What follows belongs to an exercise in optimizing a design on an open flow for small area; a production flow would make more cautious choices.
Only simulation tests tie the RTL to the original design; equivalence was not proved.
Not every run is shown, and edits may drop behaviour that the tests do not exercise.

File: design/flow/constraint.sdc
create_clock -name core_clock -period 10.0 [get_ports {Clk}]
set_input_delay 2.0000 -clock core_clock [delete_from_list [all_inputs] [get_ports {Clk}]]
set_output_delay 2.0000 -clock core_clock [all_outputs]
set_load 0.01 [all_outputs]
File: design/flow/design.v
`timescale 1ns / 1ps
module connect_four (
        Clk, Reset,
        Left1, Right1, Drop1, Start1,
		  Left2, Right2, Drop2, Start2,
        board, colors, selected_col, player, game_over, winner,
		start_state, end_state
    );
    input Clk, Reset;
	 input Left1, Right1, Drop1, Start1;
	 input Left2, Right2, Drop2, Start2;
    output [41:0] board, colors;
    output [2:0] selected_col;
	output player, game_over;
	output [1:0] winner;
	output start_state, end_state;
    reg [41:0] board;  
    reg [41:0] colors;  
    reg [2:0] selected_col;  
    reg player;  
	 reg game_over;  
    reg [1:0] winner;  
    reg [20:0] col_depth;  
    reg [2:0] state;
    integer index;
    integer i, j;
    localparam
    INITIAL     = 3'b000,
	 START 	    = 3'b001,
    MOVE1       = 3'b010,
	 MOVE2       = 3'b011,
    CHECK_MOVE  = 3'b100,
    CHECK_C4    = 3'b101,
    END         = 3'b110;
	assign start_state = (state==START);
	assign end_state = (state==END);
    always @(posedge Clk, posedge Reset) begin
        if (Reset) begin
            state <= INITIAL;
        end
        else begin : STATE_MACHINE
            (* parallel_case *)
            case (state)
				INITIAL : 
				begin
				  game_over = 0;
				  player <= 0;
				  selected_col <= 3;  
				  winner <= 0;
				  board <= {42{1'b0}};
				  colors <= {42{1'b0}};
				  col_depth <= {20{1'b0}};
				  state <= START;
				end
				START :
				begin
					if(Start1 | Drop1)
						state <= MOVE1;
				end
				MOVE1 :
				begin
				  if(Drop1)
						state <= CHECK_MOVE;
				  else
				  begin
						if(Left1 & !Right1 & (selected_col > 0))
							 selected_col <= selected_col - 1'b1;
						if(Right1 & !Left1 & (selected_col < 6))
							 selected_col <= selected_col + 1'b1;
				  end
				end
				MOVE2 :
				begin
				  if(Drop2)
						state <= CHECK_MOVE;
				  else
				  begin
						if(Left2 & !Right2 & (selected_col > 0))
							 selected_col <= selected_col - 1'b1;
						if(Right2 & !Left2 & (selected_col < 6))
							 selected_col <= selected_col + 1'b1;
				  end
				end
				CHECK_MOVE :
				begin
				  if(col_depth[selected_col*3 +: 3] != 6)
				  begin
						state <= CHECK_C4;
						col_depth[selected_col*3 +: 3] <= col_depth[selected_col*3 +: 3] + 1'b1;
						board[7*col_depth[selected_col*3 +: 3]+selected_col] <= 1;
						if(player)  
							 colors[7*col_depth[selected_col*3 +: 3]+selected_col] <= 1;
				  end
				  else
				  begin
					if(player)
						state <= MOVE2;
					else
						state <= MOVE1;
					end
				end
				CHECK_C4 :
				begin
				  for(i=0; i<7; i=i+1) begin  
						for(j=0; j<3; j=j+1) begin  
							 if(board[7*(j)+i] & board[7*(j+1)+i] & board[7*(j+2)+i] & board[7*(j+3)+i]) begin
									  if(!((colors[7*(j)+i]^colors[7*(j+1)+i]) |
										(colors[7*(j+1)+i]^colors[7*(j+2)+i]) |
										(colors[7*(j+2)+i]^colors[7*(j+3)+i]))) begin
										game_over = 1;
								  end
							 end
						end
				  end
				  for(i=0; i<6; i=i+1) begin  
						for(j=0; j<4; j=j+1) begin  
							 if(board[7*i+(j)] & board[7*i+(j+1)] & board[7*i+(j+2)] & board[7*i+(j+3)]) begin
								  if(!((colors[7*i+(j)]^colors[7*i+(j+1)]) |
										(colors[7*i+(j+1)]^colors[7*i+(j+2)]) |
										(colors[7*i+(j+2)]^colors[7*i+(j+3)]))) begin
										game_over = 1;
								  end
							 end
						end
				  end
				  for(i=0; i<4; i=i+1) begin  
						for(j=0; j<3; j=j+1) begin  
							 if(board[7*(j)+(i)] & board[7*(j+1)+(i+1)] &
								  board[7*(j+2)+(i+2)] & board[7*(j+3)+(i+3)]) begin
								  if(!((colors[7*(j)+(i)]^colors[7*(j+1)+(i+1)]) |
										(colors[7*(j+1)+(i+1)]^colors[7*(j+2)+(i+2)]) |
										(colors[7*(j+2)+(i+2)]^colors[7*(j+3)+(i+3)]))) begin
										game_over = 1;
								  end
							 end
						end
				  end
				  for(i=0; i<4; i=i+1) begin  
						for(j=3; j<6; j=j+1) begin  
							 if(board[7*(j)+(i)] & board[7*(j-1)+(i+1)] &
								  board[7*(j-2)+(i+2)] & board[7*(j-3)+(i+3)]) begin
								  if(!((colors[7*(j)+(i)]^colors[7*(j-1)+(i+1)]) |
										(colors[7*(j-1)+(i+1)]^colors[7*(j-2)+(i+2)]) |
										(colors[7*(j-2)+(i+2)]^colors[7*(j-3)+(i+3)]))) begin
										game_over = 1;
								  end
							 end
						end
				  end
				  if(game_over) begin
						state <= END;
						winner <= { player, ~player };
				  end
				  else begin
						game_over=1;
						for(i=0; i<7; i=i+1) begin
							 if(col_depth[i*3 +: 3] != 6)
								game_over=0;
						end
						if(game_over) begin
							 state <= END;
							 winner <= 2'b00;
						end
						else begin
							 begin
							if(player)
								state <= MOVE1;
							else
								state <= MOVE2;
							end
							 player <= player ^ 1'b1;
							 selected_col <= 3;
						end
				  end
				 end
				 END :
				 begin
					if(Start1 | Start2)
						state <= INITIAL;
				 end
          endcase
        end
    end
endmodule
module hvsync_generator(clk, reset, vga_h_sync, vga_v_sync, inDisplayArea, CounterX, CounterY);
input clk;
input reset;
output vga_h_sync, vga_v_sync;
output inDisplayArea;
output [9:0] CounterX;
output [9:0] CounterY;
reg [9:0] CounterX;
reg [9:0] CounterY;
reg vga_HS, vga_VS;
reg inDisplayArea;
always @(posedge clk)
begin
   if(reset)
      CounterX <= 0;
   else if(CounterX==10'h320)
	   CounterX <= 0;
   else
	   CounterX <= CounterX +1;
end
always @(posedge clk)
begin
   if(reset)
      CounterY<=0; 
   else if(CounterY==10'h209)     
      CounterY<=0;
   else if(CounterX==10'h320)     
      CounterY <= CounterY + 1;
end
always @(posedge clk)
begin
	vga_HS <= (CounterX>655 && CounterX<752); 	 
	vga_VS <= (CounterY==490 ||CounterY==491); 	 
end 
always @(posedge clk)
   if(reset)
      inDisplayArea<=0;
   else
	   inDisplayArea <= (CounterX<640) && (CounterY<480);
assign vga_h_sync = ~vga_HS;
assign vga_v_sync = ~vga_VS;
endmodule
`timescale 1ns / 1ps
module vga_display (
        Clk, Reset,
        VGA_Hsync, VGA_Vsync,
		VGA_Red0, VGA_Green0, VGA_Blue0,	 
		VGA_Red1, VGA_Green1, VGA_Blue1,	 
		VGA_Red2, VGA_Green2, 				 
		board, colors, selected_col,
		player, game_over, winner,
		start_state, end_state
    );
	input Clk, Reset;
	input [41:0] board;
	input [41:0] colors;
	input [2:0] selected_col;
	input player, game_over, start_state, end_state;
	input [1:0] winner;
	output VGA_Hsync, VGA_Vsync;
	output VGA_Red0, VGA_Green0, VGA_Blue0;
	output VGA_Red1, VGA_Green1, VGA_Blue1;
	output VGA_Red2, VGA_Green2;
	wire inDisplayArea;
	wire [9:0] CounterX;
	wire [9:0] CounterY;
	reg [1:0] color;
	reg VGA_Red0, VGA_Green0, VGA_Blue0;
	reg VGA_Red1, VGA_Green1, VGA_Blue1;
	reg VGA_Red2, VGA_Green2;
	wire [9:0] x_centers [6:0];
	wire [9:0] y_centers [5:0];
	genvar gi;
	generate
		for(gi=0; gi<7; gi=gi+1) begin : XC
			assign x_centers[gi] = 10'd125 + 10'd65*gi;
		end
		for(gi=0; gi<6; gi=gi+1) begin : YC
			assign y_centers[gi] = 10'd442 - 10'd65*gi;
		end
	endgenerate
	hvsync_generator syncgen(
		.clk(Clk), .reset(Reset),
		.vga_h_sync(VGA_Hsync), .vga_v_sync(VGA_Vsync),
		.inDisplayArea(inDisplayArea),
		.CounterX(CounterX), .CounterY(CounterY)
	);
	integer row, col, offset;
	localparam
    WHITE  = 2'b00,
	 RED	  = 2'b01,
    BLACK  = 2'b10,
    YELLOW = 2'b11,
	 LTR_A  = 4'b0000,
	 LTR_B  = 4'b0001,
	 LTR_C  = 4'b0010,
	 LTR_D  = 4'b0011,
	 LTR_E  = 4'b0100,
	 LTR_I  = 4'b0101,
	 LTR_K  = 4'b0110,
	 LTR_L  = 4'b0111,
	 LTR_N  = 4'b1000,
	 LTR_P  = 4'b1001,
	 LTR_R  = 4'b1010,
	 LTR_S  = 4'b1011,
	 LTR_T  = 4'b1100,
	 LTR_W  = 4'b1101;
	function [1:0] color_letter;
	input [3:0] letter;
	input [9:0] x;
	input [9:0] y;
	input [1:0] fill;
	begin
		color_letter = WHITE;
		case(letter)
			LTR_A :
			begin
				if(((CounterX>=x && CounterX<=x+5)||(CounterX>=x+18 && CounterX<=x+23)) && CounterY>=y+24 && CounterY<=y+29)
					color_letter = fill;
				if(CounterX>=x+9 && CounterX<=x+14 && ((CounterY>=y && CounterY<=y+11)||(CounterY>=y+21 && CounterY<=y+23)))
					color_letter = fill;
				if(((CounterX>=x+3 && CounterX<=x+8)||(CounterX>=x+15 && CounterX<=x+20)) && CounterY>=y+15 && CounterY<=y+23)
					color_letter = fill;
				if(((CounterX>=x+6 && CounterX<=x+8)||(CounterX>=x+15 && CounterX<=x+17)) && CounterY>=y+6 && CounterY<=y+23)
					color_letter = fill;
			end
			LTR_B :
			begin
				if(CounterX >= x && CounterX <= x+5 && CounterY>=y && CounterY<=y+29)
					color_letter = fill;
				if(CounterX >= x && CounterX <= x+20 && ((CounterY>=y && CounterY<=y+2)||(CounterY>=y+12 && CounterY<=y+14)||(CounterY>=y+27 && CounterY<=y+29)))
					color_letter = fill;
				if(CounterX >= x+18 && CounterX <= x+23 && ((CounterY>=y+3 && CounterY<=y+11)||(CounterY>=y+15 && CounterY<=y+26)))
					color_letter = fill;				
			end
			LTR_C :
			begin
				if(CounterX >= x && CounterX <= x+5 && CounterY>=y+6 && CounterY<=y+23)
					color_letter = fill;
				if(CounterX >= x+6 && CounterX <= x+17 && ((CounterY>=y && CounterY<=y+2)||(CounterY>=y+27 && CounterY<=y+29)))
					color_letter = fill;
				if(((CounterX >= x+3 && CounterX <= x+8)||(CounterX >= x+15 && CounterX <= x+20)) && ((CounterY>=y+3 && CounterY<=y+5)||(CounterY>=y+24 && CounterY<=y+26)))
					color_letter = fill;
				if(CounterX >= x+18 && CounterX <= x+20 && ((CounterY>=y+3 && CounterY<=y+8)||(CounterY>=y+21 && CounterY<=y+26)))
					color_letter = fill;
			end
			LTR_D :
			begin
				if(CounterX >= x && CounterX <= x+5 && CounterY>=y && CounterY<=y+29)
					color_letter = fill;
				if(CounterX >= x && CounterX <= x+17 && ((CounterY>=y && CounterY<=y+2)||(CounterY>=y+27 && CounterY<=y+29)))
					color_letter = fill;
				if(CounterX >= x+15 && CounterX <= x+20 && ((CounterY>=y+3 && CounterY<=y+5)||(CounterY>=y+24 && CounterY<=y+26)))
					color_letter = fill;
				if(CounterX >= x+18 && CounterX <= x+23 && CounterY>=y+6 && CounterY<=y+23)
					color_letter = fill;
			end
			LTR_E :
			begin
				if(CounterX >= x && CounterX <= x+5 && CounterY>=y && CounterY<=y+29)
					color_letter = fill;
				if(CounterX >= x && CounterX <= x+20 && ((CounterY>=y && CounterY<=y+2)||(CounterY>=y+27 && CounterY<=y+29)))
					color_letter = fill;
				if(CounterX >= x && CounterX <= x+17 && CounterY>=y+12 && CounterY<=y+14)
					color_letter = fill;
			end
			LTR_I :
			begin
				if(CounterX >= x && CounterX <= x+5 && CounterY>=y && CounterY<=y+29)
					color_letter = fill;
			end
			LTR_K :
			begin
				if(CounterX >= x && CounterX <= x+5 && CounterY>=y && CounterY<=y+29)
					color_letter = fill;
				if(CounterX >= x+6 && CounterX <= x+8 && CounterY>=y+9 && CounterY<=y+17)
					color_letter = fill;
				if(CounterX >= x+9 && CounterX <= x+11 && ((CounterY>=y+6 && CounterY<=y+11)||(CounterY>=y+15 && CounterY<=y+20)))
					color_letter = fill;
				if(CounterX >= x+12 && CounterX <= x+14 && ((CounterY>=y+3 && CounterY<=y+8)||(CounterY>=y+18 && CounterY<=y+23)))
					color_letter = fill;
				if(CounterX >= x+15 && CounterX <= x+17 && ((CounterY>=y && CounterY<=y+5)||(CounterY>=y+21 && CounterY<=y+26)))
					color_letter = fill;
				if(CounterX >= x+18 && CounterX <= x+20 && ((CounterY>=y && CounterY<=y+2)||(CounterY>=y+24 && CounterY<=y+29)))
					color_letter = fill;
				if(CounterX >= x+21 && CounterX <= x+23 && CounterY>=y+27 && CounterY<=y+29)
					color_letter = fill;
			end
			LTR_L :
			begin
				if(CounterX>=x && CounterX<=x+5 && CounterY>=y && CounterY<=y+29)
					color_letter = fill;
				if(CounterX>=x && CounterX<=x+19 && CounterY>=y+27 && CounterY<=y+29)
					color_letter = fill;
			end
			LTR_N :
			begin
				if(((CounterX >= x && CounterX <= x+5)||(CounterX >= x+18 && CounterX <= x+23)) && CounterY>=y && CounterY<=y+29)
					color_letter = fill;
				if(CounterX >= x+6 && CounterX <= x+8 && CounterY>=y+3 && CounterY<=y+11)
					color_letter = fill;
				if(CounterX >= x+9 && CounterX <= x+11 && CounterY>=y+6 && CounterY<=y+17)
					color_letter = fill;
				if(CounterX >= x+12 && CounterX <= x+14 && CounterY>=y+12 && CounterY<=y+23)
					color_letter = fill;
				if(CounterX >= x+15 && CounterX <= x+17 && CounterY>=y+18 && CounterY<=y+26)
					color_letter = fill;
			end
			LTR_P :
			begin
				if(CounterX >= x && CounterX <= x+5 && CounterY>=y && CounterY<=y+29)
					color_letter = fill;
				if(CounterX >= x && CounterX <= x+20 && ((CounterY>=y && CounterY<=y+2)||(CounterY>=y+15 && CounterY<=y+17)))
					color_letter = fill;
				if(CounterX >= x+18 && CounterX <= x+23 && (CounterY>=y+3 && CounterY<=y+14))
					color_letter = fill;
			end
			LTR_R :
			begin
				if(CounterX >= x && CounterX <= x+5 && CounterY>=y && CounterY<=y+29)
					color_letter = fill;
				if(CounterX >= x && CounterX <= x+20 && ((CounterY>=y && CounterY<=y+2)||(CounterY>=y+15 && CounterY<=y+17)))
					color_letter = fill;
				if(CounterX >= x+18 && CounterX <= x+23 && ((CounterY>=y+3 && CounterY<=y+14) || (CounterY>=y+18 && CounterY<=y+26)))
					color_letter = fill;
				if(CounterX >= x+21 && CounterX <= x+26 && CounterY>=y+27 && CounterY<=y+29)
					color_letter = fill;
			end
			LTR_S :
			begin
				if(CounterX >= x+3 && CounterX <= x+17 && ((CounterY>=y && CounterY<=y+2)||(CounterY>=y+27 && CounterY<=y+29)))
					color_letter = fill;
				if(CounterX >= x && CounterX <= x+5 && ((CounterY>=y+3 && CounterY<=y+11) || (CounterY>=y+21 && CounterY<=y+26)))
					color_letter = fill;
				if(CounterX >= x+15 && CounterX <= x+20 && ((CounterY>=y+3 && CounterY<=y+8) || (CounterY>=y+18 && CounterY<=y+26)))
					color_letter = fill;
				if(CounterX >= x+3 && CounterX <= x+11 && CounterY>=y+12 && CounterY<=y+14)
					color_letter = fill;
				if(CounterX >= x+9 && CounterX <= x+17 && CounterY>=y+15 && CounterY<=y+17)
					color_letter = fill;
			end
			LTR_T :
			begin
				if(CounterX>=x && CounterX<=x+23 && CounterY>=y && CounterY<=y+2)
					color_letter = fill;
				if(CounterX>=x+9 && CounterX<=x+14 && CounterY>=y && CounterY<=y+29)
					color_letter = fill;
			end
			LTR_W :
			begin
				if(CounterY>=y && CounterY<=y+8 && ((CounterX>=x && CounterX<=x+5)||(CounterX>=x+36 && CounterX<=x+41)))
					color_letter = fill;
				if(CounterY>=y+9 && CounterY<=y+14 && ((CounterX>=x+3 && CounterX<=x+8)||(CounterX>=x+33 && CounterX<=x+38)))
					color_letter = fill;
				if(CounterY>=y+15 && CounterY<=y+20 && ((CounterX>=x+6 && CounterX<=x+11)||(CounterX>=x+30 && CounterX<=x+35)))
					color_letter = fill;
				if(CounterY>=y+18 && CounterY<=y+29 && ((CounterX>=x+9 && CounterX<=x+14)||(CounterX>=x+27 && CounterX<=x+32)))
					color_letter = fill;
				if(CounterX>=x+18 && CounterX<=x+23 && CounterY>=y && CounterY<=y+14)
					color_letter = fill;
				if(CounterY>=y+9 && CounterY<=y+20 && ((CounterX>=x+15 && CounterX<=x+17)||(CounterX>=x+24 && CounterX<=x+26)))
					color_letter = fill;
			end
		endcase
	end
	endfunction
	always @(posedge Clk)
	begin : GAME_DISPLAY
		if(!Reset)
		begin
			color=WHITE;
			if(CounterX >= 88 && CounterX <= 551 && CounterY >= 80 && CounterY <= 479) begin
				color=YELLOW;
			end
			for(row=0; row<6; row=row+1) begin
				for(col=0; col<7; col=col+1) begin
					if(CounterX >= (x_centers[col]-27) && CounterX <= (x_centers[col]+27) && CounterY >= (y_centers[row]-27) && CounterY <= (y_centers[row]+27)) begin
						if(board[7*(row)+col] == 1'b1)  
							color=(colors[7*(row)+col] == 1'b1)?BLACK:RED;
						else  
							color=WHITE;
					end
				end
			end
			if(CounterY >=13 && CounterY <= 67) begin
				if(start_state) begin
					if(CounterX >= 184 && CounterX <= 207)
						color=color_letter(LTR_P,184, 25, BLACK);
					if(CounterX >= 211 && CounterX <= 237)
						color=color_letter(LTR_R,211, 25, BLACK);
					if(CounterX >= 241 && CounterX <= 261)
						color=color_letter(LTR_E,241, 25, BLACK);
					if(CounterX >= 266 && CounterX <= 286)
						color=color_letter(LTR_S,266, 25, BLACK);
					if(CounterX >= 293 && CounterX <= 313)
						color=color_letter(LTR_S,293, 25, BLACK);
					if(CounterX >= 327 && CounterX <= 347)
						color=color_letter(LTR_S,327, 25, BLACK);
					if(CounterX >= 351 && CounterX <= 374)
						color=color_letter(LTR_T,351, 25, BLACK);
					if(CounterX >= 375 && CounterX <= 398)
						color=color_letter(LTR_A,375, 25, BLACK);
					if(CounterX >= 402 && CounterX <= 428)
						color=color_letter(LTR_R,402, 25, BLACK);
					if(CounterX >= 429 && CounterX <= 452)
						color=color_letter(LTR_T,429, 25, BLACK);
				end
				else if(end_state) begin
					case(winner)
					 2'b00:
					 begin
						if(CounterX >= 262 && CounterX <= 285)
							color=color_letter(LTR_D,262, 25, YELLOW);
						if(CounterX >= 290 && CounterX <= 316)
							color=color_letter(LTR_R,290, 25, YELLOW);
						if(CounterX >= 320 && CounterX <= 343)
							color=color_letter(LTR_A,320, 25, YELLOW);
						if(CounterX >= 344 && CounterX <= 385)
							color=color_letter(LTR_W,344, 25, YELLOW);
					 end
					 2'b01:  
					 begin
						if(CounterX >= 229 && CounterX <= 255)
							color=color_letter(LTR_R,229, 25, RED);
						if(CounterX >= 259 && CounterX <= 279)
							color=color_letter(LTR_E,259, 25, RED);
						if(CounterX >= 285 && CounterX <= 306)
							color=color_letter(LTR_D,285, 25, RED);
						if(CounterX >= 332 && CounterX <= 373)
							color=color_letter(LTR_W,332, 25, RED);
						if(CounterX >= 377 && CounterX <= 382)
							color=color_letter(LTR_I,377, 25, RED);
						if(CounterX >= 389 && CounterX <= 412)
							color=color_letter(LTR_N,389, 25, RED);
						if(CounterX >= 418 && CounterX <= 438)
							color=color_letter(LTR_S,418, 25, RED);
					 end
					 2'b10:  
					 begin
						if(CounterX >= 185 && CounterX <= 208)
							color=color_letter(LTR_B,185, 25, BLACK);
						if(CounterX >= 213 && CounterX <= 232)
							color=color_letter(LTR_L,213, 25, BLACK);
						if(CounterX >= 235 && CounterX <= 259)
							color=color_letter(LTR_A,235, 25, BLACK);
						if(CounterX >= 263 && CounterX <= 283)
							color=color_letter(LTR_C,263, 25, BLACK);
						if(CounterX >= 288 && CounterX <= 311)
							color=color_letter(LTR_K,288, 25, BLACK);
						if(CounterX >= 332 && CounterX <= 373)
							color=color_letter(LTR_W,332, 25, BLACK);
						if(CounterX >= 377 && CounterX <= 382)
							color=color_letter(LTR_I,377, 25, BLACK);
						if(CounterX >= 389 && CounterX <= 412)
							color=color_letter(LTR_N,389, 25, BLACK);
						if(CounterX >= 418 && CounterX <= 438)
							color=color_letter(LTR_S,418, 25, BLACK);
					 end
					 endcase
				end
				else begin
					if(CounterX >= (x_centers[selected_col]-27) && CounterX <= (x_centers[selected_col]+27)) begin
						color = (player==1'b1)?BLACK:RED;  
					end
				end
			end
			case(color)
				RED:
				begin
					VGA_Red0 <= 1'b0;
					VGA_Red1 <= inDisplayArea;
					VGA_Red2 <= inDisplayArea;
					VGA_Green0 <= 1'b0;
					VGA_Green1 <= 1'b0;
					VGA_Green2 <= 1'b0;
					VGA_Blue0 <= 1'b0;
					VGA_Blue1 <= 1'b0;
				end
				BLACK:
				begin
					VGA_Red0 <= 1'b0;
					VGA_Red1 <= 1'b0;
					VGA_Red2 <= 1'b0;
					VGA_Green0 <= 1'b0;
					VGA_Green1 <= 1'b0;
					VGA_Green2 <= 1'b0;
					VGA_Blue0 <= 1'b0;
					VGA_Blue1 <= 1'b0;
				end
				WHITE:
				begin
					VGA_Red0 <= inDisplayArea;
					VGA_Red1 <= inDisplayArea;
					VGA_Red2 <= inDisplayArea;
					VGA_Green0 <= inDisplayArea;
					VGA_Green1 <= inDisplayArea;
					VGA_Green2 <= inDisplayArea;
					VGA_Blue0 <= inDisplayArea;
					VGA_Blue1 <= inDisplayArea;
				end
				YELLOW:
				begin
					VGA_Red0 <= 1'b0;
					VGA_Red1 <= inDisplayArea;
					VGA_Red2 <= inDisplayArea;
					VGA_Green0 <= 1'b0;
					VGA_Green1 <= inDisplayArea;
					VGA_Green2 <= inDisplayArea;
					VGA_Blue0 <= 1'b0;
					VGA_Blue1 <= 1'b0;
				end
			endcase
		end
	end
endmodule
`timescale 1ns / 1ps
module connect4_core (
        Clk, Reset,
        Left1, Right1, Drop1, Start1,
        Left2, Right2, Drop2, Start2,
        VGA_Red0, VGA_Green0, VGA_Blue0,
        VGA_Red1, VGA_Green1, VGA_Blue1,
        VGA_Red2, VGA_Green2,
        VGA_Hsync, VGA_Vsync,
        Ld6, Ld5, Ld4, Ld3, Ld2, Ld1, Ld0,
        board, colors, selected_col, player, game_over, winner,
        start_state, end_state
    );
    input Clk, Reset;
    input Left1, Right1, Drop1, Start1;
    input Left2, Right2, Drop2, Start2;
    output VGA_Red0, VGA_Green0, VGA_Blue0;
    output VGA_Red1, VGA_Green1, VGA_Blue1;
    output VGA_Red2, VGA_Green2;
    output VGA_Hsync, VGA_Vsync;
    output Ld6, Ld5, Ld4, Ld3, Ld2, Ld1, Ld0;
    output [41:0] board, colors;
    output [2:0] selected_col;
    output player, game_over;
    output [1:0] winner;
    output start_state, end_state;
    connect_four connect_four_mod(
        .Clk(Clk), .Reset(Reset),
        .Left1(Left1), .Right1(Right1), .Drop1(Drop1), .Start1(Start1),
        .Left2(Left2), .Right2(Right2), .Drop2(Drop2), .Start2(Start2),
        .board(board), .colors(colors), .selected_col(selected_col),
        .player(player), .game_over(game_over), .winner(winner),
        .start_state(start_state), .end_state(end_state)
    );
    vga_display vga_display_mod(
        .Clk(Clk), .Reset(Reset),
        .VGA_Hsync(VGA_Hsync), .VGA_Vsync(VGA_Vsync),
        .VGA_Red0(VGA_Red0), .VGA_Green0(VGA_Green0), .VGA_Blue0(VGA_Blue0),
        .VGA_Red1(VGA_Red1), .VGA_Green1(VGA_Green1), .VGA_Blue1(VGA_Blue1),
        .VGA_Red2(VGA_Red2), .VGA_Green2(VGA_Green2),
        .board(board), .colors(colors), .selected_col(selected_col),
        .player(player), .game_over(game_over), .winner(winner),
        .start_state(start_state), .end_state(end_state)
    );
    assign Ld6 = (selected_col == 0);
    assign Ld5 = (selected_col == 1);
    assign Ld4 = (selected_col == 2);
    assign Ld3 = (selected_col == 3);
    assign Ld2 = (selected_col == 4);
    assign Ld1 = (selected_col == 5);
    assign Ld0 = (selected_col == 6);
endmodule
File: design/flow/run.sh
#!/bin/bash
# synth_recipe.tcl (not shown) runs the flow's synth.tcl, then flattens the netlist and writes it again
# the make line also repeats each setting of config.mk as NAME=value (left out here)
make -C /OpenROAD-flow-scripts/flow DESIGN_CONFIG=/design/flow/config.mk WORK_HOME=/design/flow/orfs CLKGATE_MAP_FILE= SYNTH_SCRIPT=/design/flow/synth_recipe.tcl finish
File: design/flow/config.mk
export PLATFORM = sky130hd
export DESIGN_NAME = connect4_core
export DESIGN_NICKNAME = connect4_core
export VERILOG_FILES = /design/flow/design.v
export SDC_FILE = /design/flow/constraint.sdc
export NUM_CORES = 4
export LEC_CHECK = 0
export CAP_MARGIN = 20
export CORE_MARGIN = 2
export CORE_UTILIZATION = 40
export SLEW_MARGIN = 20
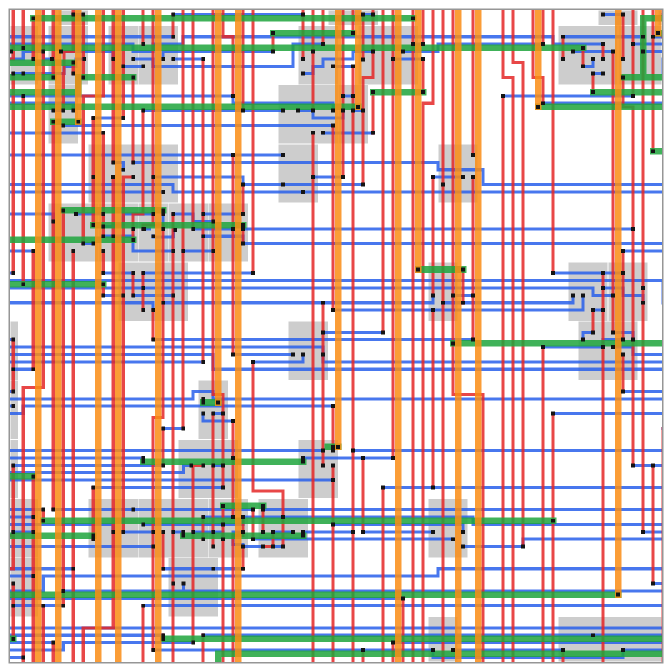
Fig. 1. Zoomed window (run 1).
Region (139, 36) to (169, 66) um. Cells in grey, sequential cells in the stronger grey; small squares are vias.
colour	layer
blue	metal 1
orange	metal 4
green	metal 3
red	metal 2
most frequent	a21oi_1 (5), nand2_1 (4)
cells with their middle in the window	38
sequential cells in the window	0

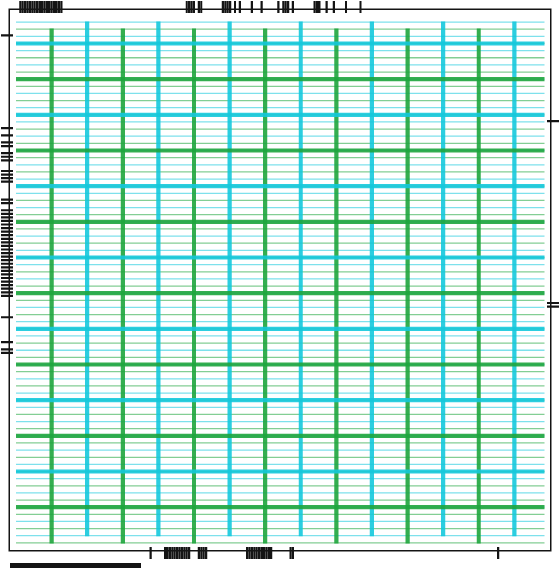
Fig. 2. Power grid (run 1).
Scale bar: 50 um. Pins as bars on the die edge.
colour	net
cyan	VDD
green	VSS
met1 rails	74
met4 straps	14
signal pins	120
die height: 206 um
Chip Width: 206 um

==> summary.txt, run 1 <==
Setup path
  • CP required: 10.35 ns
  • Worst flop-to-flop path startpoint: connect_four_mod.selected_col[0]$_DFFE_PP_
  • Reg2reg end: connect_four_mod.colors[1]$_SDFFCE_PN0P_
  • Critical Setup Path Class: reg2reg
  • Slowest stage delay, CP: 0.75 ns
  • Worst R2R Path Depth: 17

Yosys
  • Ys async rst share: 0.0213
  • Post-synth EDFFs: 115

Run status
  • Status: no timing/DRC/antenna violations

STA
  • Slew @ Worst Pin: 1.19 ns
  • Final-report setup violation count: 0
  • Crit share post-route: 0.582
  • Final hold viol count: 0

Floorplanning
  • Core Region: 40000 um2
  • FP Rows: 73

Final layout
  • Multi-input logic area: approximately 11000 um2
  • Nets: 2141
  • FF+latch area: 3990 um2
  • Ratio of cells with drive above 1 in the final layout: 0.0698

Clock tree
  • Post_cts resized: 0
  • Setup bufs post-CTS: 0
  • Clock Root Buffer: clkbuf_16

Place
  • Placed Area: 17500 um2

Detailed routing
  • DR vias/cell: between 7 and 8
  • Final ANT Viol Nets: 0
  • Total routed wirelength: 83.0 mm
  • Initial drt markers: ~2500

GRT
  • Initial antenna violation count: 1
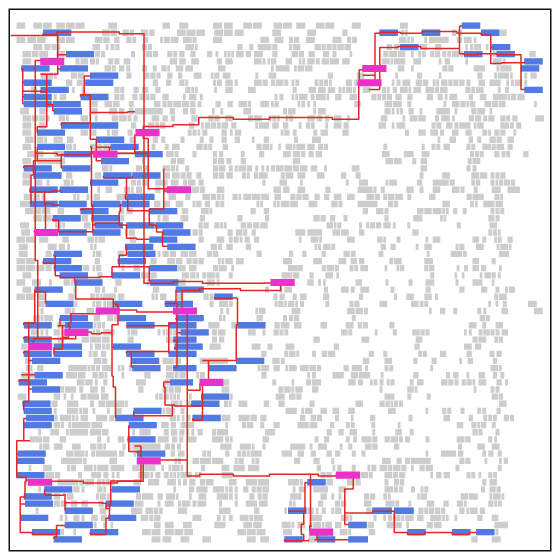
Fig. 3. Routed clock nets over the placement (run 1).
[magenta] clock drivers | count: 17
[red] clock wires | length: 2370 um
[blue] flip-flops | count: 141
routed clock nets	18
Worst-Skew Late Latency: 0.48 ns
Fin Clk Skew: 0.0177 ns

## run 1: cell type report
type                       count  area share
inverter                      55      0.0114
clock buffer                  22      0.0273
timing repair buffer         155      0.0806
sequential                   141       0.220
tap                          525      0.0362
clock inverter                10     0.00946
multi-input combinational   1709       0.615
## run 1: stage by stage
step,instances,setup WS [ns]
floorplan,2109,1.28
global placement,2585,4.35
detailed placement,2585,4.18
CTS,2617,4.15
global route,2617,3.60
finish,2617,4.18
## run 1: worst max-delay path by stage
| stage | from | slack [ns] | to | depth (start not counted) |
|---|---|---|---|---|
| finish | connect_four_mod.selected_col[0]$_DFFE_PP_ | 4.18 | connect_four_mod.colors[1]$_SDFFCE_PN0P_ | 17 |
| global route | connect_four_mod.selected_col[0]$_DFFE_PP_ | 3.60 | connect_four_mod.colors[13]$_SDFFCE_PN0P_ | 17 |
| CTS | connect_four_mod.selected_col[0]$_DFFE_PP_ | 4.15 | connect_four_mod.colors[39]$_SDFFCE_PN0P_ | 17 |
| detailed placement | connect_four_mod.selected_col[0]$_DFFE_PP_ | 4.18 | connect_four_mod.colors[13]$_SDFFCE_PN0P_ | 17 |
| floorplan | connect_four_mod.selected_col[0]$_DFFE_PP_ | 1.28 | connect_four_mod.colors[0]$_SDFFCE_PN0P_ | 10 |
| global placement | connect_four_mod.selected_col[0]$_DFFE_PP_ | 4.35 | connect_four_mod.board[3]$_SDFFCE_PN0P_ | 17 |
## run 1: critical path, delay by kind of cell (launching register included)
kind                       cells  cell delay, ns
AOI/OAI and AO/OA              6            1.64
adders and majority gates      4            1.28
buffers and inverters          1            0.07
DFF                            1            0.75
muxes                          1            0.57
and+or+nand+nor                5            1.38
## run 1: per-layer routing
layer / wire [um] / share of wire / track usage / up-vias
met4: 5910 / 0.071 / 0.249 / 2
met5: 17 / 0.00020 / 0 / -
met3: 9060 / 0.11 / 0.0930 / 335
li1: - / - / - / 8043
met1: 31600 / 0.38 / 0.496 / 9050
met2: 36400 / 0.44 / 0.601 / 1362
## run 1: logic make-up after synthesis
kind of cell,Yosys count,share of synthesized area
multiplexers,12,0.00990
AND/OR/NAND/NOR,880,0.286
XOR/XNOR,60,0.0322
flip-flops,141,0.245
adder cells (fa/ha/maj),52,0.0418
buffers and inverters,259,0.0743
AO/OA/AOI/OAI,705,0.311
## run 1: placed cells by master (no fill, tap or decap), types with 28 or more instances in the layout
cell	instances
a21oi_1	128
edfxtp_1	115
nor2b_1	37
o21a_1	95
o21ai_0	95
clkdlybuf4s50_1	119
ha_1	48
xnor2_1	51
nor2_1	199
nand2b_1	53
buf_4	36
nand4_1	86
inv_1	53
nor3_1	65
nor4_1	28
nand3_1	62
nand2_1	172
a31oi_1	32
## run 1: state kept, by name, indices dropped and copies added (netlist names), 2 cells and up
register                          cells
connect_four_mod.state                3
connect_four_mod.board               42
connect_four_mod.colors              42
connect_four_mod.col_depth           21
connect_four_mod.selected_col         3
vga_display_mod.syncgen.CounterX     10
connect_four_mod.winner               2
vga_display_mod.syncgen.CounterY     10
Fig. 4: run 1, met3 routing
Cells faint in the background.
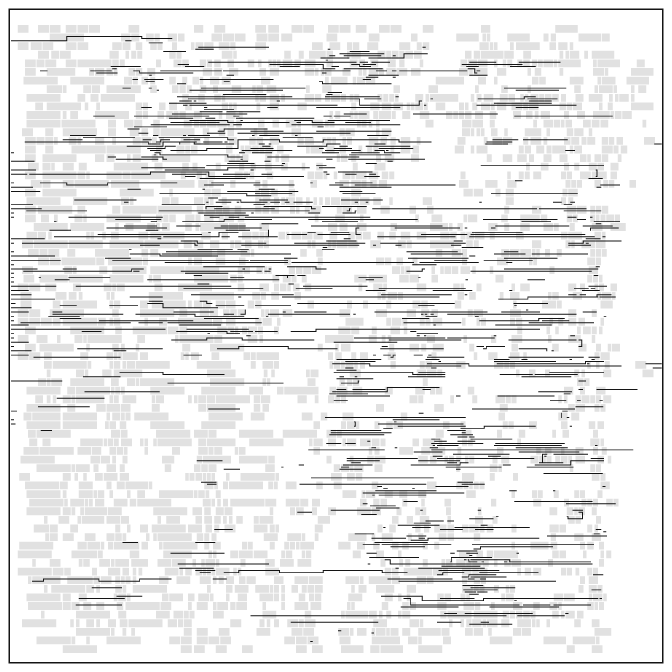

## Run 2: files that changed since run 1, shown whole
==> design/flow/design.v <==
`timescale 1ns / 1ps
module connect_four (
        Clk, Reset,
        Left1, Right1, Drop1, Start1,
        Left2, Right2, Drop2, Start2,
        board, colors, selected_col, player, game_over, winner,
        start_state, end_state
    );
    input Clk, Reset;
    input Left1, Right1, Drop1, Start1;
    input Left2, Right2, Drop2, Start2;
    output [41:0] board, colors;
    output [2:0] selected_col;
    output player, game_over;
    output [1:0] winner;
    output start_state, end_state;
    reg [41:0] colors;
    reg [2:0] selected_col;
    reg player;
    reg win;                 
    reg [20:0] col_depth;    
    reg [2:0] state;
    localparam
        INITIAL    = 3'b000,
        START      = 3'b001,
        MOVE       = 3'b010,    
        CHECK_MOVE = 3'b011,
        CHECK_C4   = 3'b110,
        END        = 3'b100;
    wire s_init  = (state == INITIAL);
    wire s_move  = (state == MOVE);
    wire s_cm    = (state == CHECK_MOVE);
    wire s_c4    = (state == CHECK_C4);
    assign start_state = (state == START);
    assign end_state   = (state == END);
    assign game_over   = end_state | s_init;
    assign winner      = {win & player, win & ~player};
    genvar gr, gc;
    generate
        for (gc = 0; gc < 7; gc = gc + 1) begin : COLS
            wire [2:0] d = col_depth[3*gc +: 3];
            for (gr = 0; gr < 6; gr = gr + 1) begin : ROWS
                assign board[7*gr+gc] = (d > gr);
            end
        end
    endgenerate
    wire [6:0] full = board[41:35];
    wire sel_full = full[selected_col];
    wire L = player ? Left2  : Left1;
    wire R = player ? Right2 : Right1;
    wire D = player ? Drop2  : Drop1;
    wire [41:0] p = player ? colors : (board & ~colors);
    reg four;
    integer i, j;
    always @* begin
        four = 1'b0;
        for (i = 0; i < 7; i = i + 1)
            for (j = 0; j < 3; j = j + 1)
                if (p[7*j+i] & p[7*(j+1)+i] & p[7*(j+2)+i] & p[7*(j+3)+i]) four = 1'b1;
        for (i = 0; i < 6; i = i + 1)
            for (j = 0; j < 4; j = j + 1)
                if (p[7*i+j] & p[7*i+j+1] & p[7*i+j+2] & p[7*i+j+3]) four = 1'b1;
        for (i = 0; i < 4; i = i + 1)
            for (j = 0; j < 3; j = j + 1)
                if (p[7*j+i] & p[7*(j+1)+i+1] & p[7*(j+2)+i+2] & p[7*(j+3)+i+3]) four = 1'b1;
        for (i = 0; i < 4; i = i + 1)
            for (j = 3; j < 6; j = j + 1)
                if (p[7*j+i] & p[7*(j-1)+i+1] & p[7*(j-2)+i+2] & p[7*(j-3)+i+3]) four = 1'b1;
    end
    wire draw = &full;
    always @(posedge Clk, posedge Reset) begin
        if (Reset)
            state <= INITIAL;
        else case (state)
            INITIAL:    state <= START;
            START:      if (Start1 | Drop1) state <= MOVE;
            MOVE:       if (D) state <= CHECK_MOVE;
            CHECK_MOVE: state <= sel_full ? MOVE : CHECK_C4;
            CHECK_C4:   state <= (four | draw) ? END : MOVE;
            END:        if (Start1 | Start2) state <= INITIAL;
            default:    state <= state;
        endcase
    end
    always @(posedge Clk) begin
        if (s_init) begin
            player <= 1'b0;
            win <= 1'b0;
        end else if (s_c4) begin
            if (four) win <= 1'b1;
            else if (!draw) player <= ~player;
        end
    end
    always @(posedge Clk) begin
        if (s_init || (s_c4 && !four && !draw))
            selected_col <= 3'd3;
        else if (s_move && !D) begin
            if (L & !R & (selected_col != 3'd0))
                selected_col <= selected_col - 1'b1;
            if (R & !L & (selected_col != 3'd6))
                selected_col <= selected_col + 1'b1;
        end
    end
    generate
        for (gc = 0; gc < 7; gc = gc + 1) begin : UPD
            wire place = s_cm & (selected_col == gc);
            wire [2:0] d = col_depth[3*gc +: 3];
            always @(posedge Clk) begin
                if (s_init)
                    col_depth[3*gc +: 3] <= 3'd0;
                else if (place & !full[gc])
                    col_depth[3*gc +: 3] <= d + 1'b1;
            end
            for (gr = 0; gr < 6; gr = gr + 1) begin : CUPD
                always @(posedge Clk) begin
                    if (s_init)
                        colors[7*gr+gc] <= 1'b0;
                    else if (place & player & (d == gr))
                        colors[7*gr+gc] <= 1'b1;
                end
            end
        end
    endgenerate
endmodule
`timescale 1ns / 1ps
module hvsync_generator(clk, reset, vga_h_sync, vga_v_sync, inDisplayArea, CounterX, CounterY);
    input clk;
    input reset;
    output vga_h_sync, vga_v_sync;
    output inDisplayArea;
    output [9:0] CounterX;
    output [9:0] CounterY;
    reg [9:0] CounterX;
    reg [9:0] CounterY;
    reg vga_HS, vga_VS;
    reg inDisplayArea;
    wire x_end = CounterX[9] & CounterX[8] & CounterX[5];    
    wire y_end = CounterY[9] & CounterY[3] & CounterY[0];    
    always @(posedge clk) begin
        if (reset | x_end)
            CounterX <= 10'd0;
        else
            CounterX <= CounterX + 1'b1;
    end
    always @(posedge clk) begin
        if (reset | y_end)
            CounterY <= 10'd0;
        else if (x_end)
            CounterY <= CounterY + 1'b1;
    end
    always @(posedge clk) begin
        vga_HS <= (CounterX > 10'd655) && (CounterX < 10'd752);
        vga_VS <= (CounterY == 10'd490) || (CounterY == 10'd491);
    end
    always @(posedge clk)
        if (reset)
            inDisplayArea <= 1'b0;
        else
            inDisplayArea <= (CounterX < 10'd640) && (CounterY < 10'd480);
    assign vga_h_sync = ~vga_HS;
    assign vga_v_sync = ~vga_VS;
endmodule
`timescale 1ns / 1ps
module vga_display (
        Clk, Reset,
        VGA_Hsync, VGA_Vsync,
        VGA_Red0, VGA_Green0, VGA_Blue0,
        VGA_Red1, VGA_Green1, VGA_Blue1,
        VGA_Red2, VGA_Green2,
        board, colors, selected_col,
        player, game_over, winner,
        start_state, end_state
    );
    input Clk, Reset;
    input [41:0] board;
    input [41:0] colors;
    input [2:0] selected_col;
    input player, game_over, start_state, end_state;
    input [1:0] winner;
    output VGA_Hsync, VGA_Vsync;
    output VGA_Red0, VGA_Green0, VGA_Blue0;
    output VGA_Red1, VGA_Green1, VGA_Blue1;
    output VGA_Red2, VGA_Green2;
    wire inDisplayArea;
    wire [9:0] X, Y;
    hvsync_generator syncgen(
        .clk(Clk), .reset(Reset),
        .vga_h_sync(VGA_Hsync), .vga_v_sync(VGA_Vsync),
        .inDisplayArea(inDisplayArea),
        .CounterX(X), .CounterY(Y)
    );
    reg xin, yin;
    reg [2:0] xc, yr;
    always @* begin
        xin = 1'b1; xc = 3'd0;
        if      (X>=10'd98  && X<=10'd152) xc = 3'd0;
        else if (X>=10'd163 && X<=10'd217) xc = 3'd1;
        else if (X>=10'd228 && X<=10'd282) xc = 3'd2;
        else if (X>=10'd293 && X<=10'd347) xc = 3'd3;
        else if (X>=10'd358 && X<=10'd412) xc = 3'd4;
        else if (X>=10'd423 && X<=10'd477) xc = 3'd5;
        else if (X>=10'd488 && X<=10'd542) xc = 3'd6;
        else xin = 1'b0;
        yin = 1'b1; yr = 3'd0;
        if      (Y>=10'd415 && Y<=10'd469) yr = 3'd0;
        else if (Y>=10'd350 && Y<=10'd404) yr = 3'd1;
        else if (Y>=10'd285 && Y<=10'd339) yr = 3'd2;
        else if (Y>=10'd220 && Y<=10'd274) yr = 3'd3;
        else if (Y>=10'd155 && Y<=10'd209) yr = 3'd4;
        else if (Y>=10'd90  && Y<=10'd144) yr = 3'd5;
        else yin = 1'b0;
    end
    wire [5:0] cidx = 7*yr + xc;
    wire occ = board[cidx];
    wire blk = colors[cidx];
    reg [3:0] gy;
    reg gin;
    always @* begin
        gin = 1'b1; gy = 4'd0;
        case (Y)
            25, 26, 27: gy = 4'd0;
            28, 29, 30: gy = 4'd1;
            31, 32, 33: gy = 4'd2;
            34, 35, 36: gy = 4'd3;
            37, 38, 39: gy = 4'd4;
            40, 41, 42: gy = 4'd5;
            43, 44, 45: gy = 4'd6;
            46, 47, 48: gy = 4'd7;
            49, 50, 51: gy = 4'd8;
            52, 53, 54: gy = 4'd9;
            default: gin = 1'b0;
        endcase
    end
    reg g_start;
    always @* begin
        g_start = 1'b0;
        case (gy)
            4'd0: g_start = (X>=10'd184 && X<=10'd204) || (X>=10'd211 && X<=10'd231) || (X>=10'd241 && X<=10'd261) || (X>=10'd269 && X<=10'd283) || (X>=10'd296 && X<=10'd310) || (X>=10'd330 && X<=10'd344) || (X>=10'd351 && X<=10'd374) || (X>=10'd384 && X<=10'd389) || (X>=10'd402 && X<=10'd422) || (X>=10'd429 && X<=10'd452);
            4'd1: g_start = (X>=10'd184 && X<=10'd189) || (X>=10'd202 && X<=10'd207) || (X>=10'd211 && X<=10'd216) || (X>=10'd229 && X<=10'd234) || (X>=10'd241 && X<=10'd246) || (X>=10'd266 && X<=10'd271) || (X>=10'd281 && X<=10'd286) || (X>=10'd293 && X<=10'd298) || (X>=10'd308 && X<=10'd313) || (X>=10'd327 && X<=10'd332) || (X>=10'd342 && X<=10'd347) || (X>=10'd360 && X<=10'd365) || (X>=10'd384 && X<=10'd389) || (X>=10'd402 && X<=10'd407) || (X>=10'd420 && X<=10'd425) || (X>=10'd438 && X<=10'd443);
            4'd2: g_start = (X>=10'd184 && X<=10'd189) || (X>=10'd202 && X<=10'd207) || (X>=10'd211 && X<=10'd216) || (X>=10'd229 && X<=10'd234) || (X>=10'd241 && X<=10'd246) || (X>=10'd266 && X<=10'd271) || (X>=10'd281 && X<=10'd286) || (X>=10'd293 && X<=10'd298) || (X>=10'd308 && X<=10'd313) || (X>=10'd327 && X<=10'd332) || (X>=10'd342 && X<=10'd347) || (X>=10'd360 && X<=10'd365) || (X>=10'd381 && X<=10'd392) || (X>=10'd402 && X<=10'd407) || (X>=10'd420 && X<=10'd425) || (X>=10'd438 && X<=10'd443);
            4'd3: g_start = (X>=10'd184 && X<=10'd189) || (X>=10'd202 && X<=10'd207) || (X>=10'd211 && X<=10'd216) || (X>=10'd229 && X<=10'd234) || (X>=10'd241 && X<=10'd246) || (X>=10'd266 && X<=10'd271) || (X>=10'd293 && X<=10'd298) || (X>=10'd327 && X<=10'd332) || (X>=10'd360 && X<=10'd365) || (X>=10'd381 && X<=10'd392) || (X>=10'd402 && X<=10'd407) || (X>=10'd420 && X<=10'd425) || (X>=10'd438 && X<=10'd443);
            4'd4: g_start = (X>=10'd184 && X<=10'd189) || (X>=10'd202 && X<=10'd207) || (X>=10'd211 && X<=10'd216) || (X>=10'd229 && X<=10'd234) || (X>=10'd241 && X<=10'd258) || (X>=10'd269 && X<=10'd277) || (X>=10'd296 && X<=10'd304) || (X>=10'd330 && X<=10'd338) || (X>=10'd360 && X<=10'd365) || (X>=10'd381 && X<=10'd383) || (X>=10'd390 && X<=10'd392) || (X>=10'd402 && X<=10'd407) || (X>=10'd420 && X<=10'd425) || (X>=10'd438 && X<=10'd443);
            4'd5: g_start = (X>=10'd184 && X<=10'd204) || (X>=10'd211 && X<=10'd231) || (X>=10'd241 && X<=10'd246) || (X>=10'd275 && X<=10'd283) || (X>=10'd302 && X<=10'd310) || (X>=10'd336 && X<=10'd344) || (X>=10'd360 && X<=10'd365) || (X>=10'd378 && X<=10'd383) || (X>=10'd390 && X<=10'd395) || (X>=10'd402 && X<=10'd422) || (X>=10'd438 && X<=10'd443);
            4'd6: g_start = (X>=10'd184 && X<=10'd189) || (X>=10'd211 && X<=10'd216) || (X>=10'd229 && X<=10'd234) || (X>=10'd241 && X<=10'd246) || (X>=10'd281 && X<=10'd286) || (X>=10'd308 && X<=10'd313) || (X>=10'd342 && X<=10'd347) || (X>=10'd360 && X<=10'd365) || (X>=10'd378 && X<=10'd383) || (X>=10'd390 && X<=10'd395) || (X>=10'd402 && X<=10'd407) || (X>=10'd420 && X<=10'd425) || (X>=10'd438 && X<=10'd443);
            4'd7: g_start = (X>=10'd184 && X<=10'd189) || (X>=10'd211 && X<=10'd216) || (X>=10'd229 && X<=10'd234) || (X>=10'd241 && X<=10'd246) || (X>=10'd266 && X<=10'd271) || (X>=10'd281 && X<=10'd286) || (X>=10'd293 && X<=10'd298) || (X>=10'd308 && X<=10'd313) || (X>=10'd327 && X<=10'd332) || (X>=10'd342 && X<=10'd347) || (X>=10'd360 && X<=10'd365) || (X>=10'd378 && X<=10'd395) || (X>=10'd402 && X<=10'd407) || (X>=10'd420 && X<=10'd425) || (X>=10'd438 && X<=10'd443);
            4'd8: g_start = (X>=10'd184 && X<=10'd189) || (X>=10'd211 && X<=10'd216) || (X>=10'd229 && X<=10'd234) || (X>=10'd241 && X<=10'd246) || (X>=10'd266 && X<=10'd271) || (X>=10'd281 && X<=10'd286) || (X>=10'd293 && X<=10'd298) || (X>=10'd308 && X<=10'd313) || (X>=10'd327 && X<=10'd332) || (X>=10'd342 && X<=10'd347) || (X>=10'd360 && X<=10'd365) || (X>=10'd375 && X<=10'd380) || (X>=10'd393 && X<=10'd398) || (X>=10'd402 && X<=10'd407) || (X>=10'd420 && X<=10'd425) || (X>=10'd438 && X<=10'd443);
            4'd9: g_start = (X>=10'd184 && X<=10'd189) || (X>=10'd211 && X<=10'd216) || (X>=10'd232 && X<=10'd237) || (X>=10'd241 && X<=10'd261) || (X>=10'd269 && X<=10'd283) || (X>=10'd296 && X<=10'd310) || (X>=10'd330 && X<=10'd344) || (X>=10'd360 && X<=10'd365) || (X>=10'd375 && X<=10'd380) || (X>=10'd393 && X<=10'd398) || (X>=10'd402 && X<=10'd407) || (X>=10'd423 && X<=10'd428) || (X>=10'd438 && X<=10'd443);
            default: g_start = 1'b0;
        endcase
    end
    reg g_draw;
    always @* begin
        g_draw = 1'b0;
        case (gy)
            4'd0: g_draw = (X>=10'd262 && X<=10'd279) || (X>=10'd290 && X<=10'd310) || (X>=10'd329 && X<=10'd334) || (X>=10'd344 && X<=10'd349) || (X>=10'd362 && X<=10'd367) || (X>=10'd380 && X<=10'd385);
            4'd1: g_draw = (X>=10'd262 && X<=10'd267) || (X>=10'd277 && X<=10'd282) || (X>=10'd290 && X<=10'd295) || (X>=10'd308 && X<=10'd313) || (X>=10'd329 && X<=10'd334) || (X>=10'd344 && X<=10'd349) || (X>=10'd362 && X<=10'd367) || (X>=10'd380 && X<=10'd385);
            4'd2: g_draw = (X>=10'd262 && X<=10'd267) || (X>=10'd280 && X<=10'd285) || (X>=10'd290 && X<=10'd295) || (X>=10'd308 && X<=10'd313) || (X>=10'd326 && X<=10'd337) || (X>=10'd344 && X<=10'd349) || (X>=10'd362 && X<=10'd367) || (X>=10'd380 && X<=10'd385);
            4'd3: g_draw = (X>=10'd262 && X<=10'd267) || (X>=10'd280 && X<=10'd285) || (X>=10'd290 && X<=10'd295) || (X>=10'd308 && X<=10'd313) || (X>=10'd326 && X<=10'd337) || (X>=10'd347 && X<=10'd352) || (X>=10'd359 && X<=10'd370) || (X>=10'd377 && X<=10'd382);
            4'd4: g_draw = (X>=10'd262 && X<=10'd267) || (X>=10'd280 && X<=10'd285) || (X>=10'd290 && X<=10'd295) || (X>=10'd308 && X<=10'd313) || (X>=10'd326 && X<=10'd328) || (X>=10'd335 && X<=10'd337) || (X>=10'd347 && X<=10'd352) || (X>=10'd359 && X<=10'd370) || (X>=10'd377 && X<=10'd382);
            4'd5: g_draw = (X>=10'd262 && X<=10'd267) || (X>=10'd280 && X<=10'd285) || (X>=10'd290 && X<=10'd310) || (X>=10'd323 && X<=10'd328) || (X>=10'd335 && X<=10'd340) || (X>=10'd350 && X<=10'd355) || (X>=10'd359 && X<=10'd361) || (X>=10'd368 && X<=10'd370) || (X>=10'd374 && X<=10'd379);
            4'd6: g_draw = (X>=10'd262 && X<=10'd267) || (X>=10'd280 && X<=10'd285) || (X>=10'd290 && X<=10'd295) || (X>=10'd308 && X<=10'd313) || (X>=10'd323 && X<=10'd328) || (X>=10'd335 && X<=10'd340) || (X>=10'd350 && X<=10'd361) || (X>=10'd368 && X<=10'd379);
            4'd7: g_draw = (X>=10'd262 && X<=10'd267) || (X>=10'd280 && X<=10'd285) || (X>=10'd290 && X<=10'd295) || (X>=10'd308 && X<=10'd313) || (X>=10'd323 && X<=10'd340) || (X>=10'd353 && X<=10'd358) || (X>=10'd371 && X<=10'd376);
            4'd8: g_draw = (X>=10'd262 && X<=10'd267) || (X>=10'd277 && X<=10'd282) || (X>=10'd290 && X<=10'd295) || (X>=10'd308 && X<=10'd313) || (X>=10'd320 && X<=10'd325) || (X>=10'd338 && X<=10'd343) || (X>=10'd353 && X<=10'd358) || (X>=10'd371 && X<=10'd376);
            4'd9: g_draw = (X>=10'd262 && X<=10'd279) || (X>=10'd290 && X<=10'd295) || (X>=10'd311 && X<=10'd316) || (X>=10'd320 && X<=10'd325) || (X>=10'd338 && X<=10'd343) || (X>=10'd353 && X<=10'd358) || (X>=10'd371 && X<=10'd376);
            default: g_draw = 1'b0;
        endcase
    end
    reg g_red;
    always @* begin
        g_red = 1'b0;
        case (gy)
            4'd0: g_red = (X>=10'd229 && X<=10'd249) || (X>=10'd259 && X<=10'd279) || (X>=10'd285 && X<=10'd302) || (X>=10'd332 && X<=10'd337) || (X>=10'd350 && X<=10'd355) || (X>=10'd368 && X<=10'd373) || (X>=10'd377 && X<=10'd382) || (X>=10'd389 && X<=10'd394) || (X>=10'd407 && X<=10'd412) || (X>=10'd421 && X<=10'd435);
            4'd1: g_red = (X>=10'd229 && X<=10'd234) || (X>=10'd247 && X<=10'd252) || (X>=10'd259 && X<=10'd264) || (X>=10'd285 && X<=10'd290) || (X>=10'd300 && X<=10'd305) || (X>=10'd332 && X<=10'd337) || (X>=10'd350 && X<=10'd355) || (X>=10'd368 && X<=10'd373) || (X>=10'd377 && X<=10'd382) || (X>=10'd389 && X<=10'd397) || (X>=10'd407 && X<=10'd412) || (X>=10'd418 && X<=10'd423) || (X>=10'd433 && X<=10'd438);
            4'd2: g_red = (X>=10'd229 && X<=10'd234) || (X>=10'd247 && X<=10'd252) || (X>=10'd259 && X<=10'd264) || (X>=10'd285 && X<=10'd290) || (X>=10'd303 && X<=10'd306) || (X>=10'd332 && X<=10'd337) || (X>=10'd350 && X<=10'd355) || (X>=10'd368 && X<=10'd373) || (X>=10'd377 && X<=10'd382) || (X>=10'd389 && X<=10'd400) || (X>=10'd407 && X<=10'd412) || (X>=10'd418 && X<=10'd423) || (X>=10'd433 && X<=10'd438);
            4'd3: g_red = (X>=10'd229 && X<=10'd234) || (X>=10'd247 && X<=10'd252) || (X>=10'd259 && X<=10'd264) || (X>=10'd285 && X<=10'd290) || (X>=10'd303 && X<=10'd306) || (X>=10'd335 && X<=10'd340) || (X>=10'd347 && X<=10'd358) || (X>=10'd365 && X<=10'd370) || (X>=10'd377 && X<=10'd382) || (X>=10'd389 && X<=10'd400) || (X>=10'd407 && X<=10'd412) || (X>=10'd418 && X<=10'd423);
            4'd4: g_red = (X>=10'd229 && X<=10'd234) || (X>=10'd247 && X<=10'd252) || (X>=10'd259 && X<=10'd276) || (X>=10'd285 && X<=10'd290) || (X>=10'd303 && X<=10'd306) || (X>=10'd335 && X<=10'd340) || (X>=10'd347 && X<=10'd358) || (X>=10'd365 && X<=10'd370) || (X>=10'd377 && X<=10'd382) || (X>=10'd389 && X<=10'd394) || (X>=10'd398 && X<=10'd403) || (X>=10'd407 && X<=10'd412) || (X>=10'd421 && X<=10'd429);
            4'd5: g_red = (X>=10'd229 && X<=10'd249) || (X>=10'd259 && X<=10'd264) || (X>=10'd285 && X<=10'd290) || (X>=10'd303 && X<=10'd306) || (X>=10'd338 && X<=10'd343) || (X>=10'd347 && X<=10'd349) || (X>=10'd356 && X<=10'd358) || (X>=10'd362 && X<=10'd367) || (X>=10'd377 && X<=10'd382) || (X>=10'd389 && X<=10'd394) || (X>=10'd398 && X<=10'd403) || (X>=10'd407 && X<=10'd412) || (X>=10'd427 && X<=10'd435);
            4'd6: g_red = (X>=10'd229 && X<=10'd234) || (X>=10'd247 && X<=10'd252) || (X>=10'd259 && X<=10'd264) || (X>=10'd285 && X<=10'd290) || (X>=10'd303 && X<=10'd306) || (X>=10'd338 && X<=10'd349) || (X>=10'd356 && X<=10'd367) || (X>=10'd377 && X<=10'd382) || (X>=10'd389 && X<=10'd394) || (X>=10'd401 && X<=10'd412) || (X>=10'd433 && X<=10'd438);
            4'd7: g_red = (X>=10'd229 && X<=10'd234) || (X>=10'd247 && X<=10'd252) || (X>=10'd259 && X<=10'd264) || (X>=10'd285 && X<=10'd290) || (X>=10'd303 && X<=10'd306) || (X>=10'd341 && X<=10'd346) || (X>=10'd359 && X<=10'd364) || (X>=10'd377 && X<=10'd382) || (X>=10'd389 && X<=10'd394) || (X>=10'd401 && X<=10'd412) || (X>=10'd418 && X<=10'd423) || (X>=10'd433 && X<=10'd438);
            4'd8: g_red = (X>=10'd229 && X<=10'd234) || (X>=10'd247 && X<=10'd252) || (X>=10'd259 && X<=10'd264) || (X>=10'd285 && X<=10'd290) || (X>=10'd300 && X<=10'd305) || (X>=10'd341 && X<=10'd346) || (X>=10'd359 && X<=10'd364) || (X>=10'd377 && X<=10'd382) || (X>=10'd389 && X<=10'd394) || (X>=10'd404 && X<=10'd412) || (X>=10'd418 && X<=10'd423) || (X>=10'd433 && X<=10'd438);
            4'd9: g_red = (X>=10'd229 && X<=10'd234) || (X>=10'd250 && X<=10'd255) || (X>=10'd259 && X<=10'd279) || (X>=10'd285 && X<=10'd302) || (X>=10'd341 && X<=10'd346) || (X>=10'd359 && X<=10'd364) || (X>=10'd377 && X<=10'd382) || (X>=10'd389 && X<=10'd394) || (X>=10'd407 && X<=10'd412) || (X>=10'd421 && X<=10'd435);
            default: g_red = 1'b0;
        endcase
    end
    reg g_black;
    always @* begin
        g_black = 1'b0;
        case (gy)
            4'd0: g_black = (X>=10'd185 && X<=10'd205) || (X>=10'd213 && X<=10'd218) || (X>=10'd244 && X<=10'd249) || (X>=10'd269 && X<=10'd280) || (X>=10'd288 && X<=10'd293) || (X>=10'd303 && X<=10'd308) || (X>=10'd332 && X<=10'd337) || (X>=10'd350 && X<=10'd355) || (X>=10'd368 && X<=10'd373) || (X>=10'd377 && X<=10'd382) || (X>=10'd389 && X<=10'd394) || (X>=10'd407 && X<=10'd412) || (X>=10'd421 && X<=10'd435);
            4'd1: g_black = (X>=10'd185 && X<=10'd190) || (X>=10'd203 && X<=10'd208) || (X>=10'd213 && X<=10'd218) || (X>=10'd244 && X<=10'd249) || (X>=10'd266 && X<=10'd271) || (X>=10'd278 && X<=10'd283) || (X>=10'd288 && X<=10'd293) || (X>=10'd300 && X<=10'd305) || (X>=10'd332 && X<=10'd337) || (X>=10'd350 && X<=10'd355) || (X>=10'd368 && X<=10'd373) || (X>=10'd377 && X<=10'd382) || (X>=10'd389 && X<=10'd397) || (X>=10'd407 && X<=10'd412) || (X>=10'd418 && X<=10'd423) || (X>=10'd433 && X<=10'd438);
            4'd2: g_black = (X>=10'd185 && X<=10'd190) || (X>=10'd203 && X<=10'd208) || (X>=10'd213 && X<=10'd218) || (X>=10'd241 && X<=10'd252) || (X>=10'd263 && X<=10'd268) || (X>=10'd281 && X<=10'd283) || (X>=10'd288 && X<=10'd293) || (X>=10'd297 && X<=10'd302) || (X>=10'd332 && X<=10'd337) || (X>=10'd350 && X<=10'd355) || (X>=10'd368 && X<=10'd373) || (X>=10'd377 && X<=10'd382) || (X>=10'd389 && X<=10'd400) || (X>=10'd407 && X<=10'd412) || (X>=10'd418 && X<=10'd423) || (X>=10'd433 && X<=10'd438);
            4'd3: g_black = (X>=10'd185 && X<=10'd190) || (X>=10'd203 && X<=10'd208) || (X>=10'd213 && X<=10'd218) || (X>=10'd241 && X<=10'd252) || (X>=10'd263 && X<=10'd268) || (X>=10'd288 && X<=10'd299) || (X>=10'd335 && X<=10'd340) || (X>=10'd347 && X<=10'd358) || (X>=10'd365 && X<=10'd370) || (X>=10'd377 && X<=10'd382) || (X>=10'd389 && X<=10'd400) || (X>=10'd407 && X<=10'd412) || (X>=10'd418 && X<=10'd423);
            4'd4: g_black = (X>=10'd185 && X<=10'd205) || (X>=10'd213 && X<=10'd218) || (X>=10'd241 && X<=10'd243) || (X>=10'd250 && X<=10'd252) || (X>=10'd263 && X<=10'd268) || (X>=10'd288 && X<=10'd296) || (X>=10'd335 && X<=10'd340) || (X>=10'd347 && X<=10'd358) || (X>=10'd365 && X<=10'd370) || (X>=10'd377 && X<=10'd382) || (X>=10'd389 && X<=10'd394) || (X>=10'd398 && X<=10'd403) || (X>=10'd407 && X<=10'd412) || (X>=10'd421 && X<=10'd429);
            4'd5: g_black = (X>=10'd185 && X<=10'd190) || (X>=10'd203 && X<=10'd208) || (X>=10'd213 && X<=10'd218) || (X>=10'd238 && X<=10'd243) || (X>=10'd250 && X<=10'd255) || (X>=10'd263 && X<=10'd268) || (X>=10'd288 && X<=10'd299) || (X>=10'd338 && X<=10'd343) || (X>=10'd347 && X<=10'd349) || (X>=10'd356 && X<=10'd358) || (X>=10'd362 && X<=10'd367) || (X>=10'd377 && X<=10'd382) || (X>=10'd389 && X<=10'd394) || (X>=10'd398 && X<=10'd403) || (X>=10'd407 && X<=10'd412) || (X>=10'd427 && X<=10'd435);
            4'd6: g_black = (X>=10'd185 && X<=10'd190) || (X>=10'd203 && X<=10'd208) || (X>=10'd213 && X<=10'd218) || (X>=10'd238 && X<=10'd243) || (X>=10'd250 && X<=10'd255) || (X>=10'd263 && X<=10'd268) || (X>=10'd288 && X<=10'd293) || (X>=10'd297 && X<=10'd302) || (X>=10'd338 && X<=10'd349) || (X>=10'd356 && X<=10'd367) || (X>=10'd377 && X<=10'd382) || (X>=10'd389 && X<=10'd394) || (X>=10'd401 && X<=10'd412) || (X>=10'd433 && X<=10'd438);
            4'd7: g_black = (X>=10'd185 && X<=10'd190) || (X>=10'd203 && X<=10'd208) || (X>=10'd213 && X<=10'd218) || (X>=10'd238 && X<=10'd255) || (X>=10'd263 && X<=10'd268) || (X>=10'd281 && X<=10'd283) || (X>=10'd288 && X<=10'd293) || (X>=10'd300 && X<=10'd305) || (X>=10'd341 && X<=10'd346) || (X>=10'd359 && X<=10'd364) || (X>=10'd377 && X<=10'd382) || (X>=10'd389 && X<=10'd394) || (X>=10'd401 && X<=10'd412) || (X>=10'd418 && X<=10'd423) || (X>=10'd433 && X<=10'd438);
            4'd8: g_black = (X>=10'd185 && X<=10'd190) || (X>=10'd203 && X<=10'd208) || (X>=10'd213 && X<=10'd218) || (X>=10'd235 && X<=10'd240) || (X>=10'd253 && X<=10'd258) || (X>=10'd266 && X<=10'd271) || (X>=10'd278 && X<=10'd283) || (X>=10'd288 && X<=10'd293) || (X>=10'd303 && X<=10'd308) || (X>=10'd341 && X<=10'd346) || (X>=10'd359 && X<=10'd364) || (X>=10'd377 && X<=10'd382) || (X>=10'd389 && X<=10'd394) || (X>=10'd404 && X<=10'd412) || (X>=10'd418 && X<=10'd423) || (X>=10'd433 && X<=10'd438);
            4'd9: g_black = (X>=10'd185 && X<=10'd205) || (X>=10'd213 && X<=10'd232) || (X>=10'd235 && X<=10'd240) || (X>=10'd253 && X<=10'd258) || (X>=10'd269 && X<=10'd280) || (X>=10'd288 && X<=10'd293) || (X>=10'd306 && X<=10'd311) || (X>=10'd341 && X<=10'd346) || (X>=10'd359 && X<=10'd364) || (X>=10'd377 && X<=10'd382) || (X>=10'd389 && X<=10'd394) || (X>=10'd407 && X<=10'd412) || (X>=10'd421 && X<=10'd435);
            default: g_black = 1'b0;
        endcase
    end
    localparam WHITE = 2'b00, RED = 2'b01, BLACK = 2'b10, YELLOW = 2'b11;
    reg [1:0] color;
    always @* begin
        color = WHITE;
        if (X >= 10'd88 && X <= 10'd551 && Y >= 10'd80)
            color = YELLOW;
        if (xin && yin)
            color = occ ? (blk ? BLACK : RED) : WHITE;
        if (Y >= 10'd13 && Y <= 10'd67) begin
            color = WHITE;
            if (start_state) begin
                if (gin && g_start) color = BLACK;
            end else if (end_state) begin
                case (winner)
                    2'b00: if (gin && g_draw)  color = YELLOW;
                    2'b01: if (gin && g_red)   color = RED;
                    2'b10: if (gin && g_black) color = BLACK;
                    default: ;
                endcase
            end else if (xin && xc == selected_col)
                color = player ? BLACK : RED;
        end
    end
    reg w_r, nb_r, wy_r;
    always @(posedge Clk) begin
        w_r  <= inDisplayArea & (color == WHITE);
        nb_r <= inDisplayArea & (color != BLACK);
        wy_r <= inDisplayArea & (color == WHITE || color == YELLOW);
    end
    assign VGA_Red0 = w_r;
    assign VGA_Green0 = w_r;
    assign VGA_Blue0 = w_r;
    assign VGA_Blue1 = w_r;
    assign VGA_Red1 = nb_r;
    assign VGA_Red2 = nb_r;
    assign VGA_Green1 = wy_r;
    assign VGA_Green2 = wy_r;
endmodule
`timescale 1ns / 1ps
module connect4_core (
        Clk, Reset,
        Left1, Right1, Drop1, Start1,
        Left2, Right2, Drop2, Start2,
        VGA_Red0, VGA_Green0, VGA_Blue0,
        VGA_Red1, VGA_Green1, VGA_Blue1,
        VGA_Red2, VGA_Green2,
        VGA_Hsync, VGA_Vsync,
        Ld6, Ld5, Ld4, Ld3, Ld2, Ld1, Ld0,
        board, colors, selected_col, player, game_over, winner,
        start_state, end_state
    );
    input Clk, Reset;
    input Left1, Right1, Drop1, Start1;
    input Left2, Right2, Drop2, Start2;
    output VGA_Red0, VGA_Green0, VGA_Blue0;
    output VGA_Red1, VGA_Green1, VGA_Blue1;
    output VGA_Red2, VGA_Green2;
    output VGA_Hsync, VGA_Vsync;
    output Ld6, Ld5, Ld4, Ld3, Ld2, Ld1, Ld0;
    output [41:0] board, colors;
    output [2:0] selected_col;
    output player, game_over;
    output [1:0] winner;
    output start_state, end_state;
    connect_four connect_four_mod(
        .Clk(Clk), .Reset(Reset),
        .Left1(Left1), .Right1(Right1), .Drop1(Drop1), .Start1(Start1),
        .Left2(Left2), .Right2(Right2), .Drop2(Drop2), .Start2(Start2),
        .board(board), .colors(colors), .selected_col(selected_col),
        .player(player), .game_over(game_over), .winner(winner),
        .start_state(start_state), .end_state(end_state)
    );
    vga_display vga_display_mod(
        .Clk(Clk), .Reset(Reset),
        .VGA_Hsync(VGA_Hsync), .VGA_Vsync(VGA_Vsync),
        .VGA_Red0(VGA_Red0), .VGA_Green0(VGA_Green0), .VGA_Blue0(VGA_Blue0),
        .VGA_Red1(VGA_Red1), .VGA_Green1(VGA_Green1), .VGA_Blue1(VGA_Blue1),
        .VGA_Red2(VGA_Red2), .VGA_Green2(VGA_Green2),
        .board(board), .colors(colors), .selected_col(selected_col),
        .player(player), .game_over(game_over), .winner(winner),
        .start_state(start_state), .end_state(end_state)
    );
    assign Ld6 = (selected_col == 0);
    assign Ld5 = (selected_col == 1);
    assign Ld4 = (selected_col == 2);
    assign Ld3 = (selected_col == 3);
    assign Ld2 = (selected_col == 4);
    assign Ld1 = (selected_col == 5);
    assign Ld0 = (selected_col == 6);
endmodule
==> design/flow/config.mk <==
export PLATFORM = sky130hd
export DESIGN_NAME = connect4_core
export DESIGN_NICKNAME = connect4_core
export VERILOG_FILES = /design/flow/design.v
export SDC_FILE = /design/flow/constraint.sdc
export NUM_CORES = 4
export LEC_CHECK = 0
export ABC_AREA = 1
export CAP_MARGIN = 20
export CORE_MARGIN = 2
export CORE_UTILIZATION = 40
export SLEW_MARGIN = 20
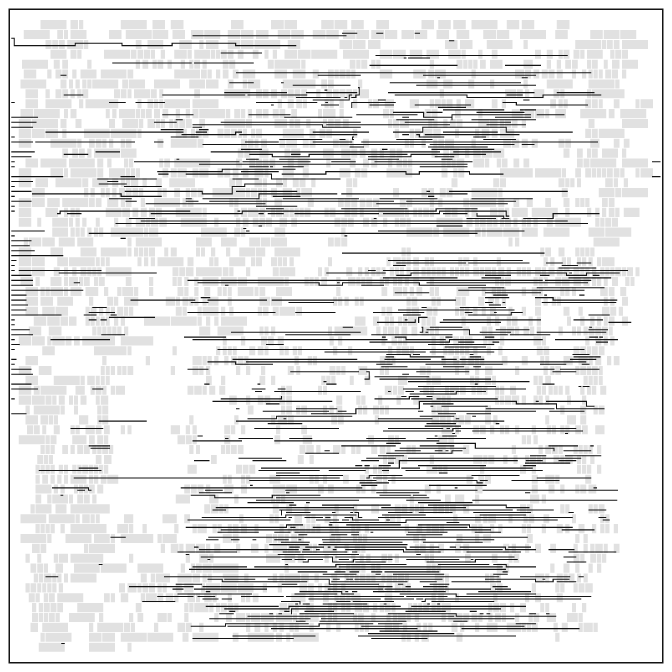
Fig. 5. Met3 routing (run 2).
Cells faint in the background.
main direction	horizontal
nets with wire on the layer	472
longest straight run	130 um
vias post-DR: 16696
M3 GR Usage: 0.181
total routed wirelength: 67.4 mm

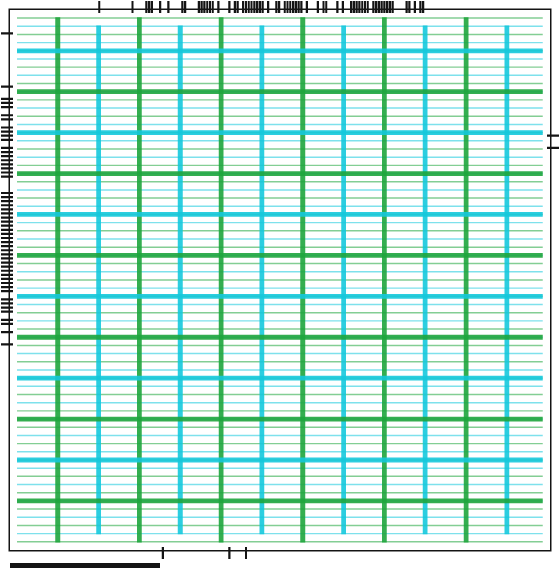
Fig. 6. Power grid (run 2).
Scale bar: 50 um. Pins as bars on the die edge.
colour	net
cyan	VDD
green	VSS
met5 straps	12
rows	64
met1 rails	65
signal pins	120
Chip Width: 179 um
die height: 179 um
Core Region: 30400 um2

==> summary.txt, run 2 <==
STA
  • Fin Clk Skew: 0.00686 ns
  • Crit share post-route: 0.723
  • Final hold viol count: 0
  • Slew @ Worst Pin: between 1 and 1.5 ns

Floorplanning
  • FP Rows: 64

Setup path
  • Worst path depth: 29
  • Crit-path leading delay family: buffers and inverters
  • Crit path top cell by count: nand2_1
  • Critical Path Source: vga_display_mod.syncgen.CounterX[1]$_SDFF_PP0_
  • Worst Setup Start Kind: flip-flop
  • Worst Setup EP: vga_display_mod.wy_r$_DFF_P_
  • Worst flop-to-flop path startpoint: vga_display_mod.syncgen.CounterX[1]$_SDFF_PP0_
  • Critical Setup Path Class: reg2reg
  • Worst R2R Path Depth: 29

Yosys
  • Synth Area in Simple Gates: 0.400
  • Synth Area in Compound Gates: 0.237
  • Post-Syn Instances: 2219
  • Post-Synth Adder-Cell Area: 0.0634
  • Post-synth EDFFs: 0
  • Synth Area in XOR/XNOR: 0.00569
  • Mux cell area share after synthesis: 0.00244
  • Largest family of logic cells by synthesized area: simple AND/OR/NAND/NOR gates
  • Ys async rst share: 0.0294

Final layout
  • Ratio of cells with drive above 1 in the final layout: 0.0392
  • Most common cell after layout, fill and taps aside: nand2_1
  • Reg with most FFs: connect_four_mod.colors
  • Nets: 2359
  • Largest register FFs: between 40 and 50
  • Regs by FF count: connect_four_mod.colors (42), connect_four_mod.col_depth (21)
  • Commonest cells after routing, fill and taps aside: 542 x nand2_1, 287 x inv_1, 261 x nor2_1

Run status
  • Status: no timing/DRC/antenna violations

Detailed routing
  • Initial drt markers: 2594
  • Final ANT Viol Nets: 0
  • Drt pass-1 iters: 6
  • DR vias/cell: 6.20
  • Average wire per standard cell: between 20 and 30 um

Clock tree
  • Post_cts resized: 0
  • Clock Root Buffer: clkbuf_16
  • Worst-Skew Late Latency: around 0.39 ns
  • Setup bufs post-CTS: 0

Place
  • Placed Area: 13700 um2

GRT
  • Initial antenna violation count: 1
==> run 2: layer usage <==
layer | routed length [um] | track usage | part of all wire
met5 | 0 | 0.00741 | 0
met4 | 3890 | 0.194 | 0.058
met3 | 10900 | 0.181 | 0.16
met2 | 25500 | 0.538 | 0.38
met1 | 27100 | 0.542 | 0.40
==> run 2: how the worst min path moves through the flow <==
| stage | depth (start not counted) | to | slack [ns] | startpoint |
|---|---|---|---|---|
| after floorplan | 2 | vga_display_mod.nb_r$_DFF_P_ | 0.42 | vga_display_mod.syncgen.inDisplayArea$_SDFF_PP0_ |
| after detailed placement | 2 | vga_display_mod.nb_r$_DFF_P_ | 0.45 | vga_display_mod.syncgen.inDisplayArea$_SDFF_PP0_ |
| after CTS | 2 | vga_display_mod.nb_r$_DFF_P_ | 0.46 | vga_display_mod.syncgen.inDisplayArea$_SDFF_PP0_ |
| after global placement | 2 | vga_display_mod.nb_r$_DFF_P_ | 0.44 | vga_display_mod.syncgen.inDisplayArea$_SDFF_PP0_ |
| final | 2 | vga_display_mod.nb_r$_DFF_P_ | 0.47 | vga_display_mod.syncgen.inDisplayArea$_SDFF_PP0_ |
| after global routing | 2 | vga_display_mod.nb_r$_DFF_P_ | 0.48 | vga_display_mod.syncgen.inDisplayArea$_SDFF_PP0_ |
==> run 2: final cells by class <==
cell class,instances,area [um2],share of cell area
tap,396,495,0.0352
antenna,1,2.50,0.000178
inverter,312,1170,0.0834
timing repair buffer,130,1290,0.0919
sequential,102,2060,0.146
clock inverter,7,98.8,0.00702
multi-input combinational,1734,8730,0.620
clock buffer,9,225,0.0160
==> run 2: stage by stage <==
stage / setup slack (ns) / instances / hold slack, ns / util
finish: 2.77 / 2691 / 0.465 / 0.463
global route: 2.43 / 2690 / 0.481 / 0.463
CTS: 3.23 / 2689 / 0.457 / 0.462
detailed placement: 3.27 / 2673 / 0.446 / 0.451
global placement: 3.49 / 2673 / 0.439 / 0.451
floorplan: 5.04 / 2219 / 0.416 / -
==> run 2: tightest hold or removal path: stages, from the launching register on <==
cell and delay [ns]:
dfxtp_1 0.34, inv_1 0.06, nor2_1 0.03
==> run 2: kinds of logic (layout without fill, tap and decap cells) <==
family	count (synthesis)	in the layout
AND/OR/NAND/NOR	1149	1149
XOR/XNOR	8	8
flip-flops	102	102
adder cells (fa/ha/maj)	60	60
other	0	1
AO/OA/AOI/OAI	514	514
multiplexers	3	3
buffers and inverters	383	458
Fig. 7: run 2, routed clock nets over the placement
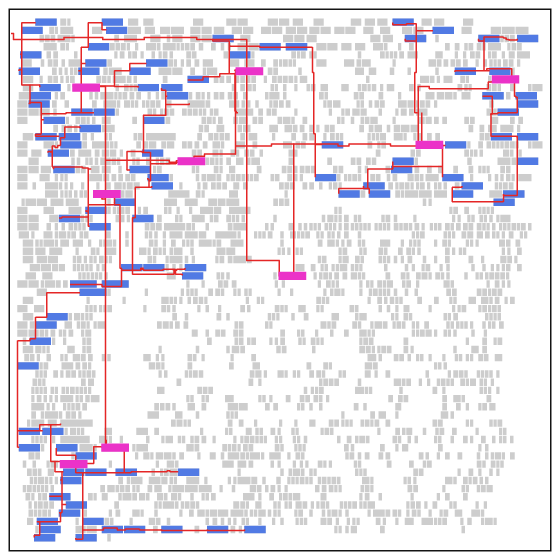

==> run 3: too many edits to list; what changed since run 2 <==
design/flow/design.v: 390 -> 3752 lines; modules unchanged: 0
  connect4_core: edited, 51 -> 3748 lines
  removed: connect_four, hvsync_generator, vga_display
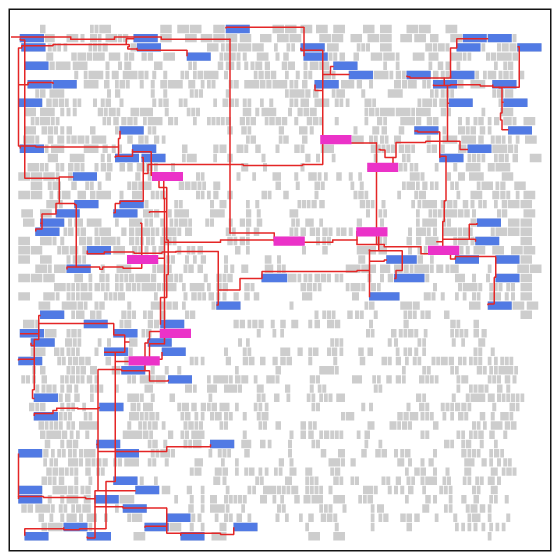
Fig. 8. Routed clock nets over the placement (run 3).
[blue] flip-flops | count: 86
[magenta] clock drivers | count: 9
[red] clock wires | length: 1740 um
flops lie	widely spread

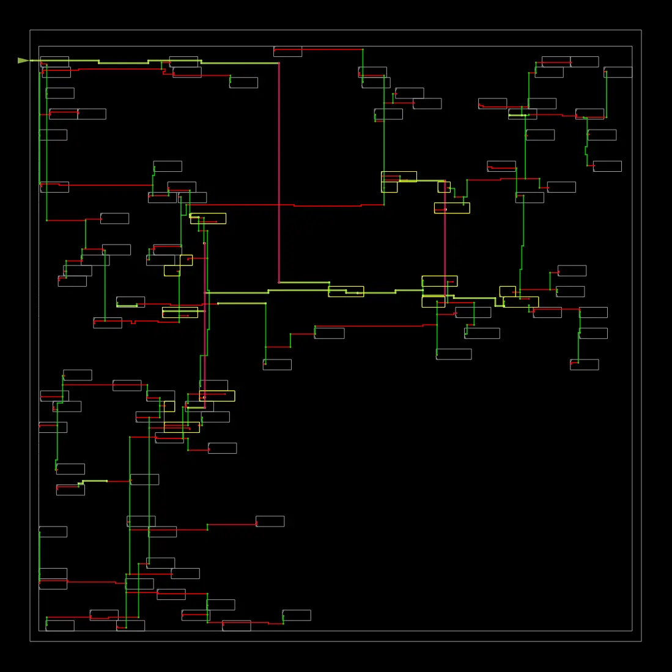
Fig. 9. Clock routing (run 3).
FFs & Latches: 86
clock buffer count: 9
Fin Clk Skew: 0.0239 ns
Clock Sinks: 86
Worst-Skew Late Latency: 0.37 ns

==> summary.txt, run 3 <==
Run status
  • Status: no timing/DRC/antenna violations

Floorplanning
  • Core Region: 23500 um2
  • FP Rows: between 50 and 60
  • Die height: 159 um
  • Chip Width: 159 um

Final layout
  • Most common cell after layout, fill and taps aside: nand2_1
  • Diode count: 0
  • Final core occ: 0.484
  • Commonest cells after routing, fill and taps aside: 476 x nand2_1, 270 x inv_1, 213 x nor2_1
  • Nets: between 1500 and 2000
  • Ratio of cells with drive above 1 in the final layout: 0.0462

STA
  • Slew @ Worst Pin: approximately 1 ns
  • Final hold viol count: 0
  • Setup WS post-layout: 4.45 ns
  • Fin. max-slew vios: 0
  • Final-report setup violation count: 0
  • Hold_ws: 0.498 ns
  • Fmax: between 0.15 and 0.2 GHz
  • Crit share post-route: 0.555

Detailed routing
  • Drt pass-1 iters: 5
  • DR vias/cell: just under 6
  • DR top layer: met5
  • Routed wl met2: about 19 mm
  • Total routed wirelength: 47.1 mm
  • Met1 Routed Length: 21.7 mm
  • WL met3: 5.82 mm
  • Vias post-DR: 12492
  • Average wire per standard cell: 22.0 um
  • Final ANT Viol Nets: 0
  • Initial drt markers: around 1600

Place
  • PortBufs: 119
  • Setup slack after placement: between 4 and 5 ns

Clock tree
  • Clock Root Buffer: clkbuf_16
  • CTS Hold Bufs: 0
  • Setup bufs post-CTS: 0
  • Number of CTS-inserted buffers: 9
  • Post_cts resized: 0

Setup path
  • Crit path top cell by count: nand2_1
  • Critical Setup Path Class: reg2out
  • CP required: about 8 ns
  • Worst Setup Start Kind: flip-flop
  • Slowest stage delay, CP: 0.56 ns

Yosys
  • Post-Syn Instances: 1711
  • Post-synth EDFFs: 0
  • Ys async rst share: 0.0349

GRT
  • Initial antenna violation count: 1
## run 3: cell families after synthesis
logic type	synth area share
and+or+nand+nor	0.412
buffers and inverters	0.129
xor gates and xnor gates	0.00363
adders and majority gates	0.0869
AOI/OAI and AO/OA	0.188
DFF	0.180
## run 3: path summary, 6_finish.rpt
check	start	to	slack (ns)	cells after the start
max in group asynchronous	Reset	connect_four_mod.state[2]$_DFFE_PP0P_	7.78	2
min	vga_display_mod.X[0]$_SDFF_PP0_	vga_display_mod.X[0]$_SDFF_PP0_	0.50	1
max	player$_SDFFE_PP0P_	winner[0]	4.45	17
max reg2reg	vga_display_mod.Y[1]$_SDFFE_PP0P_	VGA_Green1$_DFF_P_	6.05	21
min in group asynchronous	Reset	connect_four_mod.state[0]$_DFFE_PP0P_	1.97	2
min reg2reg	vga_display_mod.X[0]$_SDFF_PP0_	vga_display_mod.X[0]$_SDFF_PP0_	0.50	1
## run 3: final cells by class
| type | count | area, um2 | share of cell area |
|---|---|---|---|
| multi-input combinational | 1311 | 6660 | 0.585 |
| sequential | 86 | 1740 | 0.153 |
| timing repair buffer | 125 | 1240 | 0.109 |
| inverter | 280 | 1050 | 0.0923 |
| tap | 319 | 399 | 0.0351 |
| clock buffer | 9 | 225 | 0.0198 |
| clock inverter | 7 | 75.1 | 0.00659 |
## run 3: layer usage
layer / vias up / global-route usage
li1: 5791 / -
met1: 5786 / 0.548
met2: 837 / 0.507
met3: 76 / 0.0834
met4: 2 / 0.0831
met5: - / 0
## run 3: per-stage QoR
step                cells  instance area (um2)
floorplan            1711                 9640
global placement     2121                11100
detailed placement   2121                11100
CTS                  2137                11400
global route         2137                11400
finish               2137                11400
## run 3: worst max-delay path: cells and delay by family, from the launching register on
kind	cells	cell delay (ns)
compound gates	3	0.28
fa+ha+maj	1	0.34
simple gates	11	1.08
buf+inv	2	1.10
flops	1	0.33
Fig. 10: run 3, zoomed window
Region (104, 25) to (134, 55) um. Cells in grey, sequential cells in the stronger grey; small squares are vias.
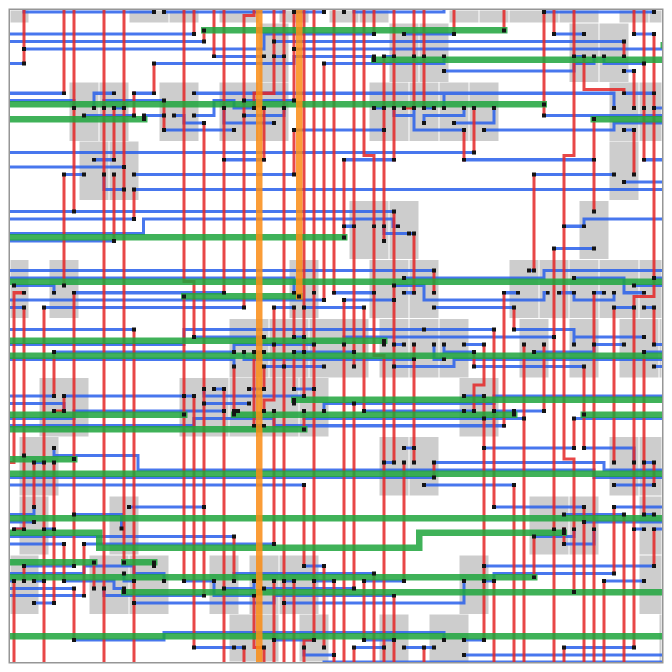

==> run 3 -> run 4 <==
==> design/flow/flow/run.sh (new file) <==
#!/bin/bash
# Layout flow: the standard flow (standard.sh, unchanged synthesis script
# and register set) with these changes:
#  - ABC maps the logic for area (amap, flow/abc_area.script) instead of the
#    delay-aware map of ORFS's abc_area.script (the clock period is generous);
#  - yosys leaves half/full adders to ABC (ADDER_MAP_FILE empty);
#  - ports are buffered with buf_1 cells;
#  - the clock tree is built from clkbuf_8 cells, without dummy loads.
# Each tool's output is in orfs/logs/; make's own output is in standard.log.
set -uo pipefail
W=$(pwd)
mkdir -p scripts
for f in "$FLOW_HOME"/scripts/*; do ln -sf "$f" scripts/; done
rm -f scripts/abc_area.script
cp flow/abc_area.script scripts/abc_area.script
export SCRIPTS_DIR="$W/scripts"
export ADDER_MAP_FILE=
export BUFFER_PORTS_ARGS="-buffer_cell sky130_fd_sc_hd__buf_1"
export CTS_ARGS="-sink_clustering_enable -repair_clock_nets -buf_list sky130_fd_sc_hd__clkbuf_8 -dont_use_dummy_load"
bash standard.sh > standard.log 2>&1
==> design/flow/flow/abc_area.script (new file) <==
strash
dch -f
amap -m
topo
==> design/flow/standard.sh (new file) <==
#!/bin/bash
# synth_recipe.tcl (not shown) runs the flow's synth.tcl, then flattens the netlist and writes it again
# the make line also repeats each setting of config.mk as NAME=value (left out here)
make -C /OpenROAD-flow-scripts/flow DESIGN_CONFIG=/design/flow/config.mk WORK_HOME=/design/flow/orfs CLKGATE_MAP_FILE= SYNTH_SCRIPT=/design/flow/synth_recipe.tcl "${@:-finish}"
--- a/design/flow/config.mk
+++ b/design/flow/config.mk
@@ -8,5 +8,5 @@
 export ABC_AREA = 1
 export CAP_MARGIN = 20
 export CORE_MARGIN = 2
-export CORE_UTILIZATION = 40
+export CORE_UTILIZATION = 55
 export SLEW_MARGIN = 20
removed: design/flow/run.sh
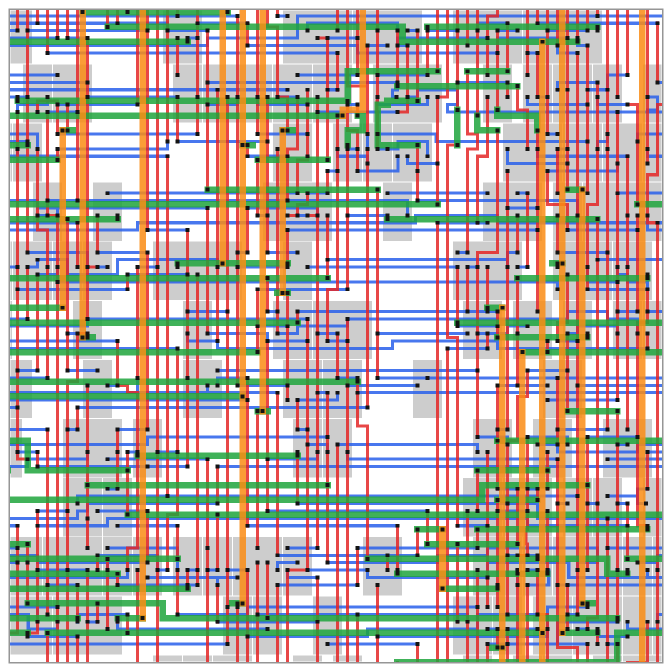
Fig. 11. Zoomed window (run 4).
Region (79, 16) to (109, 46) um. Cells in grey, sequential cells in the stronger grey; small squares are vias.
colour	layer
orange	metal 4
red	metal 2
blue	metal 1
green	metal 3
cells with their middle in the window	93
most frequent	nor2_1 (30), o21ai_0 (13), clkinv_1 (9)
sequential cells in the window	0

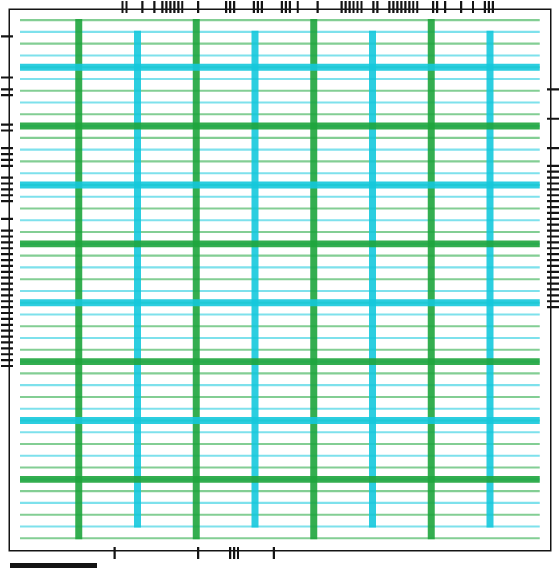
Fig. 12. Power grid (run 4).
Scale bar: 20 um. Pins as bars on the die edge.
colour	net
cyan	VDD
green	VSS
rows	44
met4 straps	8
signal pins	120
met1 rails	45

==> summary.txt, run 4 <==
Yosys
  • Ys async rst share: 0.0349

Final layout
  • Ratio of cells with drive above 1 in the final layout: 0.0157
  • Nets: 1477
  • Commonest cells after routing, fill and taps aside: 388 x nor2_1, 207 x clkinv_1, 119 x buf_1

Detailed routing
  • Average wire per standard cell: 22.8 um
  • DR top layer: met4
  • Total routed wirelength: approximately 38 mm
  • Met1 Routed Length: 14.2 mm
  • Final ANT Viol Nets: 0
  • Initial drt markers: ~2200
  • DR vias/cell: 7.13

STA
  • Final hold viol count: 0
  • Fin. max-slew vios: 0
  • Hold_ws: between 0.5 and 0.6 ns
  • Final-report setup violation count: 0

Clock tree
  • Setup bufs post-CTS: 0
  • Clock Sinks: 86
  • Clock Root Buffer: clkbuf_8
  • Number of CTS-inserted buffers: 9
  • Post_cts resized: 0

Floorplanning
  • Die height: 125 um
  • FP Rows: 44

Setup path
  • Reg2reg end: VGA_Blue0$_DFF_P_
  • Critical Setup Path Class: reg2out
  • R2R Setup Slk: 4.27 ns
  • Worst Setup Start Kind: flip-flop
  • CP required: 8.00 ns

Run status
  • Status: no timing/DRC/antenna violations

Place
  • Cells after DPL: 1640

Min path
  • Worst hold endpoint: n3368$_SDFFE_PP1P_
  • Worst Hold Depth: 2
==> run 4: cell count changes after synthesis, sizes merged, moves of 20 or more <==
cell / delta
nand2: -405
inv: -279
clkinv: +206
nor2: +160
nand3: -108
ha: -67
o21ai: -57
nor3: +40
a31oi: +25
o22a: +25
a21oi: -20
o221ai: +20
==> run 4: per-stage QoR <==
step | utilization | area, um2 | setup slack [ns]
final | 0.614 | 8830 | 3.44
after global routing | 0.614 | 8830 | 3.06
after CTS | 0.614 | 8830 | 3.64
after detailed placement | 0.606 | 8700 | 4.08
after global placement | 0.606 | 8700 | 4.33
after floorplan | - | 8020 | 3.48
==> run 4: worst max path at each step <==
stage                        start        end  cells past startpoint
6_report        n3370$_SDFFE_PP0P_  winner[0]                     20
5_1_grt         n3370$_SDFFE_PP0P_  winner[0]                     20
4_1_cts         n3370$_SDFFE_PP0P_  winner[0]                     20
3_5_place_dp    n3370$_SDFFE_PP0P_  winner[0]                     20
3_3_place_gp    n3308$_SDFFE_PP0P_  winner[0]                     19
2_1_floorplan  player$_SDFFE_PP0P_  winner[0]                     14
==> run 4: cell families (layout without fill, tap and decap cells) <==
group,after synthesis,after routing,synth area share
compound gates,401,401,0.344
buf+inv,219,346,0.108
flops,86,86,0.217
other cells,0,1,0
simple gates,632,632,0.331
==> run 4: layout make-up <==
class | count | area, um2 | share of cell area
Antenna cell | 1 | 2.50 | 0.000283
Multi-Input combinational cell | 1033 | 5430 | 0.615
Clock buffer | 9 | 124 | 0.0140
Tap cell | 184 | 230 | 0.0261
Sequential cell | 86 | 1740 | 0.197
Inverter | 207 | 777 | 0.0880
Timing Repair Buffer | 130 | 529 | 0.0599
==> run 4: per-layer routing <==
metal  track usage  vias up
met5             0        -
met4         0.212        0
met3         0.174      246
met2         0.640     1235
met1         0.638     5216
li1              -     5067
==> run 4: worst max-delay path, stage by stage (launching register included) <==
cell and delay (ns):
dfxtp_1 0.38, nor2_1 0.37, clkinv_1 0.21, nor2_1 0.47, clkinv_1 0.23, nor2_1 0.24
clkinv_1 0.14, nor2_1 0.27, clkinv_1 0.13, nor2_1 0.21, nor2_1 0.14, a22oi_1 0.19
nor4_1 0.07, nor2_1 0.11, o21ai_0 0.09, nor3_1 0.21, nand2_1 0.08, a21oi_1 0.18
or3_1 0.25, nor2_1 0.06, buf_1 0.15
Fig. 13: run 4, clock routing
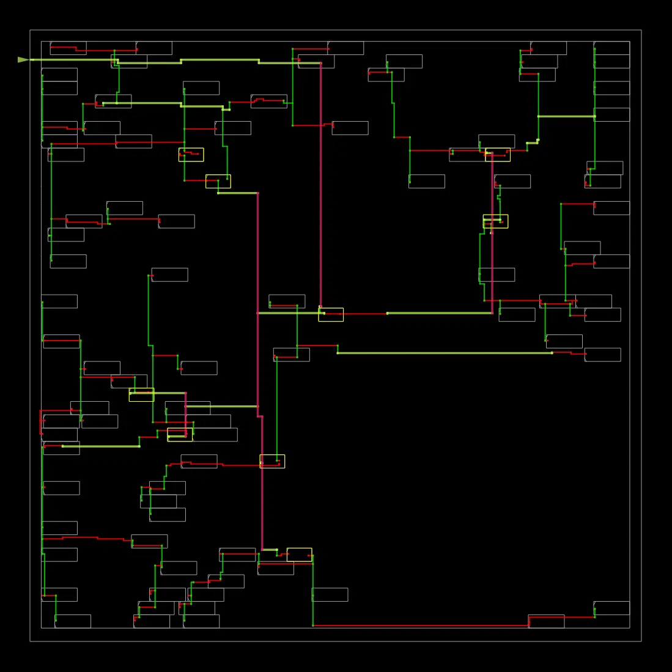

## Run 5: large edit since run 4, in outline
design/flow/design.v: 3752 -> 3396 lines; modules unchanged: 0
  connect4_core: edited, 3748 -> 3392 lines
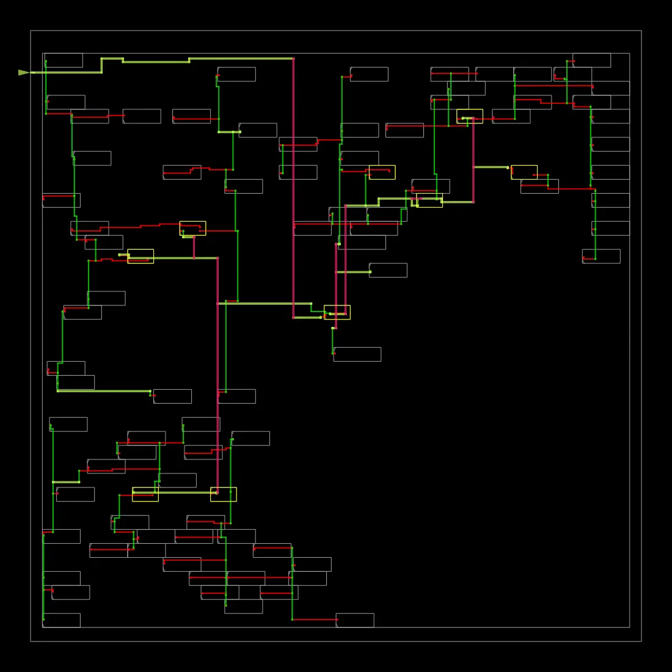
Fig. 14. Clock routing (run 5).
FFs & Latches: 81
number of CTS-inserted buffers: 9

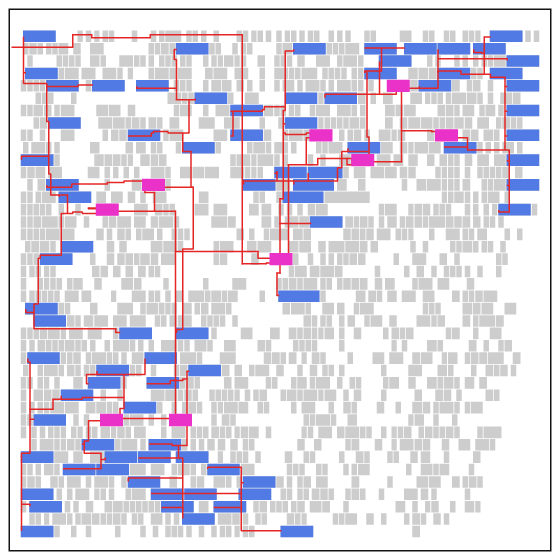
Fig. 15. Routed clock nets over the placement (run 5).
[red] clock wires | length: 1170 um
[blue] flip-flops | count: 81
[magenta] clock drivers | count: 9
routed clock nets	10

==> summary.txt, run 5 <==
Run status
  • Status: no timing/DRC/antenna violations

Setup path
  • Cell breakdown of the critical path: nor2_1, clkinv_1, nor2_1, clkinv_1, nor2_1, clkinv_1, nor2_1, clkinv_1, o221ai_1, clkinv_1, o21ai_0, o21ai_0, a221oi_1, nor2_1, nor3_1, o21ai_0, nor3_1, or3_1, nor2_1, buf_1
  • Worst R2R Path Depth: 21
  • Critical Setup Path Class: reg2out
  • WP buf/inv: 6
  • Slowest stage delay, CP: 0.50 ns
  • Worst flop-to-flop path startpoint: vga_display_mod.X[4]$_SDFF_PP0_
  • Worst Setup EP: winner[0]
  • Worst path depth: 20
  • Worst Setup Start Kind: flip-flop
  • CP required: 8.00 ns
  • Critical Path Source: n2380$_SDFFE_PP0P_
  • Critical-path top delay cell: nor3_1
  • Crit path top cell by count: nor2_1

Final layout
  • Regs by FF count: vga_display_mod.X (10), vga_display_mod.Y (10)
  • Diode count: 0
  • Final Instance Count excl. Fillers: about 1500
  • Most common cell after layout, fill and taps aside: nor2_1
  • Nets: between 1000 and 1500
  • Commonest cells after routing, fill and taps aside: 335 x nor2_1, 206 x clkinv_1, 119 x buf_1
  • Ratio of cells with drive above 1 in the final layout: 0.0152

Clock tree
  • Clock Sinks: 81
  • Worst-Skew Late Latency: 0.38 ns
  • Clock Root Buffer: clkbuf_8
  • Setup bufs post-CTS: 0
  • Post_cts resized: 0
  • CTS Hold Bufs: 0
  • Clock Path Buffers: 2

Yosys
  • Post-Syn Instances: between 1000 and 1500
  • Post-synth EDFFs: 0

Detailed routing
  • Initial drt markers: 1706
  • Average wire per standard cell: 22.0 um
  • Drt pass-1 iters: 9
  • DR vias/cell: 6.93
  • Total routed wirelength: between 30 and 40 mm

Place
  • Cells after DPL: 1478
  • Setup slack after placement: approximately 3.9 ns
  • PortBufs: 119

STA
  • Final hold viol count: 0
  • Fin. max-slew vios: 0
  • Fmax: 0.146 GHz
  • Fin Clk Skew: approximately 0.037 ns
  • Setup WS post-layout: 3.16 ns
  • Slew @ Worst Pin: 1.09 ns
  • Crit share post-route: 0.684
  • Final-report setup violation count: 0

GRT
  • Initial antenna violation count: 0

Floorplanning
  • FP Rows: 41
  • Die height: 119 um
  • Chip Width: 119 um
  • Core Region: around 13000 um2

Min path
  • Hold Path Class: reg2reg
run 5: changes by cell type after synthesis, moves of 7 or more:
cell,before,now
nor4_1,18,9
nor2_1,389,336
nand2_1,87,62
a22oi_1,13,6
o221ai_1,20,46
o21ai_0,86,71
o22a_1,25,4
a311oi_1,2,13
run 5: logic make-up (layout without fill, tap and decap cells):
kind of cell,after synthesis,in the layout,share of synthesized area
buffers and inverters,218,343,0.119
and+or+nand+nor,525,525,0.303
DFF,81,81,0.226
AOI/OAI and AO/OA,366,366,0.351
run 5: per-layer routing:
metal | vias up | part of all wire | track usage
li1 | 4567 | - | -
met1 | 4561 | 0.35 | 0.536
met2 | 939 | 0.42 | 0.701
met3 | 242 | 0.14 | 0.144
met4 | 0 | 0.085 | 0.306
met5 | - | 0 | 0
run 5: how the worst min path moves through the flow:
| stage | start | endpoint | slack (ns) | cells past startpoint |
|---|---|---|---|---|
| after detailed placement | vga_display_mod.inDisplayArea$_SDFF_PP0_ | VGA_Red1$_DFF_P_ | 0.50 | 2 |
| after floorplan | vga_display_mod.X[0]$_SDFF_PP0_ | vga_display_mod.X[0]$_SDFF_PP0_ | 0.44 | 1 |
| final | vga_display_mod.inDisplayArea$_SDFF_PP0_ | VGA_Green1$_DFF_P_ | 0.52 | 2 |
| after CTS | vga_display_mod.inDisplayArea$_SDFF_PP0_ | VGA_Green1$_DFF_P_ | 0.52 | 2 |
| after global placement | vga_display_mod.inDisplayArea$_SDFF_PP0_ | VGA_Red1$_DFF_P_ | 0.48 | 2 |
| after global routing | vga_display_mod.inDisplayArea$_SDFF_PP0_ | VGA_Green1$_DFF_P_ | 0.55 | 2 |
run 5: cell type report:
class | count | area (um2) | share of cell area
clock buffer | 9 | 124 | 0.0154
inverter | 206 | 773 | 0.0964
multi-input combinational | 891 | 4740 | 0.591
sequential | 81 | 1640 | 0.204
tap | 172 | 215 | 0.0268
timing repair buffer | 128 | 534 | 0.0666
run 5: per-stage QoR:
stage	instance area [um2]	util	hold slack, ns
after detailed placement	7900	0.621	0.495
after CTS	8020	0.631	0.515
after global placement	7870	0.619	0.482
after global routing	8020	0.631	0.546
final	8020	0.631	0.522
after floorplan	7230	-	0.437
run 5: tightest hold or removal path: stages (launching register included):
cell,delay [ns]
dfxtp_1,0.32
clkinv_1,0.07
o21ai_0,0.08

==> notes/layouts.md <==
Pictures saved along the way, in no particular order.

Met3 routing.
Cells faint in the background.
image #1
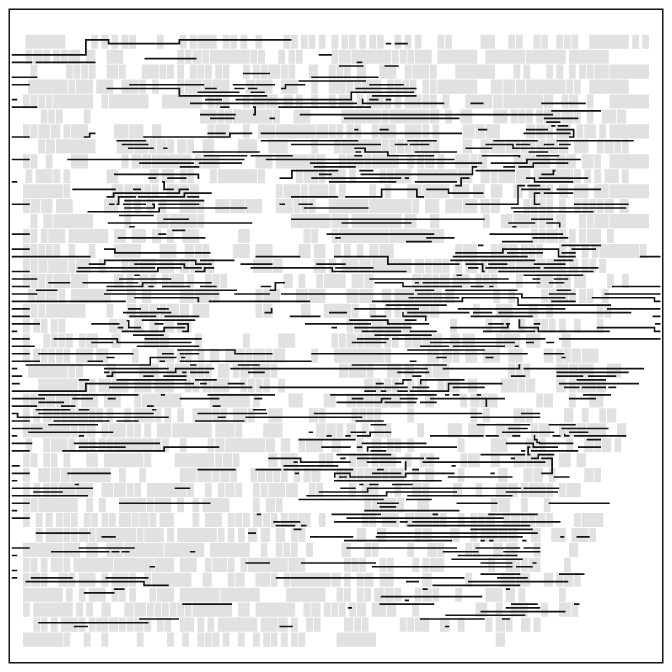
image #2
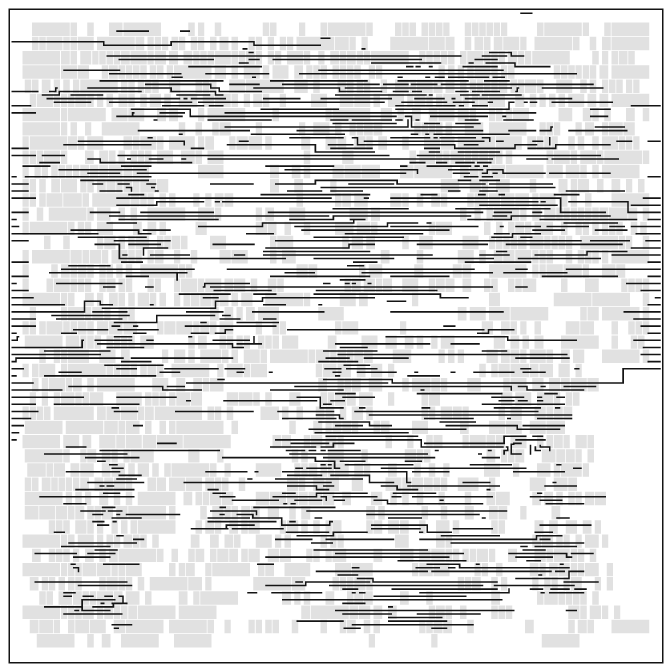
Run 5 is image #1.
Run 4 is image #2.

Key to image #1:
longest straight run	45.8 um
nets with wire on the layer	379
main direction	horizontal
share of all routed wire	14%

port drivers added, routing unchanged:
The flow's constraints put no driver on any port. The routed layouts listed below were extracted and timed again, unchanged, in two steps. Step 1 (the two cells are an assumption about what drives the block):
set clk [get_ports {Clk}]
set_driving_cell -lib_cell sky130_fd_sc_hd__clkbuf_16 $clk
set_driving_cell -lib_cell sky130_fd_sc_hd__buf_2 [delete_from_list [all_inputs] $clk]
Step 2, shift: input delay + t, output delay - t, t = (earliest + latest rising clock arrival at the registers) / 2. This alone moves slack from input paths to output paths. Slacks: ideal / step 1 / step 2; pairs: ideal / step 1.
| run | t (ns) | setup WS [ns] | worst hold slack (ns) | worst data-port slew with drivers (ns) |
|---|---|---|---|---|
| run 1 | 0.534 | 4.176 / 4.176 / 4.176 | 0.594 / 0.594 / 0.594 | 0.04 |
| run 2 | 0.441 | 2.771 / 2.771 / 2.771 | 0.465 / 0.465 / 0.465 | 0.03 |
| run 3 | 0.410 | 4.447 / 4.398 / 4.808 | 0.498 / 0.498 / 0.498 | 0.04 |
| run 4 | 0.414 | 3.444 / 3.405 / 3.819 | 0.523 / 0.523 / 0.523 | 0.04 |
| run 5 | 0.402 | 3.156 / 3.117 / 3.520 | 0.522 / 0.522 / 0.522 | 0.04 |
After both steps every run listed still meets setup and hold.
